This design comes from an exercise in tuning for small area, a short achievable clock period and few clock cycles on the open sky130 flow, not from production work.
At most, simulation tests tie the RTL to the original design; equivalence was not proved.
Not every run is shown, and edits may drop behaviour that the tests do not exercise.
No functional check of the RTL was part of runs 6 to 9.
Power is estimated from default activity; no workload was simulated.

===== design/flow/design.v =====
module seq_mult(d, done, clk, a, b, go, reset);
  output [63:0] d;
  output reg done;
  input clk;
  input [31:0] a, b;
  input go, reset;
  reg [31:0] m;               
  reg [31:0] q;               
  reg [31:0] hi;              
  reg [3:0] e1, e2, ng;      
  reg ngl;                    
  reg [33:0] s, c;           
  reg [7:0] slo;             
  reg [7:1] clo;             
  reg first;                  
  reg fa0;                    
  reg [2:0] cnt;
  function [11:0] benc(input [8:0] v);
    integer i;
    begin
      for (i = 0; i < 4; i = i + 1) begin
        benc[i] = v[2*i+1] ^ v[2*i];
        benc[4+i] = (v[2*i+2] & ~v[2*i+1] & ~v[2*i]) | (~v[2*i+2] & v[2*i+1] & v[2*i]);
        benc[8+i] = v[2*i+2];
      end
    end
  endfunction
  wire [11:0] enc_go = benc({a[8:1], 1'b0});
  wire [11:0] enc_nx = benc({q[16] & ~(cnt == 3'd2), q[15:8]});
  wire [9:0] lo = slo + {clo, 1'b0} + {ngl, 7'd0};
  wire [1:0] cy = lo[9:8] & {2{~first}};
  wire [33:0] si = {2'd0, m & {32{fa0}}} | s & {34{~first}};
  wire [33:0] ci = {first, 33'd0} | c & {34{~first}};
  wire [32:0] mx = {1'b0, m};
  wire [32:0] m2 = {m, 1'b0};
  wire [32:0] pp0 = (mx & {33{e1[0]}} | m2 & {33{e2[0]}}) ^ {33{ng[0]}};
  wire [32:0] pp1 = (mx & {33{e1[1]}} | m2 & {33{e2[1]}}) ^ {33{ng[1]}};
  wire [32:0] pp2 = (mx & {33{e1[2]}} | m2 & {33{e2[2]}}) ^ {33{ng[2]}};
  wire [32:0] pp3 = (mx & {33{e1[3]}} | m2 & {33{e2[3]}}) ^ {33{ng[3]}};
  wire hs1;
  wire hc2;
  wire hs3;
  wire hc4;
  wire fs5;
  wire fc6;
  wire hs7;
  wire hc8;
  wire fs9;
  wire fc10;
  wire fs11;
  wire fc12;
  wire fs13;
  wire fc14;
  wire fs15;
  wire fc16;
  wire fs17;
  wire fc18;
  wire fs19;
  wire fc20;
  wire fs21;
  wire fc22;
  wire fs23;
  wire fc24;
  wire fs25;
  wire fc26;
  wire fs27;
  wire fc28;
  wire fs29;
  wire fc30;
  wire fs31;
  wire fc32;
  wire fs33;
  wire fc34;
  wire fs35;
  wire fc36;
  wire fs37;
  wire fc38;
  wire fs39;
  wire fc40;
  wire fs41;
  wire fc42;
  wire fs43;
  wire fc44;
  wire fs45;
  wire fc46;
  wire fs47;
  wire fc48;
  wire fs49;
  wire fc50;
  wire fs51;
  wire fc52;
  wire fs53;
  wire fc54;
  wire fs55;
  wire fc56;
  wire fs57;
  wire fc58;
  wire fs59;
  wire fc60;
  wire fs61;
  wire fc62;
  wire fs63;
  wire fc64;
  wire fs65;
  wire fc66;
  wire fs67;
  wire fc68;
  wire fs69;
  wire fc70;
  wire fs71;
  wire fc72;
  wire fs73;
  wire fc74;
  wire fs75;
  wire fc76;
  wire fs77;
  wire fc78;
  wire fs79;
  wire fc80;
  wire fs81;
  wire fc82;
  wire fs83;
  wire fc84;
  wire fs85;
  wire fc86;
  wire fs87;
  wire fc88;
  wire fs89;
  wire fc90;
  wire hs91;
  wire hc92;
  wire hs93;
  wire hc94;
  wire fs95;
  wire fc96;
  wire hs97;
  wire hc98;
  wire fs99;
  wire fc100;
  wire hs101;
  wire hc102;
  wire fs103;
  wire fc104;
  wire fs105;
  wire fc106;
  wire fs107;
  wire fc108;
  wire fs109;
  wire fc110;
  wire fs111;
  wire fc112;
  wire fs113;
  wire fc114;
  wire fs115;
  wire fc116;
  wire fs117;
  wire fc118;
  wire fs119;
  wire fc120;
  wire fs121;
  wire fc122;
  wire fs123;
  wire fc124;
  wire fs125;
  wire fc126;
  wire fs127;
  wire fc128;
  wire fs129;
  wire fc130;
  wire fs131;
  wire fc132;
  wire fs133;
  wire fc134;
  wire fs135;
  wire fc136;
  wire fs137;
  wire fc138;
  wire fs139;
  wire fc140;
  wire fs141;
  wire fc142;
  wire fs143;
  wire fc144;
  wire fs145;
  wire fc146;
  wire fs147;
  wire fc148;
  wire fs149;
  wire fc150;
  wire fs151;
  wire fc152;
  wire fs153;
  wire fc154;
  wire fs155;
  wire fc156;
  wire fs157;
  wire fc158;
  wire fs159;
  wire fc160;
  wire fs161;
  wire fc162;
  wire fs163;
  wire fc164;
  wire fs165;
  wire fc166;
  wire fs167;
  wire fc168;
  wire fs169;
  wire fc170;
  wire fs171;
  wire fc172;
  wire fs173;
  wire fc174;
  wire fs175;
  wire fc176;
  wire fs177;
  wire fc178;
  wire fs179;
  wire fc180;
  wire fs181;
  wire fc182;
  wire fs183;
  wire fc184;
  wire fs185;
  wire fc186;
  wire fs187;
  wire fc188;
  wire fs189;
  wire fc190;
  wire fs191;
  wire fc192;
  wire fs193;
  wire fc194;
  wire fs195;
  wire fc196;
  wire hs197;
  wire hc198;
  wire fs199;
  wire fc200;
  wire hs201;
  wire hc202;
  wire hs203;
  wire hc204;
  wire fs205;
  wire fc206;
  wire fs207;
  wire fc208;
  wire fs209;
  wire fc210;
  wire fs211;
  wire fc212;
  wire fs213;
  wire fc214;
  wire fs215;
  wire fc216;
  wire fs217;
  wire fc218;
  wire fs219;
  wire fc220;
  wire fs221;
  wire fc222;
  wire fs223;
  wire fc224;
  wire fs225;
  wire fc226;
  wire fs227;
  wire fc228;
  wire fs229;
  wire fc230;
  wire fs231;
  wire fc232;
  wire fs233;
  wire fc234;
  wire fs235;
  wire fc236;
  wire fs237;
  wire fc238;
  wire fs239;
  wire fc240;
  wire fs241;
  wire fc242;
  wire fs243;
  wire fc244;
  wire fs245;
  wire fc246;
  wire fs247;
  wire fc248;
  wire fs249;
  wire fc250;
  wire fs251;
  wire fc252;
  wire fs253;
  wire fc254;
  wire fs255;
  wire fc256;
  wire fs257;
  wire fc258;
  wire fs259;
  wire fc260;
  wire fs261;
  wire fc262;
  wire fs263;
  wire fc264;
  wire fs265;
  wire fc266;
  wire fs267;
  wire fc268;
  wire fs269;
  wire fc270;
  wire fs271;
  wire fc272;
  wire fs273;
  wire fc274;
  wire fs275;
  wire fc276;
  wire fs277;
  wire fc278;
  wire fs279;
  wire fc280;
  wire fs281;
  wire fc282;
  wire hs283;
  wire hc284;
  wire hs285;
  wire hc286;
  assign hs1 = ci[4] ^ si[4];
  assign hc2 = ci[4] & si[4];
  assign hs3 = ng[2] ^ ci[5];
  assign hc4 = ng[2] & ci[5];
  assign fs5 = ci[6] ^ si[6] ^ pp0[5];
  assign fc6 = (ci[6] & si[6]) | (ci[6] & pp0[5]) | (si[6] & pp0[5]);
  assign hs7 = pp1[3] ^ pp2[1];
  assign hc8 = pp1[3] & pp2[1];
  assign fs9 = ci[7] ^ si[7] ^ pp0[6];
  assign fc10 = (ci[7] & si[7]) | (ci[7] & pp0[6]) | (si[7] & pp0[6]);
  assign fs11 = ci[8] ^ si[8] ^ pp0[7];
  assign fc12 = (ci[8] & si[8]) | (ci[8] & pp0[7]) | (si[8] & pp0[7]);
  assign fs13 = pp1[5] ^ pp2[3] ^ pp3[1];
  assign fc14 = (pp1[5] & pp2[3]) | (pp1[5] & pp3[1]) | (pp2[3] & pp3[1]);
  assign fs15 = ci[9] ^ si[9] ^ pp0[8];
  assign fc16 = (ci[9] & si[9]) | (ci[9] & pp0[8]) | (si[9] & pp0[8]);
  assign fs17 = ci[10] ^ si[10] ^ pp0[9];
  assign fc18 = (ci[10] & si[10]) | (ci[10] & pp0[9]) | (si[10] & pp0[9]);
  assign fs19 = pp1[7] ^ pp2[5] ^ pp3[3];
  assign fc20 = (pp1[7] & pp2[5]) | (pp1[7] & pp3[3]) | (pp2[5] & pp3[3]);
  assign fs21 = ci[11] ^ si[11] ^ pp0[10];
  assign fc22 = (ci[11] & si[11]) | (ci[11] & pp0[10]) | (si[11] & pp0[10]);
  assign fs23 = ci[12] ^ si[12] ^ pp0[11];
  assign fc24 = (ci[12] & si[12]) | (ci[12] & pp0[11]) | (si[12] & pp0[11]);
  assign fs25 = pp1[9] ^ pp2[7] ^ pp3[5];
  assign fc26 = (pp1[9] & pp2[7]) | (pp1[9] & pp3[5]) | (pp2[7] & pp3[5]);
  assign fs27 = ci[13] ^ si[13] ^ pp0[12];
  assign fc28 = (ci[13] & si[13]) | (ci[13] & pp0[12]) | (si[13] & pp0[12]);
  assign fs29 = ci[14] ^ si[14] ^ pp0[13];
  assign fc30 = (ci[14] & si[14]) | (ci[14] & pp0[13]) | (si[14] & pp0[13]);
  assign fs31 = pp1[11] ^ pp2[9] ^ pp3[7];
  assign fc32 = (pp1[11] & pp2[9]) | (pp1[11] & pp3[7]) | (pp2[9] & pp3[7]);
  assign fs33 = ci[15] ^ si[15] ^ pp0[14];
  assign fc34 = (ci[15] & si[15]) | (ci[15] & pp0[14]) | (si[15] & pp0[14]);
  assign fs35 = ci[16] ^ si[16] ^ pp0[15];
  assign fc36 = (ci[16] & si[16]) | (ci[16] & pp0[15]) | (si[16] & pp0[15]);
  assign fs37 = pp1[13] ^ pp2[11] ^ pp3[9];
  assign fc38 = (pp1[13] & pp2[11]) | (pp1[13] & pp3[9]) | (pp2[11] & pp3[9]);
  assign fs39 = ci[17] ^ si[17] ^ pp0[16];
  assign fc40 = (ci[17] & si[17]) | (ci[17] & pp0[16]) | (si[17] & pp0[16]);
  assign fs41 = ci[18] ^ si[18] ^ pp0[17];
  assign fc42 = (ci[18] & si[18]) | (ci[18] & pp0[17]) | (si[18] & pp0[17]);
  assign fs43 = pp1[15] ^ pp2[13] ^ pp3[11];
  assign fc44 = (pp1[15] & pp2[13]) | (pp1[15] & pp3[11]) | (pp2[13] & pp3[11]);
  assign fs45 = ci[19] ^ si[19] ^ pp0[18];
  assign fc46 = (ci[19] & si[19]) | (ci[19] & pp0[18]) | (si[19] & pp0[18]);
  assign fs47 = ci[20] ^ si[20] ^ pp0[19];
  assign fc48 = (ci[20] & si[20]) | (ci[20] & pp0[19]) | (si[20] & pp0[19]);
  assign fs49 = pp1[17] ^ pp2[15] ^ pp3[13];
  assign fc50 = (pp1[17] & pp2[15]) | (pp1[17] & pp3[13]) | (pp2[15] & pp3[13]);
  assign fs51 = ci[21] ^ si[21] ^ pp0[20];
  assign fc52 = (ci[21] & si[21]) | (ci[21] & pp0[20]) | (si[21] & pp0[20]);
  assign fs53 = ci[22] ^ si[22] ^ pp0[21];
  assign fc54 = (ci[22] & si[22]) | (ci[22] & pp0[21]) | (si[22] & pp0[21]);
  assign fs55 = pp1[19] ^ pp2[17] ^ pp3[15];
  assign fc56 = (pp1[19] & pp2[17]) | (pp1[19] & pp3[15]) | (pp2[17] & pp3[15]);
  assign fs57 = ci[23] ^ si[23] ^ pp0[22];
  assign fc58 = (ci[23] & si[23]) | (ci[23] & pp0[22]) | (si[23] & pp0[22]);
  assign fs59 = ci[24] ^ si[24] ^ pp0[23];
  assign fc60 = (ci[24] & si[24]) | (ci[24] & pp0[23]) | (si[24] & pp0[23]);
  assign fs61 = pp1[21] ^ pp2[19] ^ pp3[17];
  assign fc62 = (pp1[21] & pp2[19]) | (pp1[21] & pp3[17]) | (pp2[19] & pp3[17]);
  assign fs63 = ci[25] ^ si[25] ^ pp0[24];
  assign fc64 = (ci[25] & si[25]) | (ci[25] & pp0[24]) | (si[25] & pp0[24]);
  assign fs65 = ci[26] ^ si[26] ^ pp0[25];
  assign fc66 = (ci[26] & si[26]) | (ci[26] & pp0[25]) | (si[26] & pp0[25]);
  assign fs67 = pp1[23] ^ pp2[21] ^ pp3[19];
  assign fc68 = (pp1[23] & pp2[21]) | (pp1[23] & pp3[19]) | (pp2[21] & pp3[19]);
  assign fs69 = ci[27] ^ si[27] ^ pp0[26];
  assign fc70 = (ci[27] & si[27]) | (ci[27] & pp0[26]) | (si[27] & pp0[26]);
  assign fs71 = ci[28] ^ si[28] ^ pp0[27];
  assign fc72 = (ci[28] & si[28]) | (ci[28] & pp0[27]) | (si[28] & pp0[27]);
  assign fs73 = pp1[25] ^ pp2[23] ^ pp3[21];
  assign fc74 = (pp1[25] & pp2[23]) | (pp1[25] & pp3[21]) | (pp2[23] & pp3[21]);
  assign fs75 = ci[29] ^ si[29] ^ pp0[28];
  assign fc76 = (ci[29] & si[29]) | (ci[29] & pp0[28]) | (si[29] & pp0[28]);
  assign fs77 = ci[30] ^ si[30] ^ pp0[29];
  assign fc78 = (ci[30] & si[30]) | (ci[30] & pp0[29]) | (si[30] & pp0[29]);
  assign fs79 = pp1[27] ^ pp2[25] ^ pp3[23];
  assign fc80 = (pp1[27] & pp2[25]) | (pp1[27] & pp3[23]) | (pp2[25] & pp3[23]);
  assign fs81 = ci[31] ^ si[31] ^ pp0[30];
  assign fc82 = (ci[31] & si[31]) | (ci[31] & pp0[30]) | (si[31] & pp0[30]);
  assign fs83 = ci[32] ^ si[32] ^ pp0[31];
  assign fc84 = (ci[32] & si[32]) | (ci[32] & pp0[31]) | (si[32] & pp0[31]);
  assign fs85 = pp1[29] ^ pp2[27] ^ pp3[25];
  assign fc86 = (pp1[29] & pp2[27]) | (pp1[29] & pp3[25]) | (pp2[27] & pp3[25]);
  assign fs87 = ci[33] ^ si[33] ^ pp1[30];
  assign fc88 = (ci[33] & si[33]) | (ci[33] & pp1[30]) | (si[33] & pp1[30]);
  assign fs89 = ~ng[0] ^ pp0[32] ^ pp1[31];
  assign fc90 = (~ng[0] & pp0[32]) | (~ng[0] & pp1[31]) | (pp0[32] & pp1[31]);
  assign hs91 = pp2[29] ^ pp3[27];
  assign hc92 = pp2[29] & pp3[27];
  assign hs93 = ~ng[1] ^ pp1[32];
  assign hc94 = ~ng[1] & pp1[32];
  assign fs95 = ng[0] ^ ci[1] ^ si[1];
  assign fc96 = (ng[0] & ci[1]) | (ng[0] & si[1]) | (ci[1] & si[1]);
  assign hs97 = ci[2] ^ si[2];
  assign hc98 = ci[2] & si[2];
  assign fs99 = ng[1] ^ ci[3] ^ si[3];
  assign fc100 = (ng[1] & ci[3]) | (ng[1] & si[3]) | (ci[3] & si[3]);
  assign hs101 = pp0[2] ^ pp1[0];
  assign hc102 = pp0[2] & pp1[0];
  assign fs103 = pp0[3] ^ pp1[1] ^ hs1;
  assign fc104 = (pp0[3] & pp1[1]) | (pp0[3] & hs1) | (pp1[1] & hs1);
  assign fs105 = si[5] ^ pp0[4] ^ pp1[2];
  assign fc106 = (si[5] & pp0[4]) | (si[5] & pp1[2]) | (pp0[4] & pp1[2]);
  assign fs107 = pp2[0] ^ hc2 ^ hs3;
  assign fc108 = (pp2[0] & hc2) | (pp2[0] & hs3) | (hc2 & hs3);
  assign fs109 = hc4 ^ hs7 ^ fs5;
  assign fc110 = (hc4 & hs7) | (hc4 & fs5) | (hs7 & fs5);
  assign fs111 = pp1[4] ^ pp2[2] ^ pp3[0];
  assign fc112 = (pp1[4] & pp2[2]) | (pp1[4] & pp3[0]) | (pp2[2] & pp3[0]);
  assign fs113 = hc8 ^ fc6 ^ fs9;
  assign fc114 = (hc8 & fc6) | (hc8 & fs9) | (fc6 & fs9);
  assign fs115 = fc10 ^ fs11 ^ fs13;
  assign fc116 = (fc10 & fs11) | (fc10 & fs13) | (fs11 & fs13);
  assign fs117 = pp1[6] ^ pp2[4] ^ pp3[2];
  assign fc118 = (pp1[6] & pp2[4]) | (pp1[6] & pp3[2]) | (pp2[4] & pp3[2]);
  assign fs119 = fc12 ^ fc14 ^ fs15;
  assign fc120 = (fc12 & fc14) | (fc12 & fs15) | (fc14 & fs15);
  assign fs121 = fc16 ^ fs17 ^ fs19;
  assign fc122 = (fc16 & fs17) | (fc16 & fs19) | (fs17 & fs19);
  assign fs123 = pp1[8] ^ pp2[6] ^ pp3[4];
  assign fc124 = (pp1[8] & pp2[6]) | (pp1[8] & pp3[4]) | (pp2[6] & pp3[4]);
  assign fs125 = fc18 ^ fc20 ^ fs21;
  assign fc126 = (fc18 & fc20) | (fc18 & fs21) | (fc20 & fs21);
  assign fs127 = fc22 ^ fs23 ^ fs25;
  assign fc128 = (fc22 & fs23) | (fc22 & fs25) | (fs23 & fs25);
  assign fs129 = pp1[10] ^ pp2[8] ^ pp3[6];
  assign fc130 = (pp1[10] & pp2[8]) | (pp1[10] & pp3[6]) | (pp2[8] & pp3[6]);
  assign fs131 = fc24 ^ fc26 ^ fs27;
  assign fc132 = (fc24 & fc26) | (fc24 & fs27) | (fc26 & fs27);
  assign fs133 = fc28 ^ fs29 ^ fs31;
  assign fc134 = (fc28 & fs29) | (fc28 & fs31) | (fs29 & fs31);
  assign fs135 = pp1[12] ^ pp2[10] ^ pp3[8];
  assign fc136 = (pp1[12] & pp2[10]) | (pp1[12] & pp3[8]) | (pp2[10] & pp3[8]);
  assign fs137 = fc30 ^ fc32 ^ fs33;
  assign fc138 = (fc30 & fc32) | (fc30 & fs33) | (fc32 & fs33);
  assign fs139 = fc34 ^ fs35 ^ fs37;
  assign fc140 = (fc34 & fs35) | (fc34 & fs37) | (fs35 & fs37);
  assign fs141 = pp1[14] ^ pp2[12] ^ pp3[10];
  assign fc142 = (pp1[14] & pp2[12]) | (pp1[14] & pp3[10]) | (pp2[12] & pp3[10]);
  assign fs143 = fc36 ^ fc38 ^ fs39;
  assign fc144 = (fc36 & fc38) | (fc36 & fs39) | (fc38 & fs39);
  assign fs145 = fc40 ^ fs41 ^ fs43;
  assign fc146 = (fc40 & fs41) | (fc40 & fs43) | (fs41 & fs43);
  assign fs147 = pp1[16] ^ pp2[14] ^ pp3[12];
  assign fc148 = (pp1[16] & pp2[14]) | (pp1[16] & pp3[12]) | (pp2[14] & pp3[12]);
  assign fs149 = fc42 ^ fc44 ^ fs45;
  assign fc150 = (fc42 & fc44) | (fc42 & fs45) | (fc44 & fs45);
  assign fs151 = fc46 ^ fs47 ^ fs49;
  assign fc152 = (fc46 & fs47) | (fc46 & fs49) | (fs47 & fs49);
  assign fs153 = pp1[18] ^ pp2[16] ^ pp3[14];
  assign fc154 = (pp1[18] & pp2[16]) | (pp1[18] & pp3[14]) | (pp2[16] & pp3[14]);
  assign fs155 = fc48 ^ fc50 ^ fs51;
  assign fc156 = (fc48 & fc50) | (fc48 & fs51) | (fc50 & fs51);
  assign fs157 = fc52 ^ fs53 ^ fs55;
  assign fc158 = (fc52 & fs53) | (fc52 & fs55) | (fs53 & fs55);
  assign fs159 = pp1[20] ^ pp2[18] ^ pp3[16];
  assign fc160 = (pp1[20] & pp2[18]) | (pp1[20] & pp3[16]) | (pp2[18] & pp3[16]);
  assign fs161 = fc54 ^ fc56 ^ fs57;
  assign fc162 = (fc54 & fc56) | (fc54 & fs57) | (fc56 & fs57);
  assign fs163 = fc58 ^ fs59 ^ fs61;
  assign fc164 = (fc58 & fs59) | (fc58 & fs61) | (fs59 & fs61);
  assign fs165 = pp1[22] ^ pp2[20] ^ pp3[18];
  assign fc166 = (pp1[22] & pp2[20]) | (pp1[22] & pp3[18]) | (pp2[20] & pp3[18]);
  assign fs167 = fc60 ^ fc62 ^ fs63;
  assign fc168 = (fc60 & fc62) | (fc60 & fs63) | (fc62 & fs63);
  assign fs169 = fc64 ^ fs65 ^ fs67;
  assign fc170 = (fc64 & fs65) | (fc64 & fs67) | (fs65 & fs67);
  assign fs171 = pp1[24] ^ pp2[22] ^ pp3[20];
  assign fc172 = (pp1[24] & pp2[22]) | (pp1[24] & pp3[20]) | (pp2[22] & pp3[20]);
  assign fs173 = fc66 ^ fc68 ^ fs69;
  assign fc174 = (fc66 & fc68) | (fc66 & fs69) | (fc68 & fs69);
  assign fs175 = fc70 ^ fs71 ^ fs73;
  assign fc176 = (fc70 & fs71) | (fc70 & fs73) | (fs71 & fs73);
  assign fs177 = pp1[26] ^ pp2[24] ^ pp3[22];
  assign fc178 = (pp1[26] & pp2[24]) | (pp1[26] & pp3[22]) | (pp2[24] & pp3[22]);
  assign fs179 = fc72 ^ fc74 ^ fs75;
  assign fc180 = (fc72 & fc74) | (fc72 & fs75) | (fc74 & fs75);
  assign fs181 = fc76 ^ fs77 ^ fs79;
  assign fc182 = (fc76 & fs77) | (fc76 & fs79) | (fs77 & fs79);
  assign fs183 = pp1[28] ^ pp2[26] ^ pp3[24];
  assign fc184 = (pp1[28] & pp2[26]) | (pp1[28] & pp3[24]) | (pp2[26] & pp3[24]);
  assign fs185 = fc78 ^ fc80 ^ fs81;
  assign fc186 = (fc78 & fc80) | (fc78 & fs81) | (fc80 & fs81);
  assign fs187 = fc82 ^ fs83 ^ fs85;
  assign fc188 = (fc82 & fs83) | (fc82 & fs85) | (fs83 & fs85);
  assign fs189 = pp2[28] ^ pp3[26] ^ ~pp0[32];
  assign fc190 = (pp2[28] & pp3[26]) | (pp2[28] & ~pp0[32]) | (pp3[26] & ~pp0[32]);
  assign fs191 = fc84 ^ fc86 ^ fs87;
  assign fc192 = (fc84 & fc86) | (fc84 & fs87) | (fc86 & fs87);
  assign fs193 = hs91 ^ fc88 ^ fs89;
  assign fc194 = (hs91 & fc88) | (hs91 & fs89) | (fc88 & fs89);
  assign fs195 = pp2[30] ^ pp3[28] ^ ~pp1[32];
  assign fc196 = (pp2[30] & pp3[28]) | (pp2[30] & ~pp1[32]) | (pp3[28] & ~pp1[32]);
  assign hs197 = hc92 ^ fc90;
  assign hc198 = hc92 & fc90;
  assign fs199 = pp2[31] ^ pp3[29] ^ hs93;
  assign fc200 = (pp2[31] & pp3[29]) | (pp2[31] & hs93) | (pp3[29] & hs93);
  assign hs201 = pp3[30] ^ ~pp2[32];
  assign hc202 = pp3[30] & ~pp2[32];
  assign hs203 = ~ng[2] ^ pp2[32];
  assign hc204 = ~ng[2] & pp2[32];
  assign fs205 = ci[0] ^ si[0] ^ cy[0];
  assign fc206 = (ci[0] & si[0]) | (ci[0] & cy[0]) | (si[0] & cy[0]);
  assign fs207 = pp0[0] ^ cy[1] ^ fs95;
  assign fc208 = (pp0[0] & cy[1]) | (pp0[0] & fs95) | (cy[1] & fs95);
  assign fs209 = pp0[1] ^ hs97 ^ fc96;
  assign fc210 = (pp0[1] & hs97) | (pp0[1] & fc96) | (hs97 & fc96);
  assign fs211 = hc98 ^ hs101 ^ fs99;
  assign fc212 = (hc98 & hs101) | (hc98 & fs99) | (hs101 & fs99);
  assign fs213 = hc102 ^ fc100 ^ fs103;
  assign fc214 = (hc102 & fc100) | (hc102 & fs103) | (fc100 & fs103);
  assign fs215 = fs105 ^ fc104 ^ fs107;
  assign fc216 = (fs105 & fc104) | (fs105 & fs107) | (fc104 & fs107);
  assign fs217 = fc106 ^ fc108 ^ fs109;
  assign fc218 = (fc106 & fc108) | (fc106 & fs109) | (fc108 & fs109);
  assign fs219 = fs111 ^ fc110 ^ fs113;
  assign fc220 = (fs111 & fc110) | (fs111 & fs113) | (fc110 & fs113);
  assign fs221 = fc112 ^ fc114 ^ fs115;
  assign fc222 = (fc112 & fc114) | (fc112 & fs115) | (fc114 & fs115);
  assign fs223 = fs117 ^ fc116 ^ fs119;
  assign fc224 = (fs117 & fc116) | (fs117 & fs119) | (fc116 & fs119);
  assign fs225 = fc118 ^ fc120 ^ fs121;
  assign fc226 = (fc118 & fc120) | (fc118 & fs121) | (fc120 & fs121);
  assign fs227 = fs123 ^ fc122 ^ fs125;
  assign fc228 = (fs123 & fc122) | (fs123 & fs125) | (fc122 & fs125);
  assign fs229 = fc124 ^ fc126 ^ fs127;
  assign fc230 = (fc124 & fc126) | (fc124 & fs127) | (fc126 & fs127);
  assign fs231 = fs129 ^ fc128 ^ fs131;
  assign fc232 = (fs129 & fc128) | (fs129 & fs131) | (fc128 & fs131);
  assign fs233 = fc130 ^ fc132 ^ fs133;
  assign fc234 = (fc130 & fc132) | (fc130 & fs133) | (fc132 & fs133);
  assign fs235 = fs135 ^ fc134 ^ fs137;
  assign fc236 = (fs135 & fc134) | (fs135 & fs137) | (fc134 & fs137);
  assign fs237 = fc136 ^ fc138 ^ fs139;
  assign fc238 = (fc136 & fc138) | (fc136 & fs139) | (fc138 & fs139);
  assign fs239 = fs141 ^ fc140 ^ fs143;
  assign fc240 = (fs141 & fc140) | (fs141 & fs143) | (fc140 & fs143);
  assign fs241 = fc142 ^ fc144 ^ fs145;
  assign fc242 = (fc142 & fc144) | (fc142 & fs145) | (fc144 & fs145);
  assign fs243 = fs147 ^ fc146 ^ fs149;
  assign fc244 = (fs147 & fc146) | (fs147 & fs149) | (fc146 & fs149);
  assign fs245 = fc148 ^ fc150 ^ fs151;
  assign fc246 = (fc148 & fc150) | (fc148 & fs151) | (fc150 & fs151);
  assign fs247 = fs153 ^ fc152 ^ fs155;
  assign fc248 = (fs153 & fc152) | (fs153 & fs155) | (fc152 & fs155);
  assign fs249 = fc154 ^ fc156 ^ fs157;
  assign fc250 = (fc154 & fc156) | (fc154 & fs157) | (fc156 & fs157);
  assign fs251 = fs159 ^ fc158 ^ fs161;
  assign fc252 = (fs159 & fc158) | (fs159 & fs161) | (fc158 & fs161);
  assign fs253 = fc160 ^ fc162 ^ fs163;
  assign fc254 = (fc160 & fc162) | (fc160 & fs163) | (fc162 & fs163);
  assign fs255 = fs165 ^ fc164 ^ fs167;
  assign fc256 = (fs165 & fc164) | (fs165 & fs167) | (fc164 & fs167);
  assign fs257 = fc166 ^ fc168 ^ fs169;
  assign fc258 = (fc166 & fc168) | (fc166 & fs169) | (fc168 & fs169);
  assign fs259 = fs171 ^ fc170 ^ fs173;
  assign fc260 = (fs171 & fc170) | (fs171 & fs173) | (fc170 & fs173);
  assign fs261 = fc172 ^ fc174 ^ fs175;
  assign fc262 = (fc172 & fc174) | (fc172 & fs175) | (fc174 & fs175);
  assign fs263 = fs177 ^ fc176 ^ fs179;
  assign fc264 = (fs177 & fc176) | (fs177 & fs179) | (fc176 & fs179);
  assign fs265 = fc178 ^ fc180 ^ fs181;
  assign fc266 = (fc178 & fc180) | (fc178 & fs181) | (fc180 & fs181);
  assign fs267 = fs183 ^ fc182 ^ fs185;
  assign fc268 = (fs183 & fc182) | (fs183 & fs185) | (fc182 & fs185);
  assign fs269 = fc184 ^ fc186 ^ fs187;
  assign fc270 = (fc184 & fc186) | (fc184 & fs187) | (fc186 & fs187);
  assign fs271 = fs189 ^ fc188 ^ fs191;
  assign fc272 = (fs189 & fc188) | (fs189 & fs191) | (fc188 & fs191);
  assign fs273 = fc190 ^ fc192 ^ fs193;
  assign fc274 = (fc190 & fc192) | (fc190 & fs193) | (fc192 & fs193);
  assign fs275 = fs195 ^ hs197 ^ fc194;
  assign fc276 = (fs195 & hs197) | (fs195 & fc194) | (hs197 & fc194);
  assign fs277 = fc196 ^ hc198 ^ fs199;
  assign fc278 = (fc196 & hc198) | (fc196 & fs199) | (hc198 & fs199);
  assign fs279 = hc94 ^ hs201 ^ fc200;
  assign fc280 = (hc94 & hs201) | (hc94 & fc200) | (hs201 & fc200);
  assign fs281 = pp3[31] ^ hc202 ^ hs203;
  assign fc282 = (pp3[31] & hc202) | (pp3[31] & hs203) | (hc202 & hs203);
  assign hs283 = ~pp3[32] ^ hc204;
  assign hc284 = ~pp3[32] & hc204;
  assign hs285 = ~ng[3] ^ pp3[32];
  assign hc286 = ~ng[3] & pp3[32];
  wire [41:0] ts = {hc286, hs285, hs283, fs281, fc278, fs277, fc274, fc272, fc270, fc268, fc266, fc264, fc262, fc260, fc258, fc256, fc254, fc252, fc250, fc248, fc246, fc244, fc242, fc240, fc238, fc236, fc234, fc232, fc230, fc228, fc226, fc224, fc222, fc220, fc218, fc216, fc214, fc212, fc210, fc208, fc206, fs205};
  wire [41:0] tc = {1'b0, hc284, fc282, fc280, fs279, fc276, fs275, fs273, fs271, fs269, fs267, fs265, fs263, fs261, fs259, fs257, fs255, fs253, fs251, fs249, fs247, fs245, fs243, fs241, fs239, fs237, fs235, fs233, fs231, fs229, fs227, fs225, fs223, fs221, fs219, fs217, fs215, fs213, fs211, fs209, fs207, 1'b0};
  wire [39:0] xa = {s[31:0], slo};
  wire [39:0] xb = {c[31:0], clo, 1'b0};
  wire [39:0] kp0 = xa ^ xb;
  wire [39:0] kg0 = xa & xb;
  wire [39:0] kg1, kp1;
  assign kg1[0] = kg0[0];
  assign kp1[0] = kp0[0];
  genvar gi;
  generate
    for (gi = 1; gi < 40; gi = gi + 1) begin : kl1
      assign kg1[gi] = xa[gi] & xb[gi] | xa[gi] & xa[gi-1] & xb[gi-1] | xb[gi] & xa[gi-1] & xb[gi-1];
      assign kp1[gi] = (xa[gi] | xb[gi]) & (xa[gi-1] | xb[gi-1]);
    end
  endgenerate
  wire [39:0] kg2 = kg1 | (kp1 & {kg1[37:0], 2'd0});
  wire [39:0] kp2 = kp1 & {kp1[37:0], 2'd0};
  wire [39:0] kg3 = kg2 | (kp2 & {kg2[35:0], 4'd0});
  wire [39:0] kp3 = kp2 & {kp2[35:0], 4'd0};
  wire [39:0] kg4 = kg3 | (kp3 & {kg3[31:0], 8'd0});
  wire [39:0] kp4 = kp3 & {kp3[31:0], 8'd0};
  wire [39:0] kg5 = kg4 | (kp4 & {kg4[23:0], 16'd0});
  wire [39:0] kp5 = kp4 & {kp4[23:0], 16'd0};
  wire [39:0] kg6 = kg5 | (kp5 & {kg5[7:0], 32'd0});
  wire [39:0] kp6 = kp5 & {kp5[7:0], 32'd0};
  wire [39:0] sum = kp0 ^ {kg6[38:0], 1'b0};
  always @(posedge clk, posedge reset)
    if (reset)
      done <= 1'b0;
    else if (go)
      done <= 1'b0;
    else if (cnt == 3'd4)
      done <= 1'b1;
  always @(posedge clk)
    if (go) begin
      first <= 1'b1;
      fa0 <= a[0];
      cnt <= 3'd0;
      m <= b;
      q <= a;
      {ng, e2, e1} <= enc_go;
    end else begin
      first <= 1'b0;
      fa0 <= 1'b0;
      {ng, e2, e1} <= enc_nx;
      if (!done) begin
        cnt <= cnt + 3'd1;
        q <= {lo[7:0], q[31:8]};
      end
    end
  always @(posedge clk) begin
    s <= ts[41:8];
    c <= tc[41:8];
    slo <= ts[7:0];
    clo <= tc[7:1];
    ngl <= ng[3];
    if (!done && cnt == 3'd4)
      hi <= sum[39:8];
  end
  assign d = {hi, q};
endmodule

===== design/flow/run.sh =====
#!/bin/bash
# synth_recipe.tcl (not shown) runs the flow's synth.tcl, then flattens the netlist and writes it again
# the make line also repeats each setting of config.mk as NAME=value (left out here)
make -C /OpenROAD-flow-scripts/flow DESIGN_CONFIG=/design/flow/config.mk WORK_HOME=/design/flow/orfs CLKGATE_MAP_FILE= SYNTH_SCRIPT=/design/flow/synth_recipe.tcl finish

===== design/flow/config.mk =====
export PLATFORM = sky130hd
export DESIGN_NAME = seq_mult
export DESIGN_NICKNAME = seq_mult
export VERILOG_FILES = /design/flow/design.v
export SDC_FILE = /design/flow/constraint.sdc
export NUM_CORES = 4
export LEC_CHECK = 0
export CAP_MARGIN = 20
export CORE_MARGIN = 2
export CORE_UTILIZATION = 40
export PLACE_DENSITY = 0.6
export SETUP_SLACK_MARGIN = 0.6
export SLEW_MARGIN = 20

===== design/flow/constraint.sdc =====
create_clock -name core_clock -period 3.3 [get_ports {clk}]
set_input_delay 0.6600 -clock core_clock [delete_from_list [all_inputs] [get_ports {clk}]]
set_output_delay 0.6600 -clock core_clock [all_outputs]
set_load 0.01 [all_outputs]

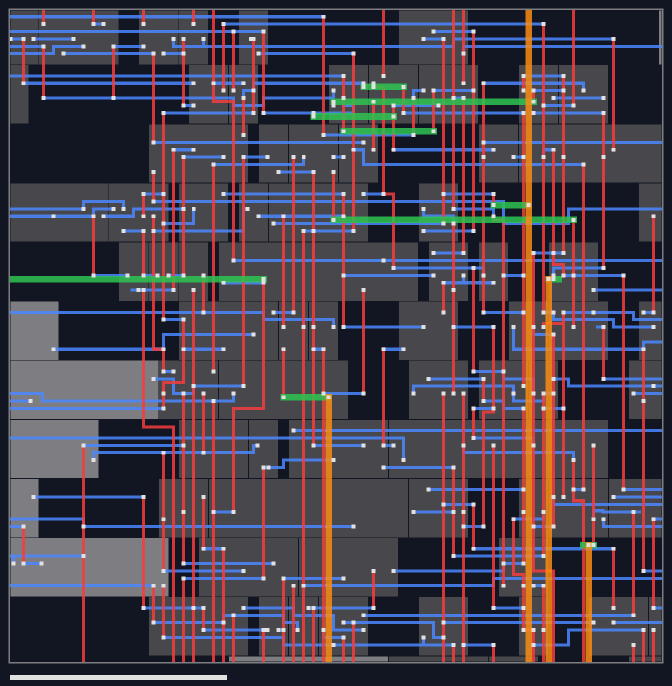
Run 1: close-up of the layout
Bar = 10 um. Window x 133 to 163, y 133 to 163 um. Cells in gray, sequential cells in the stronger gray; small squares are vias.
[met2] red
[met3] green
[met4] orange
[met1] blue
cells with their middle in the window: 67
netlist names of flops here include: c (2), s (1)
most frequent: nor2_1 (8), inv_1 (8), ha_1 (8)
sequential cells in the window: 3

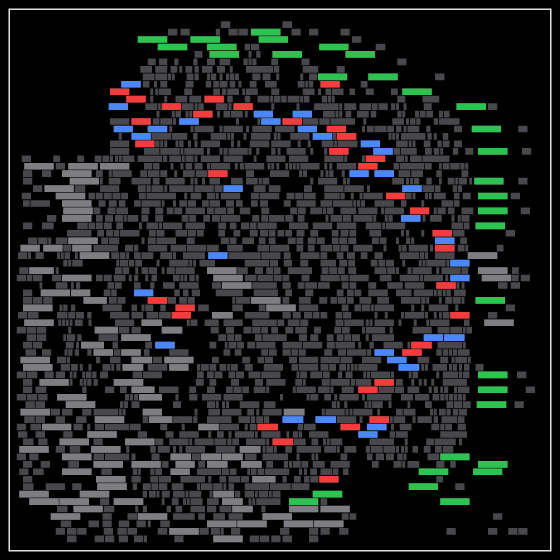
Run 1: sequential cells grouped by signal name
[s] red | sequential cells: 34
[c] blue | sequential cells: 33
[hi] green | sequential cells: 32
not colored: 98

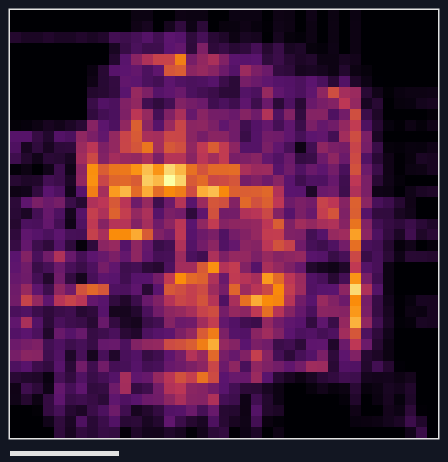
Run 1: routed metal per tile
Bar = 50 um. The die is cut into 39 by 39 equal tiles; black is low, pale yellow is high, scaled to the fullest tile. Values are wire area over tile area, all layers added.
densest ninth of the die: center
tiles over half the peak: 11%
emptiest ninth of the die: north-east
nearly empty tiles: 18%

## run 1: placed cells by master (no fill, tap or decap), drive strengths merged, types with 5 or more instances in the layout
cell type,instances
buf,111
mux2,25
a21o,8
a22oi,126
and2,5
a211oi,9
nand2,80
nand2b,14
nor3,11
a31oi,19
inv,223
clkinv,5
xor2,24
nor2b,7
xnor2,155
nor2,71
a21oi,28
edfxtp,96
clkdlybuf4s50,130
ha,94
nor4,9
fa,131
dfxtp,100
o21ai,58
or2,11
clkbuf,24
o31ai,11
o211ai,16
## run 1: metrics by stage
| step | setup WS [ns] | cells |
|---|---|---|
| 5_1_grt | 0.463 | 2119 |
| 3_3_place_gp | 0.509 | 1998 |
| 6_report | 0.552 | 2119 |
| 2_1_floorplan | 0.603 | 1461 |
| 4_1_cts | 0.587 | 2078 |
| 3_5_place_dp | 0.398 | 1998 |
## run 1: layer usage
metal / global-route usage / share of wire / routed length (um) / vias to the layer above
met5: 0 / 0.00061 / 26 / -
met4: 0.0774 / 0.033 / 1430 / 4
met3: 0.0393 / 0.067 / 2870 / 86
met2: 0.349 / 0.46 / 19700 / 456
met1: 0.289 / 0.44 / 18800 / 5634
li1: - / - / - / 5232
## run 1: worst max-delay path, cell delays in order, from the launching register on
cell and delay (ns):
edfxtp_1 0.56, a22oi_1 0.28, xnor2_1 0.19, fa_1 0.52, fa_1 0.56, inv_1 0.05, fa_1 0.47
## run 1: worst paths after layout
kind / slack (ns) / end / start
min in group core_clock: 0.56 / done / cnt[2]
worst max-delay path: 0.55 / c[14] / m[17]
max in group asynchronous: 2.89 / done / reset
worst min register to register: 0.56 / done / cnt[2]
worst min-delay path: 0.32 / done / reset
worst max register to register: 0.55 / c[14] / m[17]
## run 1: kinds of logic (layout without fill, tap and decap cells)
| logic type | count (synthesis) | in the layout | synth area share |
|---|---|---|---|
| AO/OA/AOI/OAI | 304 | 304 | 0.145 |
| XOR/XNOR | 179 | 179 | 0.105 |
| adder cells (fa/ha/maj) | 225 | 225 | 0.255 |
| buffers and inverters | 307 | 497 | 0.0773 |
| flip-flops | 197 | 197 | 0.329 |
| multiplexers | 27 | 27 | 0.0202 |
| AND/OR/NAND/NOR | 222 | 222 | 0.0687 |
## run 1: report_power, final
| part | internal, uW | total [uW] | switching [uW] |
|---|---|---|---|
| combinational | 5840 | 13200 | 7320 |
| sequential | 3900 | 4670 | 769 |
| clock | 1140 | 2250 | 1110 |
| total | 10900 | 20100 | 9210 |
## run 1: sequential cells by signal, indices dropped and copies added (netlist names), 3 cells and up
signal,count
s,34
c,33
hi,32
m,32
q,32
slo,8
clo,7
e1,4
e2,4
ng,4
cnt,3
## run 1: layout make-up
type	count	share of cell area
flip-flops and latches	197	0.263
clock buffers	18	0.0238
inverters	217	0.0437
repair buffers	248	0.133
clock inverters	14	0.00947
multi-input cells	957	0.496
well taps	468	0.0310
## run 1: timing repair
item / CTS / global route
endpoints found under the hold margin: 0 / 0
resized for setup: 35 / 131
setup endpoints to repair: 44 / 65
gates cloned: 2 / 6
pin swaps: 16 / 74
buffers inserted: 46 / 35
==> flow_metrics.env, run 1 <==
export IMPL_ys_seq_area_frac=0.329
export IMPL_required_ns=3.64
export IMPL_synth_largest_area_cell="edfxtp_1"
export IMPL_cts_tree="done"
export IMPL_yosys_cell_count_top_type="inv_1"
export IMPL_tightest_slew_ns=0.794
export IMPL_dp_hpwl_um=29000
export IMPL_async_flop_share=0.00508
export IMPL_synth_edf_count=96
export IMPL_cts_buffers=17
export IMPL_clkSlewWorstSetupHoldPaths_ns=0.08
export IMPL_synthCells=1461
export IMPL_cp_start_kind="register"
export IMPL_synth_top_area_share=0.193
export IMPL_placed_area_sq_mm=0.0168
export IMPL_synth_nets=1753
export IMPL_cts_root_buf="clkbuf_16"
export IMPL_insertion_delay_ns=0.46
export IMPL_clock_skew_ns=0.0153
export IMPL_ir_drop_v=0.000435
export IMPL_gp_congestion=0.842
export IMPL_ys_flop_type="dfxtp_1"
export IMPL_rsz0062_at_grt="true"
export IMPL_htreeDepth=4
export IMPL_synth_seq_cells=197
export IMPL_syn_area_sq_mm=0.0149
export IMPL_io_buffers=131
export IMPL_p_total_uw=20100
export IMPL_design_area_sq_mm=0.0189
export IMPL_final_setup_tns_ns=0
export IMPL_outcome="complete, no violations"
export IMPL_hold_path_class="input port to asynchronous set/reset pin"
export IMPL_total_leakage_power_uw=0.00787
export IMPL_period_minus_slack_ns=2.75
export IMPL_grt_pass1_wl_um=63900
export IMPL_multi_input_area_sq_mm=0.00938
export IMPL_endpoint_kind="register"
export IMPL_start_util=0.406
export IMPL_wl_per_cell_um=20.2
export IMPL_vias=11412
export IMPL_core_area_sq_mm=0.0367
export IMPL_drc_errors=0
export IMPL_final_fill_count=3236
export IMPL_cts_max_path_buffers=2
export IMPL_relSlewSlack=0.462
export IMPL_synth_common_cells="inv_1, xnor2_1, fa_1"
export IMPL_utilization=0.515
export IMPL_min_period_over_period=0.833
export IMPL_num_nets_final=1930
export IMPL_setup_viol_count_final=0
export IMPL_dieArea_sq_mm=0.0389
export IMPL_criticalPathCategory="register to register"
export IMPL_cts_hold_buf=0
Testbench counts for the RTL of run 1, summed over its fixed seeds: cycles 14,408.
Run 1, IR drop over the die:
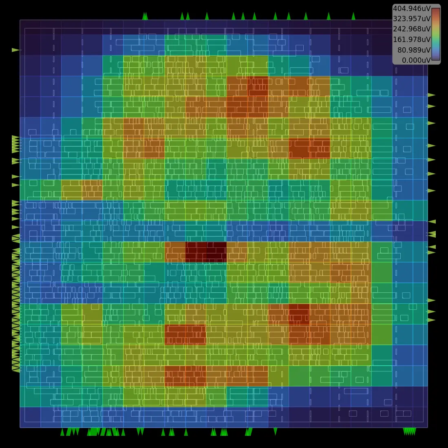

## Run 2: what changed since run 1
--- a/design/flow/config.mk
+++ b/design/flow/config.mk
@@ -11,3 +11,3 @@
 export PLACE_DENSITY = 0.6
-export SETUP_SLACK_MARGIN = 0.6
+export SETUP_SLACK_MARGIN = 0.3
 export SLEW_MARGIN = 20
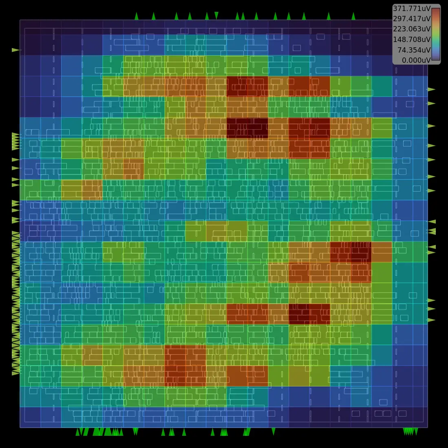
Run 2: IR drop over the die
pwr/cell area: 1070 mW/mm^2
Pwr Total: 18,600 uW
NetSw: 8570 uW

==> run 2 against run 1 <==
Sequential cell count did not move. Highest routed layer is now met4. Still clean. Register-to-register slack got worse by 0.07 ns. Global-route usage fell by 0.80 points. Hold slack improved by 0.0031 ns. Fmax fell by 2.5%.
==> flow_metrics.env, run 2 <==
export IMPL_outcome="complete, no violations"
export IMPL_io_buffers=131
export IMPL_vias=10706
export IMPL_htreeDepth=4
export IMPL_cts_root_buf="clkbuf_16"
export IMPL_max_flop_register="s"
export IMPL_criticalPathCategory="register to register"
export IMPL_cp_start_kind="register"
export IMPL_wl_per_cell_um=18.9
export IMPL_dp_hpwl_um=29000
export IMPL_hold_path_class="input port to asynchronous set/reset pin"
export IMPL_cts_tree="done"
export IMPL_top_regs="s: 34 flops, c: 33 flops"
export IMPL_use_met1=0.283
export IMPL_yosys_cell_count_top_type="inv_1"
export IMPL_total_leakage_power_uw=0.00725
export IMPL_ys_flop_type="dfxtp_1"
export IMPL_cts_hold_buf=0
export IMPL_layout_commonest_cell="inv_1"
export IMPL_drc_errors=0
export IMPL_setup_viol_count_final=0
export IMPL_core_area_sq_mm=0.0367
export IMPL_multi_input_area_sq_mm=0.00887
export IMPL_min_period_over_period=0.854
export IMPL_gp_congestion=0.847
export IMPL_ctsResizeCount=0
export IMPL_insertion_delay_ns=0.48
export IMPL_largest_reg_flops=34
export IMPL_synth_seq_cells=197
export IMPL_synthCells=1461
export IMPL_use_met2=0.333
export IMPL_rsz0062_at_grt="false"
export IMPL_relSlewSlack=0.560
export IMPL_synth_top_area_share=0.193
export IMPL_start_util=0.406
export IMPL_num_nets_final=1844
export IMPL_use_met3=0.0406
export IMPL_syn_area_sq_mm=0.0149
export IMPL_layout_common_cells="inv_1, xnor2_1, fa_1"
export IMPL_synth_nets=1753
export IMPL_grt_most_used_layer="met2"
export IMPL_clock_skew_ns=0.0210
export IMPL_dieArea_sq_mm=0.0389
export IMPL_async_flop_share=0.00508
export IMPL_tightest_slew_ns=0.649
export IMPL_clkSlewWorstSetupHoldPaths_ns=0.09
export IMPL_cts_max_path_buffers=2
export IMPL_synth_edf_count=96
export IMPL_cts_buffers=17
export IMPL_cts_setup_buffers=0
export IMPL_period_minus_slack_ns=2.82
export IMPL_final_setup_tns_ns=0
export IMPL_final_fill_count=3335
export IMPL_synth_largest_area_cell="edfxtp_1"
export IMPL_required_ns=3.53
export IMPL_ir_drop_v=0.000443
export IMPL_chipWidth_um=197
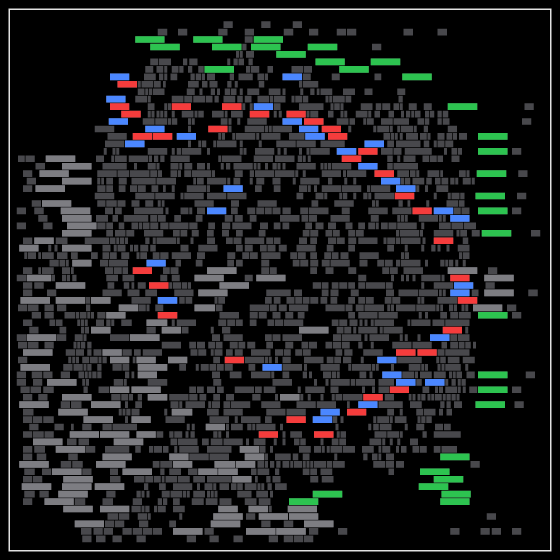
Run 2: sequential cells grouped by signal name
[c] blue | sequential cells: 33
[hi] green | sequential cells: 32
[s] red | sequential cells: 34
not colored: 98
total sequential power: 4630 uW
utilization after layout: 0.475
sequential share of cell area: 0.282

==> run 2: cell count changes in the layout (fill, tap and decap cells not counted), moves of 11 or more <==
cell / delta
xnor2_1: +15
inv_1: +13
dfxtp_1: +26
buf_6: -11
a22oi_1: +39
dfxtp_2: -19
xnor2_2: -15
a22oi_2: -39
buf_4: -64
==> run 2: worst max-delay path, cell delays in order, from the launching register on <==
cell	delay (ns)
dfxtp_1	0.37
inv_1	0.06
ha_1	0.26
nor4_2	0.28
o21ai_1	0.12
o311ai_2	0.11
o22ai_2	0.20
o41ai_4	0.45
a41oi_4	0.24
o31a_1	0.35
xnor2_1	0.12
==> run 2: area by class of cell <==
type / instances / share of cell area
multi-input cells: 957 / 0.509
flip-flops and latches: 197 / 0.282
repair buffers: 162 / 0.0942
inverters: 217 / 0.0467
well taps: 468 / 0.0336
clock buffers: 17 / 0.0244
clock inverters: 15 / 0.0106
==> run 2: power breakdown <==
part	internal [uW]	leakage [uW]	switching, uW
Clock	1090	0.000290	1110
Sequential	3870	0.00180	758
Combinational	5110	0.00517	6710
Total	10100	0.00725	8570
==> run 2: routing by layer <==
| metal | share of wire | vias to the layer above |
|---|---|---|
| met5 | 0 | - |
| met4 | 0.024 | 0 |
| met3 | 0.065 | 51 |
| met2 | 0.46 | 387 |
| met1 | 0.45 | 5221 |
| li1 | - | 5047 |
==> run 2: path summary, 6_finish.rpt <==
path | slack (ns) | to | start | cells past startpoint
max in group asynchronous | 2.89 | done | reset | 2
min in group core_clock | 0.56 | cnt[0] | cnt[0] | 2
max reg2reg | 0.48 | hi[31] | slo[6] | 10
max | 0.48 | hi[31] | slo[6] | 10
min | 0.32 | done | reset | 2
min reg2reg | 0.56 | cnt[0] | cnt[0] | 2
==> run 2: cells by family after synthesis <==
family                   Yosys count  share of synthesized area
adder cells (fa/ha/maj)          225                      0.255
AND/OR/NAND/NOR                  222                     0.0687
buffers and inverters            307                     0.0773
XOR/XNOR                         179                      0.105
multiplexers                      27                     0.0202
flip-flops                       197                      0.329
AO/OA/AOI/OAI                    304                      0.145
==> run 2: per-stage QoR <==
step,cell area [sq um],setup slack (ns),util,cells,hold slack [ns]
floorplan,14900,0.334,-,1461,0.330
global placement,16800,0.515,0.458,2001,0.529
detailed placement,16800,0.455,0.458,2001,0.537
CTS,17400,0.447,0.475,2033,0.313
global route,17400,0.349,0.475,2033,0.317
finish,17400,0.481,0.475,2033,0.324
Run 2, clock nets:
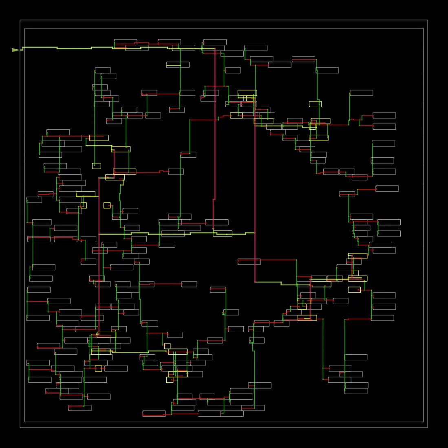

## Run 3: what changed since run 2
--- a/design/flow/config.mk
+++ b/design/flow/config.mk
@@ -9,4 +9,4 @@
 export CORE_MARGIN = 2
-export CORE_UTILIZATION = 40
-export PLACE_DENSITY = 0.6
+export CORE_UTILIZATION = 60
+export PLACE_DENSITY = 0.75
 export SETUP_SLACK_MARGIN = 0.3
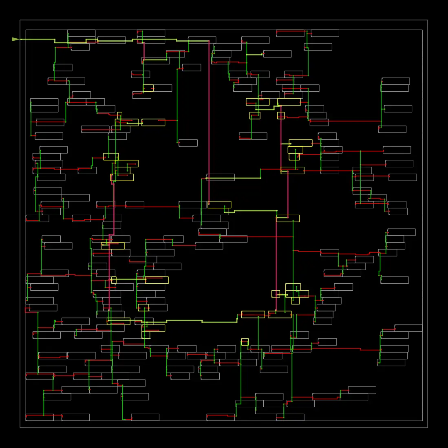
Run 3: clock nets
clock buffers: 17
Fin Clk Skew: 0.0194 ns
CTS Sinks: 197

==> run 3 against run 2 <==
Core utilization increased by 23 points. Sequential cell count unchanged. Setup slack got worse by 0.031 ns. Register-to-register slack got worse by 0.03 ns. Global-route usage is 8.6 points higher. Combinational power barely moved. Critical endpoint unchanged. Largest cell class unchanged.
==> flow_metrics.env, run 3 <==
export IMPL_synth_edf_count=96
export IMPL_r2r_setup_slack_ns=0.45
export IMPL_final_setup_tns_ns=0
export IMPL_top_regs="s: 34 flops, c: 33 flops"
export IMPL_ys_flop_type="dfxtp_1"
export IMPL_rsz0062_at_grt="false"
export IMPL_synth_common_cells="inv_1, xnor2_1, fa_1"
export IMPL_r2r_end="hi[31]"
export IMPL_layout_commonest_cell="inv_1"
export IMPL_cts_max_path_buffers=2
export IMPL_tightest_slew_ns=1.02
export IMPL_gp_congestion=0.888
export IMPL_clockPowerShare=0.112
export IMPL_num_nets_final=1840
export IMPL_dp_hpwl_um=27800
export IMPL_crit_slowest_cell="o41ai_4"
export IMPL_start_util=0.612
export IMPL_outcome="complete, no violations"
export IMPL_htreeDepth=4
export IMPL_switchingPower_uw=8610
export IMPL_period_minus_slack_ns=2.85
export IMPL_synth_largest_area_cell="edfxtp_1"
export IMPL_synth_top_area_share=0.193
export IMPL_syn_area_sq_mm=0.0149
export IMPL_layout_common_cells="inv_1, xnor2_1, fa_1"
export IMPL_hold_slack_ns=0.338
export IMPL_yosys_cell_count_top_type="inv_1"
export IMPL_synth_seq_cells=197
export IMPL_max_stage_delay_ns=0.46
export IMPL_insertion_delay_ns=0.45
export IMPL_chipWidth_um=162
export IMPL_drc_errors=0
export IMPL_grt_pass1_wl_um=59700
export IMPL_final_fill_count=1840
export IMPL_core_area_sq_mm=0.0244
export IMPL_required_ns=3.50
export IMPL_cp_start_kind="register"
export IMPL_synthCells=1461
export IMPL_criticalPathCategory="register to register"
export IMPL_endpoint_kind="register"
export IMPL_cts_tree="done"
export IMPL_vias=11016
export IMPL_fin_cells=1886
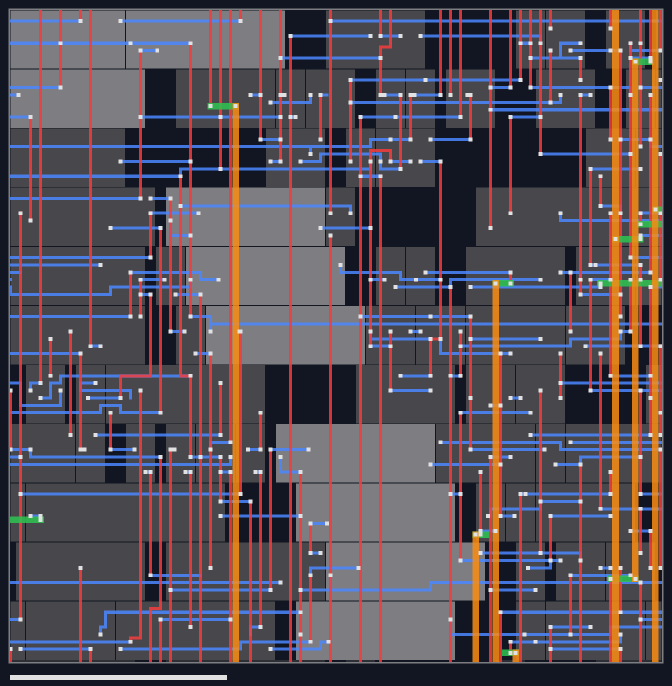
Run 3: close-up of the layout
Bar = 10 um. Window x 106 to 136, y 106 to 136 um. Cells in gray, sequential cells in the stronger gray; small squares are vias.
[met2] red
[met4] orange
[met3] green
[met1] blue
most frequent: inv_1 (17), dfxtp_1 (10), ha_1 (9)
cells with their middle in the window: 73
sequential cells in the window: 10
netlist names of flops here include: s (6), c (4)

-- run 3: cell counts after synthesis --
Identical to the previous run, type by type.
-- run 3: worst max-delay path by stage --
stage | from | endpoint | slack, ns | cells past startpoint
CTS | fa0 | c[2] | 0.44 | 8
global placement | slo[2] | slo[0] | 0.52 | 13
finish | slo[6] | hi[31] | 0.45 | 10
floorplan | ng[3] | c[0] | 0.33 | 8
global route | slo[2] | slo[0] | 0.31 | 13
detailed placement | fa0 | c[6] | 0.45 | 8
-- run 3: layout make-up --
type / count / area [sq um] / area share
diodes: 1 / 2.50 / 0.000146
clock buffers: 17 / 425 / 0.0248
clock inverters: 15 / 161 / 0.00939
inverters: 217 / 815 / 0.0474
multi-input cells: 957 / 8860 / 0.516
flip-flops and latches: 197 / 4910 / 0.286
well taps: 324 / 405 / 0.0236
repair buffers: 158 / 1600 / 0.0931
-- run 3: cells by family after synthesis --
group	after synthesis	synth area share
buffers and inverters	307	0.0773
multiplexers	27	0.0202
adder cells (fa/ha/maj)	225	0.255
flip-flops	197	0.329
AND/OR/NAND/NOR	222	0.0687
AO/OA/AOI/OAI	304	0.145
XOR/XNOR	179	0.105
-- run 3: worst max-delay path: cells and delay by family (launching register included) --
kind,cells,cell delay (ns)
AND/OR/NAND/NOR,1,0.27
buffers and inverters,1,0.07
adder cells (fa/ha/maj),1,0.25
flip-flops,1,0.37
XOR/XNOR,1,0.12
AO/OA/AOI/OAI,6,1.51
-- run 3: stage by stage --
step	utilization	setup slack [ns]	cell area (sq um)	power (uW)
global route	0.704	0.312	17200	20400
finish	0.705	0.450	17200	18600
detailed placement	0.680	0.452	16600	16500
global placement	0.680	0.517	16600	16100
CTS	0.704	0.440	17200	18600
floorplan	-	0.334	14900	12700
-- run 3: per-layer routing --
metal	vias up	routed length, um	global-route usage
met4	6	1290	0.112
met2	515	16800	0.458
met3	92	3420	0.0730
met1	5361	15300	0.397
met5	-	37	0
li1	5042	-	-
-- run 3: power groups by stage --
stage	combinational [uW]	sequential (uW)	clock (uW)
global placement	11400	4650	0
finish	11900	4650	2090
global route	13500	4750	2220
detailed placement	11800	4680	0
floorplan	8240	4470	0
CTS	11900	4640	2110
-- run 3: what timing repair did --
action                     CTS  global route
hold buffers                 0             0
setup endpoints to repair    0             3
resized for setup            0             2
Run 3, sequential cells grouped by signal name:
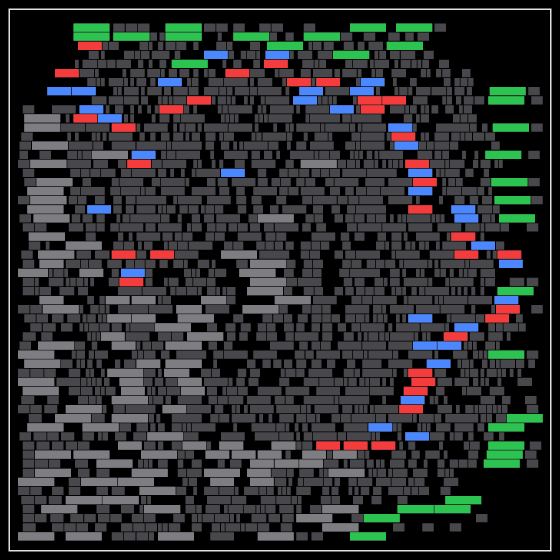

## Run 4: what changed since run 3
==> design/flow/flow/run.sh (new file) <==
#!/bin/bash
# The standard layout (standard.sh: standard synthesis and ORFS flow),
# except that buffer_ports puts sky130_fd_sc_hd__buf_1 cells on the ports
# instead of the delay buffers it picks by itself.
set -euo pipefail
cd "$(dirname "$0")/.."
bash standard.sh "BUFFER_PORTS_ARGS=-buffer_cell sky130_fd_sc_hd__buf_1" finish > make_finish.log 2>&1
==> design/flow/standard.sh (new file) <==
#!/bin/bash
# synth_recipe.tcl (not shown) runs the flow's synth.tcl, then flattens the netlist and writes it again
# the make line also repeats each setting of config.mk as NAME=value (left out here)
make -C /OpenROAD-flow-scripts/flow DESIGN_CONFIG=/design/flow/config.mk WORK_HOME=/design/flow/orfs CLKGATE_MAP_FILE= SYNTH_SCRIPT=/design/flow/synth_recipe.tcl "${@:-finish}"
--- a/design/flow/config.mk
+++ b/design/flow/config.mk
@@ -9,4 +9,4 @@
 export CORE_MARGIN = 2
-export CORE_UTILIZATION = 60
-export PLACE_DENSITY = 0.75
+export CORE_UTILIZATION = 40
+export PLACE_DENSITY = 0.6
 export SETUP_SLACK_MARGIN = 0.3
removed: design/flow/run.sh
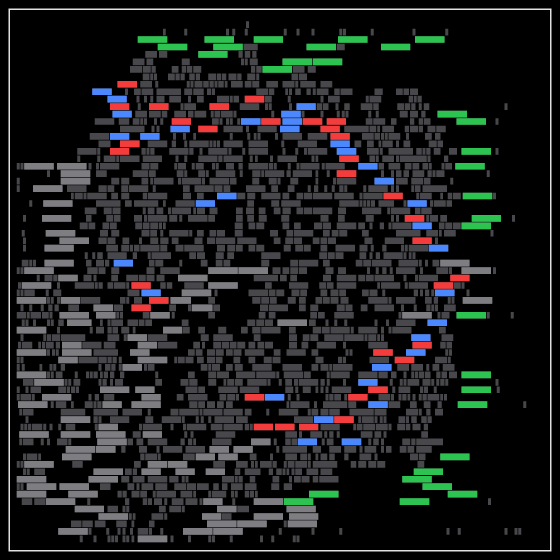
Run 4: sequential cells grouped by signal name
[hi] green | sequential cells: 32
[s] red | sequential cells: 34
[c] blue | sequential cells: 33
register area: 0.00491 sq mm
utilization after layout: 0.453

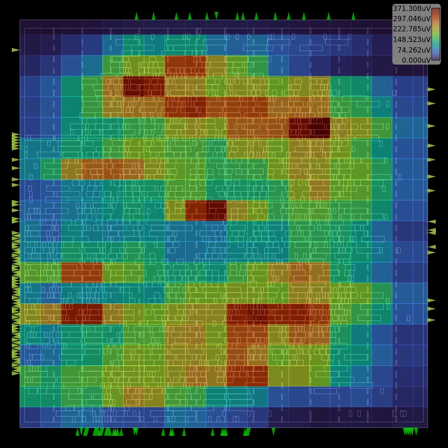
Run 4: IR drop over the die
pwr/cell area: 1110 mW/mm^2
internal power: 9810 uW
NetSw: 8600 uW

==> run 4 against run 3 <==
Design area fell by 3.2%. Routed wire length increased by 4.3%. Clock skew shrank 0.0053 ns. Global-route usage is 8.9 points lower. Hold slack gained 0.016 ns. Still clean. Synthesized cell count did not move. Sequential cell count unchanged. Non-clock buffer count grew 6. Die area grew 49%. Sequential power about the same. Sequential share of layout area rose by 0.95 points. Clock-buffer cell count rose by 2.
==> flow_metrics.env, run 4 <==
export IMPL_chipWidth_um=197
export IMPL_syn_area_sq_mm=0.0149
export IMPL_cts_max_path_buffers=2
export IMPL_min_period_over_period=0.874
export IMPL_swShare=0.467
export IMPL_synth_seq_cells=197
export IMPL_insertion_delay_ns=0.47
export IMPL_final_setup_tns_ns=0
export IMPL_synth_edf_count=96
export IMPL_vias=10688
export IMPL_synth_largest_area_cell="edfxtp_1"
export IMPL_drc_errors=0
export IMPL_grt_pass1_wl_um=60500
export IMPL_tightest_slew_ns=0.758
export IMPL_crit_slowest_cell="dfxtp_1"
export IMPL_required_ns=3.52
export IMPL_min_path_cells=1
export IMPL_top_regs="s: 34 flops, c: 33 flops"
export IMPL_n_antenna_cell=0
export IMPL_cts_tree="done"
export IMPL_ys_seq_area_frac=0.329
export IMPL_clkSlewWorstSetupHoldPaths_ns=0.08
export IMPL_hold_path_class="input port to register"
export IMPL_design_area_sq_mm=0.0166
export IMPL_cts_buffers=17
export IMPL_ir_drop_v=0.000457
export IMPL_synth_nets=1753
export IMPL_rsz0062_at_grt="true"
export IMPL_placed_area_sq_mm=0.0160
export IMPL_crit_buf_inv=2
export IMPL_reg2reg_depth=11
export IMPL_clock_skew_ns=0.0141
export IMPL_layout_common_cells="inv_1, xnor2_1, fa_1"
export IMPL_seq_power_share=0.252
export IMPL_num_nets_final=1846
export IMPL_cts_root_buf="clkbuf_16"
export IMPL_worst_path_stages=11
export IMPL_total_leakage_power_uw=0.00691
export IMPL_synth_common_cells="inv_1, xnor2_1, fa_1"
export IMPL_start_util=0.406
export IMPL_dieArea_sq_mm=0.0389
export IMPL_layout_commonest_cell="inv_1"
export IMPL_numClockSinks=197
export IMPL_async_flop_share=0.00508
export IMPL_outcome="complete, no violations"
export IMPL_yosys_cell_count_top_type="inv_1"
export IMPL_period_minus_slack_ns=2.88
export IMPL_cp_start_kind="register"
export IMPL_gp_congestion=0.860
export IMPL_cp_top_family="compound AO/OA/AOI/OAI gates"
export IMPL_synth_top_area_share=0.193
export IMPL_largest_reg_flops=34
export IMPL_synthCells=1461
export IMPL_endpoint_kind="register"
export IMPL_dp_hpwl_um=29100
export IMPL_criticalPathCategory="register to register"
export IMPL_core_area_sq_mm=0.0367
export IMPL_worstPathCellList="inv_1, ha_1, nor4_2, o21ai_1, o311ai_2, o22ai_4, o41ai_4, buf_4, a41oi_4, o31a_1, xnor2_1"
export IMPL_setup_viol_count_final=0
==> run 4: cell counts after synthesis <==
No cell type changed its count.
==> run 4: cells by family (layout without fill, tap and decap cells) <==
group           after synthesis  after routing  share of synthesized area
buf+inv                     307            413                     0.0773
compound gates              304            304                      0.145
fa+ha+maj                   225            225                      0.255
mux                          27             27                     0.0202
xor+xnor                    179            179                      0.105
flops                       197            197                      0.329
simple gates                222            222                     0.0687
==> run 4: final cells by class <==
type,instances,area [sq um]
Clock buffer,19,433
Clock inverter,13,138
Fill cell,3465,20100
Inverter,217,815
Multi-Input combinational cell,957,8870
Sequential cell,197,4910
Tap cell,468,586
Timing Repair Buffer,164,871
==> run 4: worst reg2reg max path: cells and delay by family (launching register included) <==
family | cells | cell delay, ns
AND/OR/NAND/NOR | 1 | 0.28
adder cells (fa/ha/maj) | 1 | 0.26
XOR/XNOR | 1 | 0.13
AO/OA/AOI/OAI | 6 | 1.32
flip-flops | 1 | 0.38
buffers and inverters | 2 | 0.27
==> run 4: repair_timing <==
action | 4_1_cts | 5_1_grt
resized for setup | 0 | 2
setup buffers | 0 | 2
hold endpoints to repair | 1 | 0
endpoints found under the setup margin | 0 | 4
hold buffers | 1 | 0
==> run 4: through the flow <==
| step | instances | setup WS [ns] | hold slack (ns) | power [uW] |
|---|---|---|---|---|
| 5_1_grt | 2035 | 0.279 | 0.349 | 20300 |
| 4_1_cts | 2033 | 0.411 | 0.337 | 18500 |
| 2_1_floorplan | 1461 | 0.334 | 0.330 | 12700 |
| 3_3_place_gp | 2000 | 0.505 | 0.488 | 16100 |
| 3_5_place_dp | 2000 | 0.425 | 0.482 | 16300 |
| 6_report | 2035 | 0.417 | 0.354 | 18400 |
==> run 4: layer usage <==
layer	vias up	wire length (um)	global-route usage
met1	5224	17800	0.284
met5	-	0	0
met2	369	17600	0.326
met4	0	886	0.0671
met3	37	2190	0.0318
li1	5058	-	-
==> run 4: path summary, 6_finish.rpt <==
kind	from	endpoint	slack, ns
worst min register to register	cnt[0]	cnt[0]	0.56
worst max register to register	slo[6]	hi[31]	0.42
min in group asynchronous	reset	done	0.56
worst max-delay path	slo[6]	hi[31]	0.42
worst min-delay path	b[1]	m[1]	0.35
max in group asynchronous	reset	done	2.65
==> run 4: power by group through the flow <==
stage / sequential [uW] / combinational (uW) / clock (uW)
3_3_place_gp: 4650 / 11400 / 0
5_1_grt: 4740 / 13400 / 2210
3_5_place_dp: 4680 / 11700 / 0
4_1_cts: 4630 / 11800 / 2130
6_report: 4630 / 11700 / 2070
2_1_floorplan: 4470 / 8240 / 0
Run 4, met4 routing:
Bar = 50 um. Cells faint in the background.
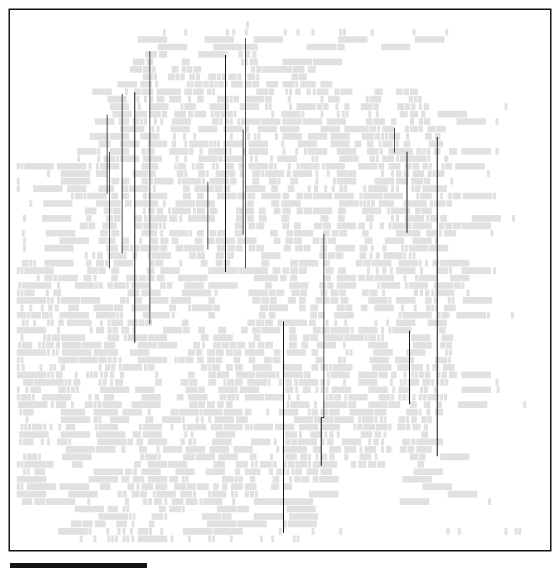

## Run 5: what changed since run 4
==> design/flow/flow/run.sh (replaced) <==
#!/bin/bash
# The standard layout (standard.sh: standard synthesis and ORFS flow),
# except that buffer_ports puts sky130_fd_sc_hd__buf_2 cells on the ports
# instead of the delay buffers it picks by itself.
set -euo pipefail
cd "$(dirname "$0")/.."
bash standard.sh "BUFFER_PORTS_ARGS=-buffer_cell sky130_fd_sc_hd__buf_2" finish > make_finish.log 2>&1
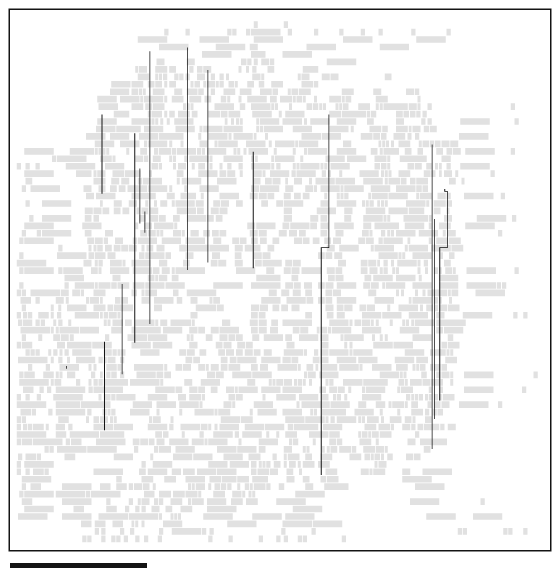
Run 5: met4 routing
Bar = 50 um. Cells faint in the background.
wire length on this layer: 888 um
longest straight run: 111 um
nets with wire on the layer: 13

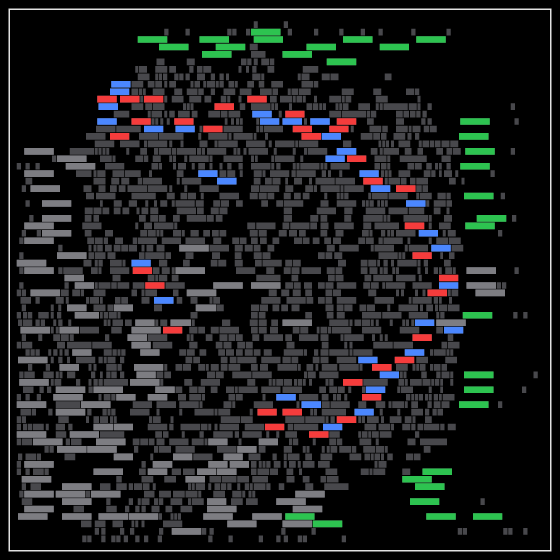
Run 5: sequential cells grouped by signal name
[hi] green | sequential cells: 32
[s] red | sequential cells: 34
[c] blue | sequential cells: 33
not colored: 98

==> run 5 against run 4 <==
Hold slack improved by 0.0012 ns. Clock-buffer cell count decreased by 2. First-iteration DRC count decreased by 11%. Design area rose by 1.0%. Synthesized cell count did not move. Clock skew is 0.0073 ns higher. Fmax rose by 2.2%. Register-to-register slack improved by 0.06 ns. Routed wire length shrank 0.54%. Combinational power about the same. Largest power group unchanged.
==> flow_metrics.env, run 5 <==
export IMPL_outcome="complete, no violations"
export IMPL_clkSlewWorstSetupHoldPaths_ns=0.09
export IMPL_min_from="b[31]"
export IMPL_cp_start_kind="register"
export IMPL_yosys_cell_count_top_type="inv_1"
export IMPL_hold_path_class="input port to register"
export IMPL_p_int_uw=9820
export IMPL_cts_root_buf="clkbuf_16"
export IMPL_period_minus_slack_ns=2.82
export IMPL_start_util=0.406
export IMPL_swShare=0.468
export IMPL_synth_edf_count=96
export IMPL_chipWidth_um=197
export IMPL_clock_skew_ns=0.0214
export IMPL_total_leakage_power_uw=0.00728
export IMPL_clockPowerShare=0.119
export IMPL_max_flop_register="s"
export IMPL_cts_buffers=17
export IMPL_dieArea_sq_mm=0.0389
export IMPL_ir_drop_v=0.000450
export IMPL_grt_pass1_wl_um=60700
export IMPL_placed_area_sq_mm=0.0162
export IMPL_min_period_over_period=0.855
export IMPL_final_setup_tns_ns=0
export IMPL_switchingPower_uw=8620
export IMPL_synth_largest_area_cell="edfxtp_1"
export IMPL_design_area_sq_mm=0.0168
export IMPL_drc_errors=0
export IMPL_p_comb_frac=0.630
export IMPL_cts_max_path_buffers=2
export IMPL_num_nets_final=1845
export IMPL_top_regs="s: 34 flops, c: 33 flops"
export IMPL_ys_seq_area_frac=0.329
export IMPL_dp_hpwl_um=29000
export IMPL_synth_seq_cells=197
export IMPL_r2r_end="hi[31]"
export IMPL_endpoint_kind="register"
export IMPL_async_flop_share=0.00508
export IMPL_synth_top_area_share=0.193
export IMPL_tightest_slew_ns=0.709
export IMPL_reg2reg_depth=10
export IMPL_wl_per_cell_um=18.8
export IMPL_synth_nets=1753
export IMPL_htreeDepth=4
export IMPL_n_antenna_cell=0
export IMPL_criticalPathCategory="register to register"
export IMPL_layout_common_cells="inv_1, xnor2_1, fa_1"
[run 5: cell counts after synthesis]
No cell type changed its count.
[run 5: how the worst min path moves through the flow]
stage	end	slack [ns]	depth (start not counted)
finish	m[31]	0.35	1
global route	m[6]	0.35	1
CTS	m[31]	0.33	1
detailed placement	done	0.50	2
global placement	done	0.51	2
floorplan	ngl	0.33	0
[run 5: cell families after synthesis]
logic type,count (synthesis),synth area share
adder cells (fa/ha/maj),225,0.255
AND/OR/NAND/NOR,222,0.0687
flip-flops,197,0.329
AO/OA/AOI/OAI,304,0.145
buffers and inverters,307,0.0773
multiplexers,27,0.0202
XOR/XNOR,179,0.105
[run 5: critical path, stage by stage, from the launching register on]
cell and delay, ns:
dfxtp_1 0.38, inv_1 0.07, ha_1 0.25, nor4_2 0.26, o21ai_1 0.11, o311ai_2 0.12
o22ai_2 0.20, o41ai_4 0.45, a41oi_4 0.24, o31a_1 0.36, xnor2_1 0.13
[run 5: stage by stage]
stage | hold WS, ns | power [uW] | worst slack [ns] | utilization | instances
CTS | 0.334 | 18600 | 0.426 | 0.457 | 2034
detailed placement | 0.504 | 16400 | 0.448 | 0.440 | 2001
floorplan | 0.330 | 12700 | 0.334 | - | 1461
finish | 0.355 | 18400 | 0.477 | 0.458 | 2034
global placement | 0.508 | 16200 | 0.520 | 0.440 | 2001
global route | 0.352 | 20400 | 0.297 | 0.458 | 2034
[run 5: what timing repair did]
action / 4_1_cts / 5_1_grt
buffers inserted: 0 / 0
setup endpoints to repair: 0 / 3
gates resized for setup: 0 / 3
endpoints found under the hold margin: 1 / 0
hold buffers: 1 / 0
[run 5: area by class of cell]
class                   instances  area (sq um)  share of cell area
clock buffers                  17           425              0.0253
multi-input cells             957          8870               0.528
flip-flops and latches        197          4910               0.292
inverters                     217           815              0.0485
clock inverters                15           189              0.0112
repair buffers                163          1000              0.0596
well taps                     468           586              0.0349
[run 5: power by group through the flow]
stage	combinational, uW	sequential (uW)	clock, uW
detailed placement	11700	4660	0
floorplan	8240	4470	0
global route	13400	4730	2330
global placement	11500	4640	0
CTS	11800	4620	2260
finish	11600	4620	2200
[run 5: metal layers]
| layer | vias to the layer above | GRT usage | routed length (um) |
|---|---|---|---|
| met5 | - | 0 | 11 |
| met4 | 2 | 0.0663 | 887 |
| met3 | 42 | 0.0389 | 2380 |
| met2 | 376 | 0.328 | 17400 |
| met1 | 5377 | 0.279 | 17600 |
| li1 | 5068 | - | - |
Run 5, IR drop over the die:
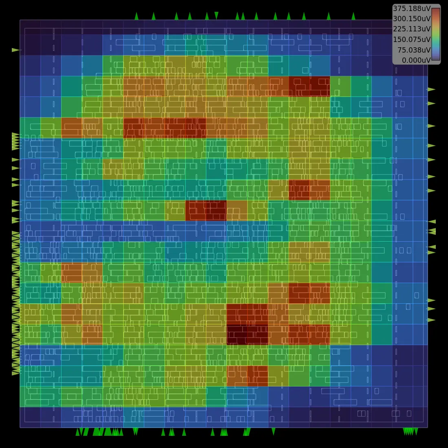

## Run 6: what changed since run 5
--- a/design/flow/design.v
+++ b/design/flow/design.v
@@ -9,3 +9,3 @@
   reg [31:0] hi;              
-  reg [3:0] e1, e2, ng;      
+  reg [3:0] e1r, e2r, ngr;   
   reg ngl;                    
@@ -14,4 +14,2 @@
   reg [7:1] clo;             
-  reg first;                  
-  reg fa0;                    
   reg [2:0] cnt;
@@ -28,9 +26,13 @@
   wire [11:0] enc_go = benc({a[8:1], 1'b0});
+  wire [11:0] enc_go1 = benc(a[16:8]);
   wire [11:0] enc_nx = benc({q[16] & ~(cnt == 3'd2), q[15:8]});
+  wire [3:0] e1, e2, ng;
+  assign {ng, e2, e1} = go ? enc_go : {ngr, e2r, e1r};
+  wire [31:0] mm = go ? b : m;
   wire [9:0] lo = slo + {clo, 1'b0} + {ngl, 7'd0};
-  wire [1:0] cy = lo[9:8] & {2{~first}};
-  wire [33:0] si = {2'd0, m & {32{fa0}}} | s & {34{~first}};
-  wire [33:0] ci = {first, 33'd0} | c & {34{~first}};
-  wire [32:0] mx = {1'b0, m};
-  wire [32:0] m2 = {m, 1'b0};
+  wire [1:0] cy = lo[9:8] & {2{~go}};
+  wire [33:0] si = {2'd0, b & {32{go & a[0]}}} | s & {34{~go}};
+  wire [33:0] ci = {go, 33'd0} | c & {34{~go}};
+  wire [32:0] mx = {1'b0, mm};
+  wire [32:0] m2 = {mm, 1'b0};
   wire [32:0] pp0 = (mx & {33{e1[0]}} | m2 & {33{e2[0]}}) ^ {33{ng[0]}};
@@ -617,12 +619,4 @@
   wire [39:0] kg0 = xa & xb;
-  wire [39:0] kg1, kp1;
-  assign kg1[0] = kg0[0];
-  assign kp1[0] = kp0[0];
-  genvar gi;
-  generate
-    for (gi = 1; gi < 40; gi = gi + 1) begin : kl1
-      assign kg1[gi] = xa[gi] & xb[gi] | xa[gi] & xa[gi-1] & xb[gi-1] | xb[gi] & xa[gi-1] & xb[gi-1];
-      assign kp1[gi] = (xa[gi] | xb[gi]) & (xa[gi-1] | xb[gi-1]);
-    end
-  endgenerate
+  wire [39:0] kg1 = kg0 | (kp0 & {kg0[38:0], 1'd0});
+  wire [39:0] kp1 = kp0 & {kp0[38:0], 1'd0};
   wire [39:0] kg2 = kg1 | (kp1 & {kg1[37:0], 2'd0});
@@ -647,12 +641,8 @@
     if (go) begin
-      first <= 1'b1;
-      fa0 <= a[0];
-      cnt <= 3'd0;
+      cnt <= 3'd1;
       m <= b;
-      q <= a;
-      {ng, e2, e1} <= enc_go;
+      q <= {lo[7:0], a[31:8]};
+      {ngr, e2r, e1r} <= enc_go1;
     end else begin
-      first <= 1'b0;
-      fa0 <= 1'b0;
-      {ng, e2, e1} <= enc_nx;
+      {ngr, e2r, e1r} <= enc_nx;
       if (!done) begin
@@ -668,3 +658,3 @@
     ngl <= ng[3];
-    if (!done && cnt == 3'd4)
+    if (!go && !done && cnt == 3'd4)
       hi <= sum[39:8];
==> design/flow/run.sh (new file) <==
#!/bin/bash
# synth_recipe.tcl (not shown) runs the flow's synth.tcl, then flattens the netlist and writes it again
# the make line also repeats each setting of config.mk as NAME=value (left out here)
make -C /OpenROAD-flow-scripts/flow DESIGN_CONFIG=/design/flow/config.mk WORK_HOME=/design/flow/orfs CLKGATE_MAP_FILE= SYNTH_SCRIPT=/design/flow/synth_recipe.tcl finish
--- a/design/flow/config.mk
+++ b/design/flow/config.mk
@@ -11,3 +11,2 @@
 export PLACE_DENSITY = 0.6
-export SETUP_SLACK_MARGIN = 0.3
 export SLEW_MARGIN = 20
removed: design/flow/flow/run.sh
removed: design/flow/standard.sh
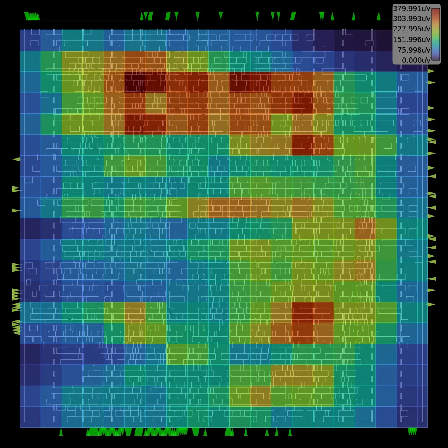
Run 6: IR drop over the die
NetSw: 8330 uW
pwr/cell area: 961 mW/mm^2
Pwr Total: 18,400 uW
internal power: 10,000 uW

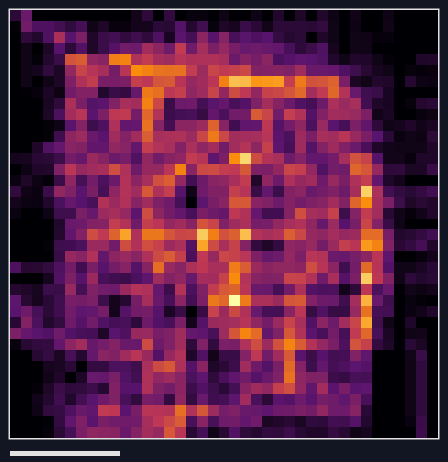
Run 6: routed metal per tile
Bar = 50 um. The die is cut into 39 by 39 equal tiles; black is low, pale yellow is high, scaled to the fullest tile. Values are wire area over tile area, all layers added.
emptiest ninth of the die: north-east
mean over tiles: 0.17
tiles over half the peak: 12%
nearly empty tiles: 13%
densest ninth of the die: center
fullest tile: 0.63

==> run 6 against run 5 <==
Still clean on timing, DRC and antenna. Hold slack got worse by 0.0079 ns. Via count rose by 2.8%. Clock power barely moved. Fmax fell by 12%. Final cell count rose by 5.8%. Setup slack got worse by 0.39 ns. Clock skew fell by 0.0084 ns. Total power fell by 0.41%.
==> flow_metrics.env, run 6 <==
export IMPL_htreeDepth=4
export IMPL_layout_commonest_cell="inv_1"
export IMPL_yosys_cell_count_top_type="inv_1"
export IMPL_chipWidth_um=195
export IMPL_wl_per_cell_um=19.4
export IMPL_tightest_slew_ns=0.548
export IMPL_setup_viol_count_final=0
export IMPL_async_flop_share=0.00513
export IMPL_io_buffers=131
export IMPL_hold_path_class="input port to asynchronous set/reset pin"
export IMPL_synthCells=1433
export IMPL_final_setup_tns_ns=0
export IMPL_max_stage_delay_ns=0.53
export IMPL_syn_area_sq_mm=0.0145
export IMPL_synth_edf_count=64
export IMPL_outcome="complete, no violations"
export IMPL_vias=11169
export IMPL_cp_start_kind="input port"
export IMPL_synth_top_area_share=0.187
export IMPL_drc_errors=0
export IMPL_min_period_over_period=0.975
export IMPL_grt_pass1_wl_um=66200
export IMPL_clock_skew_ns=0.0130
export IMPL_criticalPathCategory="input port to register"
export IMPL_layout_common_cells="inv_1, buf_4, dfxtp_1"
export IMPL_core_area_sq_mm=0.0357
run 6: critical path, delay by kind of cell:
kind / cells / cell delay [ns]
adders and majority gates: 3 / 1.30
buffers and inverters: 7 / 0.77
and+or+nand+nor: 1 / 0.37
AOI/OAI and AO/OA: 2 / 0.29
xor gates and xnor gates: 1 / 0.14
run 6: final timing paths:
kind | to | depth (start not counted) | startpoint
hold reg to reg | q[24] | 0 | slo[0]
hold / removal | done | 2 | reset
min in group core_clock | q[24] | 0 | slo[0]
max in group asynchronous | done | 2 | reset
setup reg to reg | c[21] | 10 | e2r[0]
setup / recovery | c[26] | 14 | a[4]
run 6: area by class of cell:
| class | count | area share |
|---|---|---|
| Timing Repair Buffer | 303 | 0.159 |
| Antenna cell | 1 | 0.000131 |
| Inverter | 173 | 0.0340 |
| Multi-Input combinational cell | 986 | 0.506 |
| Clock inverter | 14 | 0.00864 |
| Clock buffer | 18 | 0.0236 |
| Tap cell | 461 | 0.0302 |
| Sequential cell | 195 | 0.238 |
run 6: what timing repair did:
action                                  4_1_cts  5_1_grt
endpoints found under the setup margin       53       43
setup buffers                                10        1
cloned                                        6        2
gates resized for setup                      31       30
hold buffers                                  0        0
pin swaps                                    45       41
hold endpoints to repair                      0        0
run 6: per-stage QoR:
| stage | std cells | util | worst slack [ns] | cell area (sq um) | power [uW] |
|---|---|---|---|---|---|
| floorplan | 1433 | - | -0.140 | 15200 | 12300 |
| global placement | 2102 | 0.505 | -0.685 | 18000 | 15700 |
| detailed placement | 2102 | 0.505 | -0.725 | 18000 | 15900 |
| CTS | 2150 | 0.533 | 0.00587 | 19000 | 18400 |
| global route | 2151 | 0.536 | -0.0140 | 19100 | 20100 |
| finish | 2151 | 0.536 | 0.0824 | 19100 | 18400 |
run 6: metal layers:
| layer | up-vias | track usage | routed length [um] |
|---|---|---|---|
| li1 | 5302 | - | - |
| met1 | 5586 | 0.307 | 19200 |
| met2 | 253 | 0.379 | 20300 |
| met3 | 28 | 0.0255 | 1630 |
| met4 | 0 | 0.0507 | 516 |
| met5 | - | 0 | 0 |
run 6: cell families after synthesis:
family                   share of synthesized area
adder cells (fa/ha/maj)                      0.238
multiplexers                                0.0473
flip-flops                                   0.313
AO/OA/AOI/OAI                                0.141
AND/OR/NAND/NOR                             0.0802
buffers and inverters                       0.0701
XOR/XNOR                                     0.111
run 6: power breakdown:
part,switching (uW),total [uW],internal (uW)
combinational,6740,11800,5090
clock,1040,2230,1190
sequential,544,4300,3760
Run 6, sequential cells grouped by signal name:
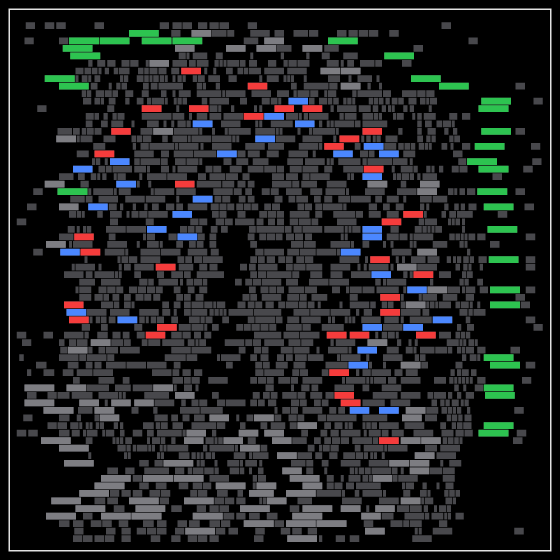

==> run 7: too many edits to list; what changed since run 6 <==
design/flow/design.v: 663 -> 940 lines; modules unchanged: 0
  seq_mult: edited, 663 -> 940 lines
--- a/design/flow/config.mk
+++ b/design/flow/config.mk
@@ -10,3 +10,4 @@
 export CORE_UTILIZATION = 40
 export PLACE_DENSITY = 0.6
+export SETUP_SLACK_MARGIN = 0.3
 export SLEW_MARGIN = 20
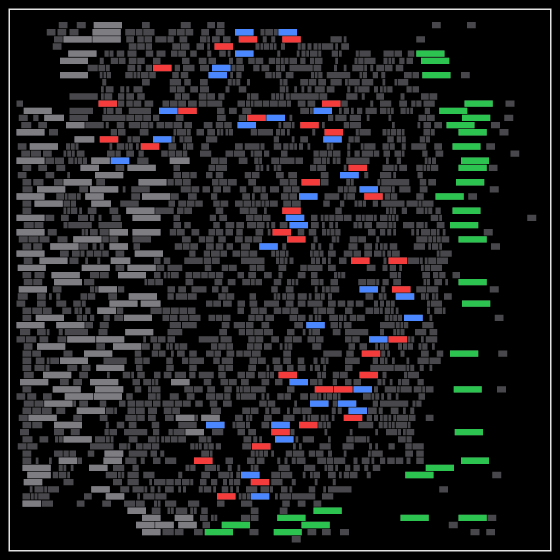
Run 7: sequential cells grouped by signal name
[hi] green | sequential cells: 32
[s] red | sequential cells: 34
[c] blue | sequential cells: 33
not colored: 98
utilization after layout: 0.467
sequential share of cell area: 0.264
total sequential power: 4920 uW

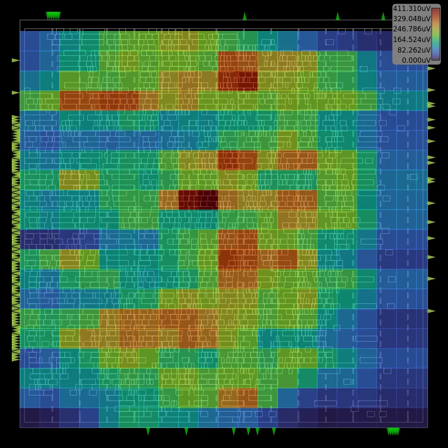
Run 7: IR drop over the die
pwr/cell area: 1170 mW/mm^2
NetSw: 9910 uW
Pwr Total: 21,800 uW
internal power: 11,900 uW

==> run 7 against run 6 <==
Core utilization decreased by 6.9 points. Synthesized area rose by 12%. Global-route usage is 0.84 points lower. Register-to-register slack better by 0.19 ns. Sequential share of layout area increased by 2.6 points. Total power grew 19%. Synthesized cell count up 24%. Design area fell by 2.5%. Non-clock buffer count shrank 144. Sequential power up 14%.
==> flow_metrics.env, run 7 <==
export IMPL_insertion_delay_ns=0.46
export IMPL_final_fill_count=3846
export IMPL_crit_slowest_cell="dfxtp_1"
export IMPL_max_flop_register="s"
export IMPL_start_util=0.408
export IMPL_rsz0062_at_grt="false"
export IMPL_max_stage_delay_ns=0.39
export IMPL_synth_top_family_by_area="XOR/XNOR gates"
export IMPL_numClockSinks=197
export IMPL_synth_nets=1944
export IMPL_outcome="complete, no violations"
export IMPL_required_ns=3.50
export IMPL_chipWidth_um=206
export IMPL_cts_hold_buf=0
export IMPL_ir_drop_v=0.000430
export IMPL_cts_buffers=17
export IMPL_yosys_area_share_simple=0.0970
export IMPL_drc_errors=0
export IMPL_ys_seq_area_frac=0.302
export IMPL_cp_start_kind="register"
export IMPL_synthCells=1783
export IMPL_worstPathCellList="inv_1, ha_1, nor4_2, inv_1, a31oi_1, o2111ai_1, a211oi_2, buf_4, a21oi_2, o31ai_1, xor2_1"
export IMPL_layout_common_cells="xnor2_1, nand2_1, clkdlybuf4s50_1"
export IMPL_cts_tree="done"
export IMPL_r2r_setup_slack_ns=0.49
export IMPL_vias=13019
export IMPL_synth_xor_xnor_area_share=0.225
export IMPL_layout_commonest_cell="xnor2_1"
export IMPL_reg2reg_depth=11
export IMPL_htreeDepth=4
export IMPL_synth_largest_area_cell="edfxtp_1"
export IMPL_hold_path_class="input port to asynchronous set/reset pin"
export IMPL_core_area_sq_mm=0.0399
-- run 7: logic make-up after synthesis --
logic type | Yosys count
buf+inv | 205
fa+ha+maj | 163
flops | 197
simple gates | 354
xor+xnor | 400
compound gates | 434
mux | 30
-- run 7: cell type report --
type / count / area share
clock buffers: 19 / 0.0232
clock inverters: 13 / 0.00968
inverters: 107 / 0.0216
repair buffers: 159 / 0.0869
multi-input cells: 1381 / 0.559
well taps: 525 / 0.0353
flip-flops and latches: 197 / 0.264
-- run 7: how the worst max path moves through the flow --
stage            from     end  slack [ns]  cells after the start
2_1_floorplan  slo[2]  slo[0]        0.72                     12
3_3_place_gp     c[3]  hi[21]        0.43                     10
3_5_place_dp     c[3]  hi[21]        0.36                     10
4_1_cts          c[3]  hi[29]        0.33                     10
5_1_grt          c[4]  hi[21]        0.31                     11
6_report         c[4]  hi[21]        0.49                     11
-- run 7: power by group --
part           internal (uW)  switching, uW
Combinational           6800           7840
Sequential              3840           1080
Clock                   1270            990
Total                  11900           9910
-- run 7: per-layer routing --
metal / wire length, um / track usage / vias to the layer above
met4: 726 / 0.0596 / 0
met2: 19700 / 0.336 / 373
met5: 0 / 0 / -
met3: 3030 / 0.0443 / 39
li1: - / - / 6385
met1: 21200 / 0.299 / 6222
-- run 7: metrics by stage --
step	setup slack, ns	total power, uW	utilization	cell area [sq um]	hold WS, ns
6_report	0.487	21800	0.467	18600	0.330
5_1_grt	0.305	23600	0.467	18600	0.324
4_1_cts	0.333	21800	0.466	18600	0.304
3_5_place_dp	0.357	19500	0.451	18000	0.543
3_3_place_gp	0.426	19300	0.451	18000	0.527
2_1_floorplan	0.720	15900	-	16300	0.332
-- run 7: worst register-to-register path, cell delays in order (launching register included) --
cell and delay [ns]:
dfxtp_1 0.39, inv_1 0.08, ha_1 0.24, nor4_2 0.32, inv_1 0.09, a31oi_1 0.24, o2111ai_1 0.28, a211oi_2 0.25
buf_4 0.17, a21oi_2 0.11, o31ai_1 0.29, xor2_1 0.10
-- run 7: timing repair --
item / CTS / global route
resized for setup: 0 / 4
buffers inserted: 0 / 1
setup endpoints to repair: 0 / 11
Run 7, met4 routing:
Bar = 50 um. Cells faint in the background.
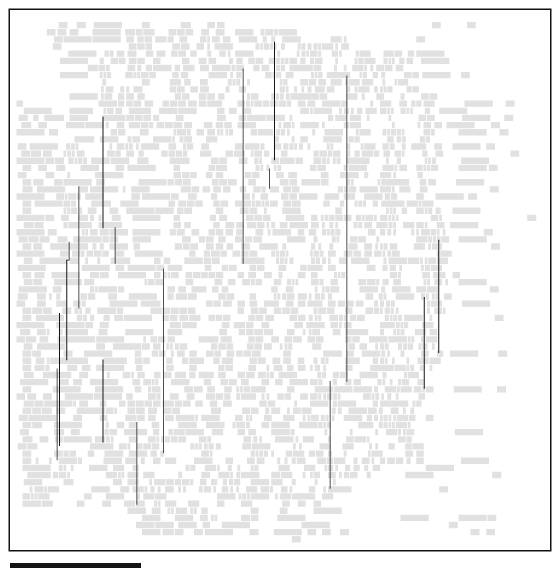

## Run 8: what changed since run 7
--- a/design/flow/design.v
+++ b/design/flow/design.v
@@ -9,3 +9,3 @@
   reg [31:0] hi;              
-  reg [3:0] e1, e2, ng;      
+  reg [3:0] e1r, e2r, ngr;   
   reg ngl;                    
@@ -14,4 +14,2 @@
   reg [7:1] clo;             
-  reg first;                  
-  reg fa0;                    
   reg [2:0] cnt;
@@ -28,9 +26,13 @@
   wire [11:0] enc_go = benc({a[8:1], 1'b0});
+  wire [11:0] enc_go1 = benc(a[16:8]);
   wire [11:0] enc_nx = benc({q[16] & ~(cnt == 3'd2), q[15:8]});
+  wire [3:0] e1, e2, ng;
+  assign {ng, e2, e1} = go ? enc_go : {ngr, e2r, e1r};
+  wire [31:0] mm = go ? b : m;
   wire [9:0] lo = slo + {clo, 1'b0} + {ngl, 7'd0};
-  wire [1:0] cy = lo[9:8] & {2{~first}};
-  wire [33:0] si = {2'd0, m & {32{fa0}}} | s & {34{~first}};
-  wire [33:0] ci = {first, 33'd0} | c & {34{~first}};
-  wire [32:0] mx = {1'b0, m};
-  wire [32:0] m2 = {m, 1'b0};
+  wire [1:0] cy = lo[9:8] & {2{~go}};
+  wire [33:0] si = {2'd0, b & {32{go & a[0]}}} | s & {34{~go}};
+  wire [33:0] ci = {go, 33'd0} | c & {34{~go}};
+  wire [32:0] mx = {1'b0, mm};
+  wire [32:0] m2 = {mm, 1'b0};
   wire [32:0] pp0 = (mx & {33{e1[0]}} | m2 & {33{e2[0]}}) ^ {33{ng[0]}};
@@ -885,11 +887,4 @@
   endgenerate
-  wire [39:0] kg1, kp1;
-  assign kg1[0] = kg0[0];
-  assign kp1[0] = kp0[0];
-  generate
-    for (gi = 1; gi < 40; gi = gi + 1) begin : kl1
-      assign kg1[gi] = xa[gi] & xb[gi] | xa[gi] & xa[gi-1] & xb[gi-1] | xb[gi] & xa[gi-1] & xb[gi-1];
-      assign kp1[gi] = (xa[gi] | xb[gi]) & (xa[gi-1] | xb[gi-1]);
-    end
-  endgenerate
+  wire [39:0] kg1 = kg0 | (kp0 & {kg0[38:0], 1'd0});
+  wire [39:0] kp1 = kp0 & {kp0[38:0], 1'd0};
   wire [39:0] kg2 = kg1 | (kp1 & {kg1[37:0], 2'd0});
@@ -914,12 +909,8 @@
     if (go) begin
-      first <= 1'b1;
-      fa0 <= a[0];
-      cnt <= 3'd0;
+      cnt <= 3'd1;
       m <= b;
-      q <= a;
-      {ng, e2, e1} <= enc_go;
+      q <= {lo[7:0], a[31:8]};
+      {ngr, e2r, e1r} <= enc_go1;
     end else begin
-      first <= 1'b0;
-      fa0 <= 1'b0;
-      {ng, e2, e1} <= enc_nx;
+      {ngr, e2r, e1r} <= enc_nx;
       if (!done) begin
@@ -935,3 +926,3 @@
     ngl <= ng[3];
-    if (!done && cnt == 3'd4)
+    if (!go && !done && cnt == 3'd4)
       hi <= sum[39:8];
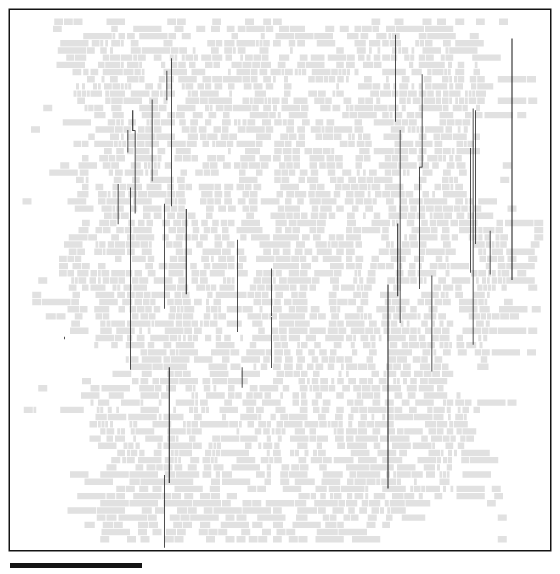
Run 8: met4 routing
Bar = 50 um. Cells faint in the background.
main direction: vertical
longest straight run: 91.1 um
wire length on this layer: 1,070 um
share of all routed wire: 2.2%

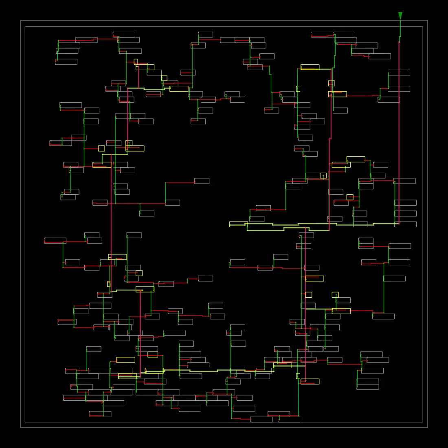
Run 8: clock nets
num sequential: 195
clock buffers: 19
Clock Latency Late Sink: 0.48 ns
Fin Clk Skew: 0.0151 ns

==> run 8 against run 7 <==
Still clean. Sequential cell count down 2. Final cell count rose by 7.5%. Fmax down 10%. Via count is 4.9% higher. Critical path depth increased by 1. Synthesized area down 1.3%.
==> flow_metrics.env, run 8 <==
export IMPL_crit_slowest_cell="or3b_4"
export IMPL_dieArea_sq_mm=0.0418
export IMPL_largest_reg_flops=34
export IMPL_clkSlewWorstSetupHoldPaths_ns=0.08
export IMPL_synth_edf_count=64
export IMPL_layout_commonest_cell="xnor2_1"
export IMPL_crit_buf_inv=2
export IMPL_endpoint_kind="register"
export IMPL_required_ns=3.52
export IMPL_max_stage_delay_ns=0.40
export IMPL_cts_buffers=17
export IMPL_total_leakage_power_uw=0.00865
export IMPL_cts_max_path_buffers=2
export IMPL_outcome="complete, no violations"
export IMPL_rsz0062_at_grt="true"
export IMPL_worstPathCellList="ha_4, mux2_4, a211o_1, a311oi_2, o21ai_1, or3b_4, a41oi_4, buf_12, o31ai_4, buf_4, mux2i_1, xnor2_1"
export IMPL_finalWorstSetupSlack_ns=0.166
export IMPL_yosys_cell_count_top_type="xnor2_1"
export IMPL_n_antenna_cell=0
export IMPL_final_setup_tns_ns=0
export IMPL_synthCells=1657
export IMPL_synth_largest_area_cell="xnor2_1"
export IMPL_cts_hold_buf=0
export IMPL_synth_common_cells="xnor2_1, dfxtp_1, nand2_1"
export IMPL_htreeDepth=4
export IMPL_vias=13662
export IMPL_reg2reg_depth=12
export IMPL_setup_viol_count_final=0
export IMPL_layout_common_cells="xnor2_1, buf_4, clkdlybuf4s50_1"
export IMPL_cts_tree="done"
export IMPL_gp_congestion=0.859
export IMPL_synth_seq_cells=195
export IMPL_preCtsSetupSlack_ns=-0.357
export IMPL_dp_hpwl_um=35900
export IMPL_chipWidth_um=204
export IMPL_criticalPathCategory="register to register"
export IMPL_grt_pass1_wl_um=76600
export IMPL_worst_path_stages=12
export IMPL_p_per_area_mw_per_mm2=1150
export IMPL_drc_errors=0
[run 8: changes by cell type after synthesis, sizes merged, moves of 30 or more]
cell | previous run | this run
o21ai | 113 | 64
inv | 106 | 59
maj3 | 69 | 111
nand2 | 147 | 107
mux2 | 28 | 65
edfxtp | 96 | 64
ha | 92 | 60
a22oi | 126 | 96
dfxtp | 100 | 130
xnor2 | 335 | 365
xor2 | 64 | 94
[run 8: path summary, 6_finish.rpt]
check                           slack (ns)   start  endpoint
worst max-delay path                  0.17   c[13]    hi[30]
worst min-delay path                  0.30   reset      done
worst max register to register        0.17   c[13]    hi[30]
worst min register to register        0.41  slo[0]     q[24]
max in group asynchronous             2.90   reset      done
min in group core_clock               0.41  slo[0]     q[24]
[run 8: timing repair]
action                                  in CTS  in global routing
gates resized for setup                     76                 29
endpoints found under the setup margin      54                 52
endpoints found under the hold margin        0                  0
setup buffers                               15                  7
gates cloned                                 7                  0
pin swaps                                   36                 36
[run 8: logic make-up (layout without fill, tap and decap cells)]
group / Yosys count / count (layout) / share of synthesized area
xor gates and xnor gates: 461 / 461 / 0.261
adders and majority gates: 173 / 173 / 0.121
and+or+nand+nor: 288 / 288 / 0.0859
AOI/OAI and AO/OA: 327 / 327 / 0.149
buffers and inverters: 139 / 536 / 0.0429
muxes: 74 / 75 / 0.0566
DFF: 195 / 195 / 0.283
[run 8: final cells by class]
| type | instances | area [sq um] |
|---|---|---|
| multi-input cells | 1324 | 11300 |
| flip-flops and latches | 195 | 4560 |
| clock buffers | 19 | 464 |
| clock inverters | 13 | 96.3 |
| repair buffers | 445 | 4130 |
| fillers | 3557 | 18200 |
| well taps | 525 | 657 |
| inverters | 59 | 221 |
[run 8: power breakdown]
part,internal [uW],switching (uW)
sequential,3790,803
clock,1040,1040
combinational,9320,8580
total,14100,10400
[run 8: worst reg2reg max path, cell delays in order, from the launching register on]
cell and delay [ns]:
dfxtp_2 0.35, ha_4 0.27, mux2_4 0.29, a211o_1 0.28, a311oi_2 0.34, o21ai_1 0.14
or3b_4 0.40, a41oi_4 0.20, buf_12 0.16, o31ai_4 0.07, buf_4 0.14, mux2i_1 0.15
xnor2_1 0.09
[run 8: metrics by stage]
| step | utilization | hold slack [ns] | std cells |
|---|---|---|---|
| 2_1_floorplan | - | 0.386 | 1657 |
| 3_3_place_gp | 0.506 | 0.390 | 2519 |
| 6_report | 0.541 | 0.304 | 2580 |
| 5_1_grt | 0.541 | 0.304 | 2580 |
| 3_5_place_dp | 0.506 | 0.391 | 2519 |
| 4_1_cts | 0.536 | 0.291 | 2573 |
[run 8: metal layers]
layer	vias to the layer above	share of wire	routed length [um]	GRT usage
met2	307	0.49	23800	0.408
li1	6636	-	-	-
met5	-	0.00026	13	0
met1	6651	0.45	22100	0.306
met3	66	0.042	2050	0.0365
met4	2	0.022	1070	0.0735
Run 8, close-up of the layout:
Bar = 10 um. Window x 138 to 168, y 138 to 168 um. Cells in gray, sequential cells in the stronger gray; small squares are vias.
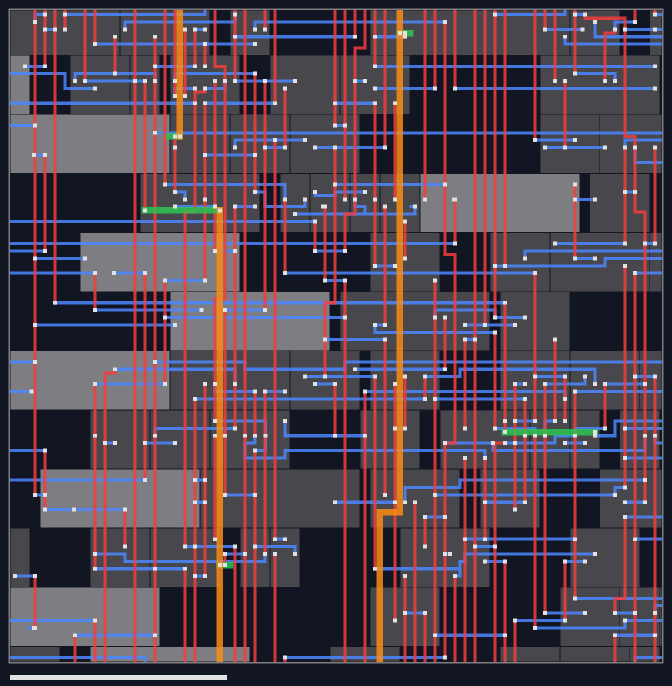

## Run 9: what changed since run 8
--- a/design/flow/config.mk
+++ b/design/flow/config.mk
@@ -11,3 +11,2 @@
 export PLACE_DENSITY = 0.6
-export SETUP_SLACK_MARGIN = 0.3
 export SLEW_MARGIN = 20
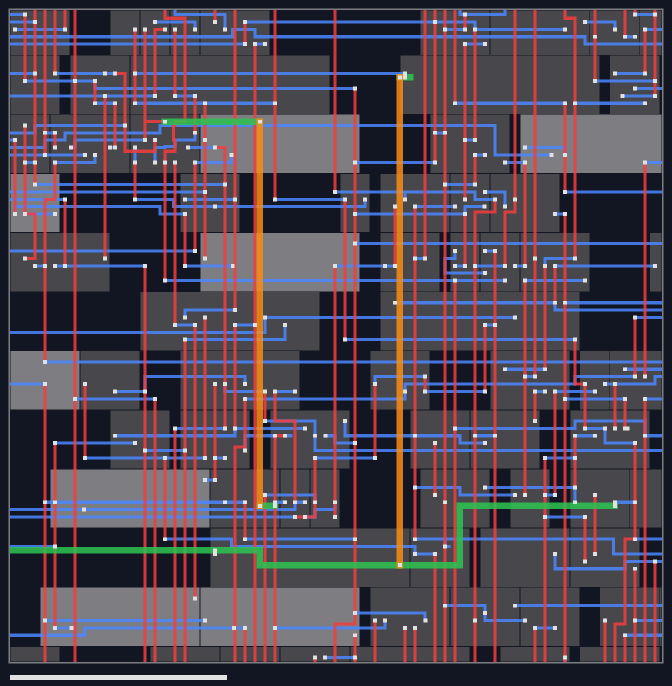
Run 9: close-up of the layout
Bar = 10 um. Window x 138 to 168, y 138 to 168 um. Cells in gray, sequential cells in the stronger gray; small squares are vias.
[met3] green
[met2] red
[met4] orange
[met1] blue
cells with their middle in the window: 62
sequential cells in the window: 6
netlist names of flops here include: m (3), s (2)
most frequent: buf_4 (14), xnor2_1 (9)

==> run 9 against run 8 <==
Register-to-register slack lost 0.10 ns. Global-route usage shrank 1.5 points. Synthesized cell count is the same. Sequential share of layout area grew 1.1 points. Critical path type unchanged. Largest power group unchanged.
==> flow_metrics.env, run 9 <==
export IMPL_io_buffers=131
export IMPL_max_stage_delay_ns=0.42
export IMPL_largest_reg_flops=34
export IMPL_async_flop_share=0.00513
export IMPL_outcome="complete, no violations"
export IMPL_required_ns=3.51
export IMPL_synth_top_area_share=0.190
export IMPL_synthCells=1657
export IMPL_cp_top_family="compound AO/OA/AOI/OAI gates"
export IMPL_criticalPathCategory="register to register"
export IMPL_endpoint_kind="register"
export IMPL_p_comb_frac=0.715
export IMPL_cts_hold_buf=0
export IMPL_cts_max_path_buffers=2
export IMPL_gp_congestion=0.859
export IMPL_numClockSinks=195
export IMPL_start_util=0.405
export IMPL_dieArea_sq_mm=0.0418
export IMPL_synth_largest_area_cell="xnor2_1"
export IMPL_yosys_cell_count_top_type="xnor2_1"
export IMPL_crit_buf_inv=1
export IMPL_p_int_uw=13200
export IMPL_grt_pass1_wl_um=72500
export IMPL_worst_path_stages=10
export IMPL_ys_seq_area_frac=0.283
export IMPL_clockPowerShare=0.091
export IMPL_reg2reg_depth=10
export IMPL_synth_nets=1786
export IMPL_wl_per_cell_um=18.3
export IMPL_utilization=0.514
export IMPL_cts_tree="done"
export IMPL_vias=13301
export IMPL_chipWidth_um=204
export IMPL_synth_seq_cells=195
export IMPL_switchingPower_uw=9910
export IMPL_swShare=0.429
export IMPL_clkSlewWorstSetupHoldPaths_ns=0.08
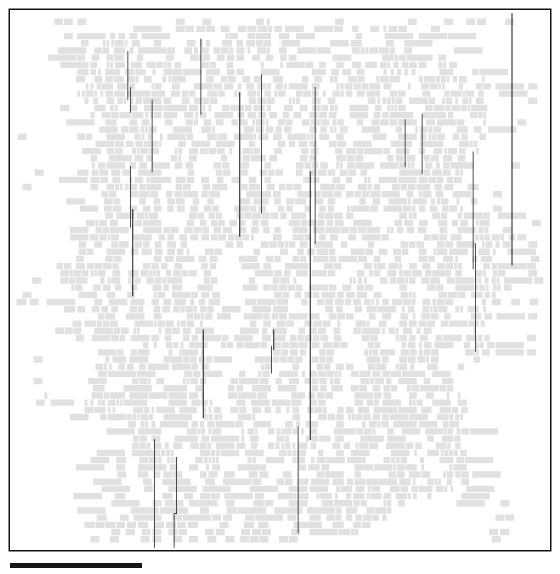
Run 9: met4 routing
Bar = 50 um. Cells faint in the background.
nets with wire on the layer: 18
longest straight run: 101 um
share of all routed wire: 1.7%

==> run 9: cell counts after synthesis <==
Identical to the previous run, type by type.
==> run 9: final cells by class <==
| type | instances | share of cell area |
|---|---|---|
| Multi-Input combinational cell | 1323 | 0.538 |
| Antenna cell | 1 | 0.000123 |
| Tap cell | 525 | 0.0322 |
| Clock buffer | 18 | 0.0211 |
| Clock inverter | 14 | 0.00706 |
| Inverter | 59 | 0.0109 |
| Sequential cell | 195 | 0.223 |
| Timing Repair Buffer | 380 | 0.167 |
==> run 9: final timing paths <==
check / startpoint / end / slack, ns
worst min register to register: slo[0] / q[24] / 0.41
min in group core_clock: slo[0] / q[24] / 0.41
max in group asynchronous: reset / done / 2.89
worst max register to register: s[13] / hi[28] / 0.07
worst min-delay path: reset / done / 0.32
worst max-delay path: s[13] / hi[28] / 0.07
==> run 9: power by group through the flow <==
| stage | combinational [uW] | sequential, uW | clock, uW |
|---|---|---|---|
| after CTS | 16200 | 4480 | 2150 |
| after detailed placement | 16100 | 4530 | 0 |
| after global placement | 15800 | 4520 | 0 |
| final | 16500 | 4490 | 2110 |
| after global routing | 18100 | 4580 | 2240 |
| after floorplan | 11100 | 4400 | 0 |
==> run 9: logic make-up after synthesis <==
group	synth area share
XOR/XNOR	0.261
AO/OA/AOI/OAI	0.149
AND/OR/NAND/NOR	0.0859
flip-flops	0.283
adder cells (fa/ha/maj)	0.121
buffers and inverters	0.0429
multiplexers	0.0566
==> run 9: layer usage <==
layer | wire length [um] | share of wire | global-route usage
met1 | 20700 | 0.45 | 0.289
met3 | 2110 | 0.046 | 0.0423
met4 | 793 | 0.017 | 0.0587
met5 | 0 | 0 | 0
met2 | 22500 | 0.49 | 0.379
==> run 9: what timing repair did <==
item	4_1_cts	5_1_grt
endpoints found under the hold margin	0	0
setup buffers	0	1
resized for setup	2	25
pin swaps	0	5
endpoints found under the setup margin	4	15
==> run 9: through the flow <==
stage          std cells  worst slack (ns)  total power, uW
3_3_place_gp        2481            -0.330            20300
3_5_place_dp        2481            -0.368            20600
2_1_floorplan       1657            0.0322            15500
6_report            2515            0.0656            23100
4_1_cts             2513           0.00473            22900
5_1_grt             2514           -0.0582            24900
Run 9, clock nets:
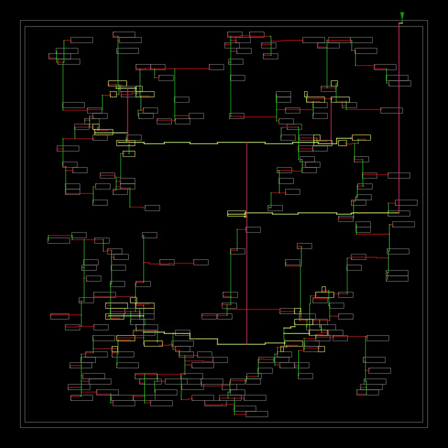

==> run 10: too many edits to list; what changed since run 9 <==
design/flow/design.v: 931 -> 935 lines; modules unchanged: 0
  seq_mult: edited, 931 -> 935 lines
==> design/flow/flow/run.sh (new file) <==
#!/bin/bash
# The standard layout (standard.sh: standard synthesis and ORFS flow),
# except that buffer_ports puts sky130_fd_sc_hd__buf_2 cells on the ports
# instead of the delay buffers it picks by itself.
set -euo pipefail
cd "$(dirname "$0")/.."
bash standard.sh "BUFFER_PORTS_ARGS=-buffer_cell sky130_fd_sc_hd__buf_2" finish > make_finish.log 2>&1
==> design/flow/standard.sh (new file) <==
#!/bin/bash
# synth_recipe.tcl (not shown) runs the flow's synth.tcl, then flattens the netlist and writes it again
# the make line also repeats each setting of config.mk as NAME=value (left out here)
make -C /OpenROAD-flow-scripts/flow DESIGN_CONFIG=/design/flow/config.mk WORK_HOME=/design/flow/orfs CLKGATE_MAP_FILE= SYNTH_SCRIPT=/design/flow/synth_recipe.tcl "${@:-finish}"
--- a/design/flow/config.mk
+++ b/design/flow/config.mk
@@ -10,3 +10,4 @@
 export CORE_UTILIZATION = 40
 export PLACE_DENSITY = 0.6
+export SETUP_SLACK_MARGIN = 0.3
 export SLEW_MARGIN = 20
removed: design/flow/run.sh
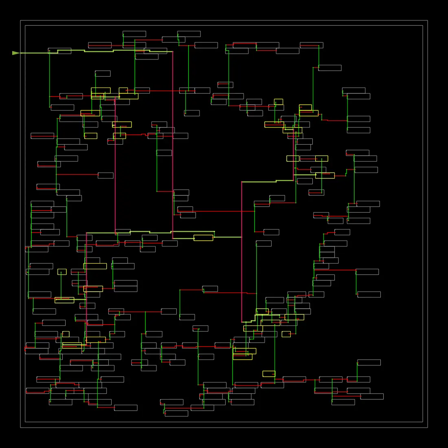
Run 10: clock nets
num sequential: 197
clock buffers: 17
cts bufs inserted: 17
Fin Clk Skew: 0.0143 ns

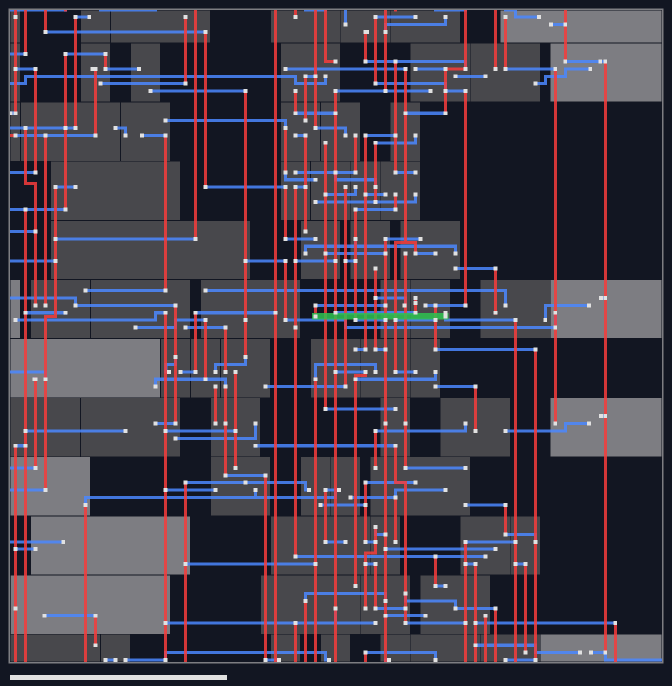
Run 10: close-up of the layout
Bar = 10 um. Window x 132 to 162, y 132 to 162 um. Cells in gray, sequential cells in the stronger gray; small squares are vias.
[met2] red
[met1] blue
[met3] green
netlist names of flops here include: c (2), s (2)
sequential cells in the window: 5
cells with their middle in the window: 56
most frequent: ha_1 (8), inv_1 (6), nand2_1 (5)

==> run 10 against run 9 <==
Clock skew is essentially flat. Die area shrank 8.4%. Combinational power shrank 31%. Routed wire length shrank 18%. Synthesized area shrank 8.6%. Via count shrank 22%. Clock-buffer cell count shrank 1. Sequential cell count grew 2. Register-to-register slack gained 0.33 ns. Setup slack gained 0.33 ns. Fmax grew 11%. First-iteration DRC count grew 35%. Critical endpoint is now hi[30].
==> flow_metrics.env, run 10 <==
export IMPL_outcome="complete, no violations"
export IMPL_final_setup_tns_ns=0
export IMPL_relSlewSlack=0.579
export IMPL_use_met2=0.325
export IMPL_largest_reg_flops=34
export IMPL_synth_common_cells="inv_1, xnor2_1, a22oi_1"
export IMPL_min_period_over_period=0.880
export IMPL_ir_drop_v=0.000487
export IMPL_crit_buf_inv=1
export IMPL_crit_slowest_cell="or4b_1"
export IMPL_gp_congestion=0.850
export IMPL_use_met3=0.0397
export IMPL_use_met1=0.286
export IMPL_drc_errors=0
export IMPL_layout_commonest_cell="inv_1"
export IMPL_whs_endpoint="m[2]"
export IMPL_synth_top_area_share=0.196
export IMPL_synth_seq_cells=197
export IMPL_endpoint_kind="register"
export IMPL_clkSlewWorstSetupHoldPaths_ns=0.08
export IMPL_dieArea_sq_mm=0.0382
export IMPL_max_stage_delay_ns=0.48
export IMPL_min_from="b[2]"
export IMPL_ys_seq_area_frac=0.335
export IMPL_synthCells=1400
export IMPL_criticalPathCategory="register to register"
Testbench counts for the RTL of run 10, summed over its fixed seeds: cycles 14,408.
[run 10: timing repair]
item | CTS | global route
resized for setup | 5 | 16
endpoints found under the setup margin | 40 | 11
buffers inserted | 1 | 2
gates cloned | 0 | 0
pin swaps | 2 | 5
hold buffers | 1 | 0
endpoints found under the hold margin | 1 | 0
[run 10: logic make-up (layout without fill, tap and decap cells)]
group | count (synthesis) | after routing | synth area share
AOI/OAI and AO/OA | 298 | 298 | 0.147
buffers and inverters | 286 | 388 | 0.0732
adders and majority gates | 226 | 226 | 0.260
DFF | 197 | 197 | 0.335
and+or+nand+nor | 186 | 186 | 0.0578
xor gates and xnor gates | 180 | 180 | 0.107
muxes | 27 | 27 | 0.0205
other | 0 | 2 | 0
[run 10: per-stage QoR]
step	setup WS (ns)	utilization	total power [uW]	hold slack (ns)	area (sq um)
finish	0.397	0.458	18600	0.369	16600
global route	0.285	0.457	20700	0.348	16600
CTS	0.300	0.456	18700	0.345	16600
detailed placement	0.139	0.436	16200	0.496	15900
global placement	0.137	0.436	15800	0.498	15900
floorplan	0.311	-	12900	0.330	14700
[run 10: layout make-up]
| cell class | instances | area [sq um] | area share |
|---|---|---|---|
| inverter | 197 | 742 | 0.0446 |
| clock buffer | 17 | 425 | 0.0256 |
| clock inverter | 15 | 244 | 0.0147 |
| multi-input combinational | 917 | 8740 | 0.526 |
| tap | 468 | 586 | 0.0352 |
| antenna | 2 | 5.00 | 0.000301 |
| timing repair buffer | 159 | 958 | 0.0576 |
| sequential | 197 | 4930 | 0.296 |
[run 10: worst max-delay path by stage]
stage	start	endpoint	slack, ns	cells past startpoint
after floorplan	ng[3]	c[0]	0.31	8
after global placement	c[3]	hi[29]	0.14	9
after detailed placement	c[3]	hi[29]	0.14	9
after CTS	c[3]	hi[30]	0.30	10
after global routing	slo[5]	hi[29]	0.29	12
final	c[4]	hi[30]	0.40	10
[run 10: worst reg2reg max path: stages (launching register included)]
cell and delay [ns]:
dfxtp_4 0.37, inv_1 0.09, ha_2 0.22, or3_4 0.39, or4b_1 0.48, a21o_1 0.24
nand4bb_4 0.15, a31o_4 0.23, a21oi_4 0.10, o311ai_4 0.30, xor2_1 0.10
[run 10: power by group]
part | internal (uW) | leakage [uW] | switching [uW]
sequential | 3900 | 0.00180 | 1010
clock | 1200 | 0.000323 | 1150
combinational | 5070 | 0.00497 | 6290
total | 10200 | 0.00709 | 8450
[run 10: per-layer routing]
| metal | vias up | share of wire | routed length, um |
|---|---|---|---|
| met1 | 5167 | 0.46 | 17500 |
| met2 | 316 | 0.46 | 17500 |
| li1 | 4894 | - | - |
| met3 | 38 | 0.059 | 2240 |
| met4 | 0 | 0.017 | 658 |
| met5 | - | 0 | 0 |

==> gallery <==
IR drop over the die.
panel A
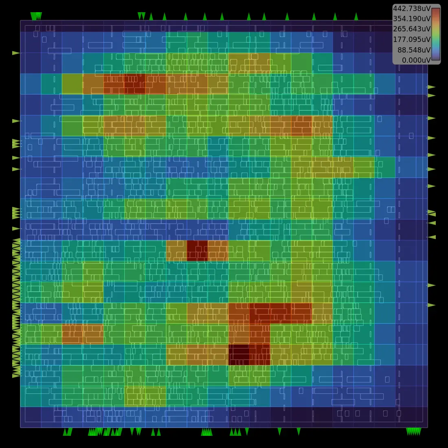
panel B
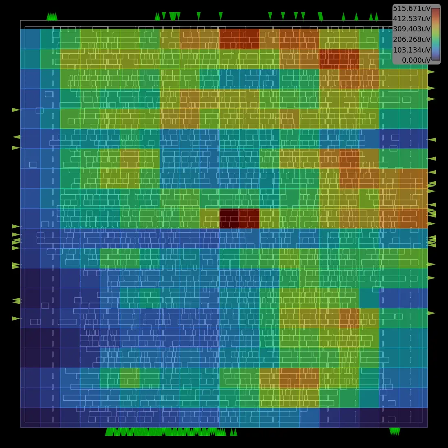
panel C
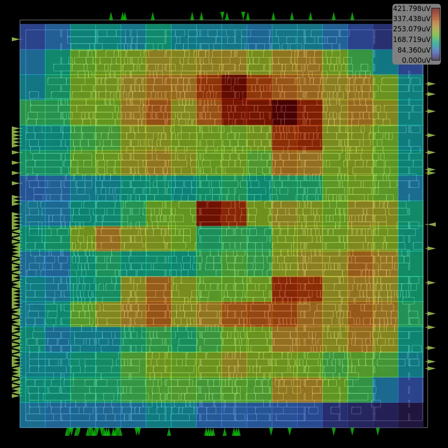
- panel C = run 3
- panel A = run 10
- panel B = run 8

-- re-timing with driven ports --
The flow's constraints put no driver on any port. The routed layouts listed below were extracted and timed again, unchanged, in two steps.
Step 1: set_driving_cell puts a clkbuf_16 on clk and a buf_2 on each other input, an assumption about the parent block.
Step 2 adds t to the input delays and takes it off the output delays; t is the mean of the earliest and latest rising clock arrival at the registers after step 1. Input paths then give back, and output paths get back, about the clock's delay inside the block.
Three values: ideal, step 1, step 2; two values: the first two.
run	t (ns)	slack for setup (ns)	worst setup path at the end	latest minus earliest clock arrival (ns)	worst register clock-pin slew, ns
run 1	0.510	0.552 / 0.552 / 0.552	register to register	0.016 / 0.015	0.08 / 0.08
run 2	0.518	0.481 / 0.481 / 0.481	register to register	0.021 / 0.021	0.09 / 0.09
run 3	0.488	0.450 / 0.450 / 0.450	register to register	0.023 / 0.024	0.09 / 0.09
run 4	0.512	0.417 / 0.417 / 0.417	register to register	0.015 / 0.015	0.08 / 0.08
run 5	0.514	0.477 / 0.477 / 0.477	register to register	0.021 / 0.022	0.09 / 0.09
run 6	0.502	0.082 / 0.091 / -0.411	input to register	0.014 / 0.015	0.08 / 0.08
run 7	0.512	0.487 / 0.487 / 0.487	register to register	0.011 / 0.010	0.08 / 0.08
run 8	0.529	0.166 / 0.166 / -0.158	input to register	0.016 / 0.016	0.08 / 0.08
run 9	0.512	0.066 / 0.066 / -0.428	input to register	0.017 / 0.016	0.08 / 0.08
run 10	0.510	0.397 / 0.397 / 0.397	register to register	0.015 / 0.015	0.09 / 0.09
With both steps, setup timing fails in run 6, run 8 and run 9, where it was met with ideal ports. The setup slack of run 9, which loses most, moves by 0.000 ns with the drivers and by -0.494 ns with both steps.
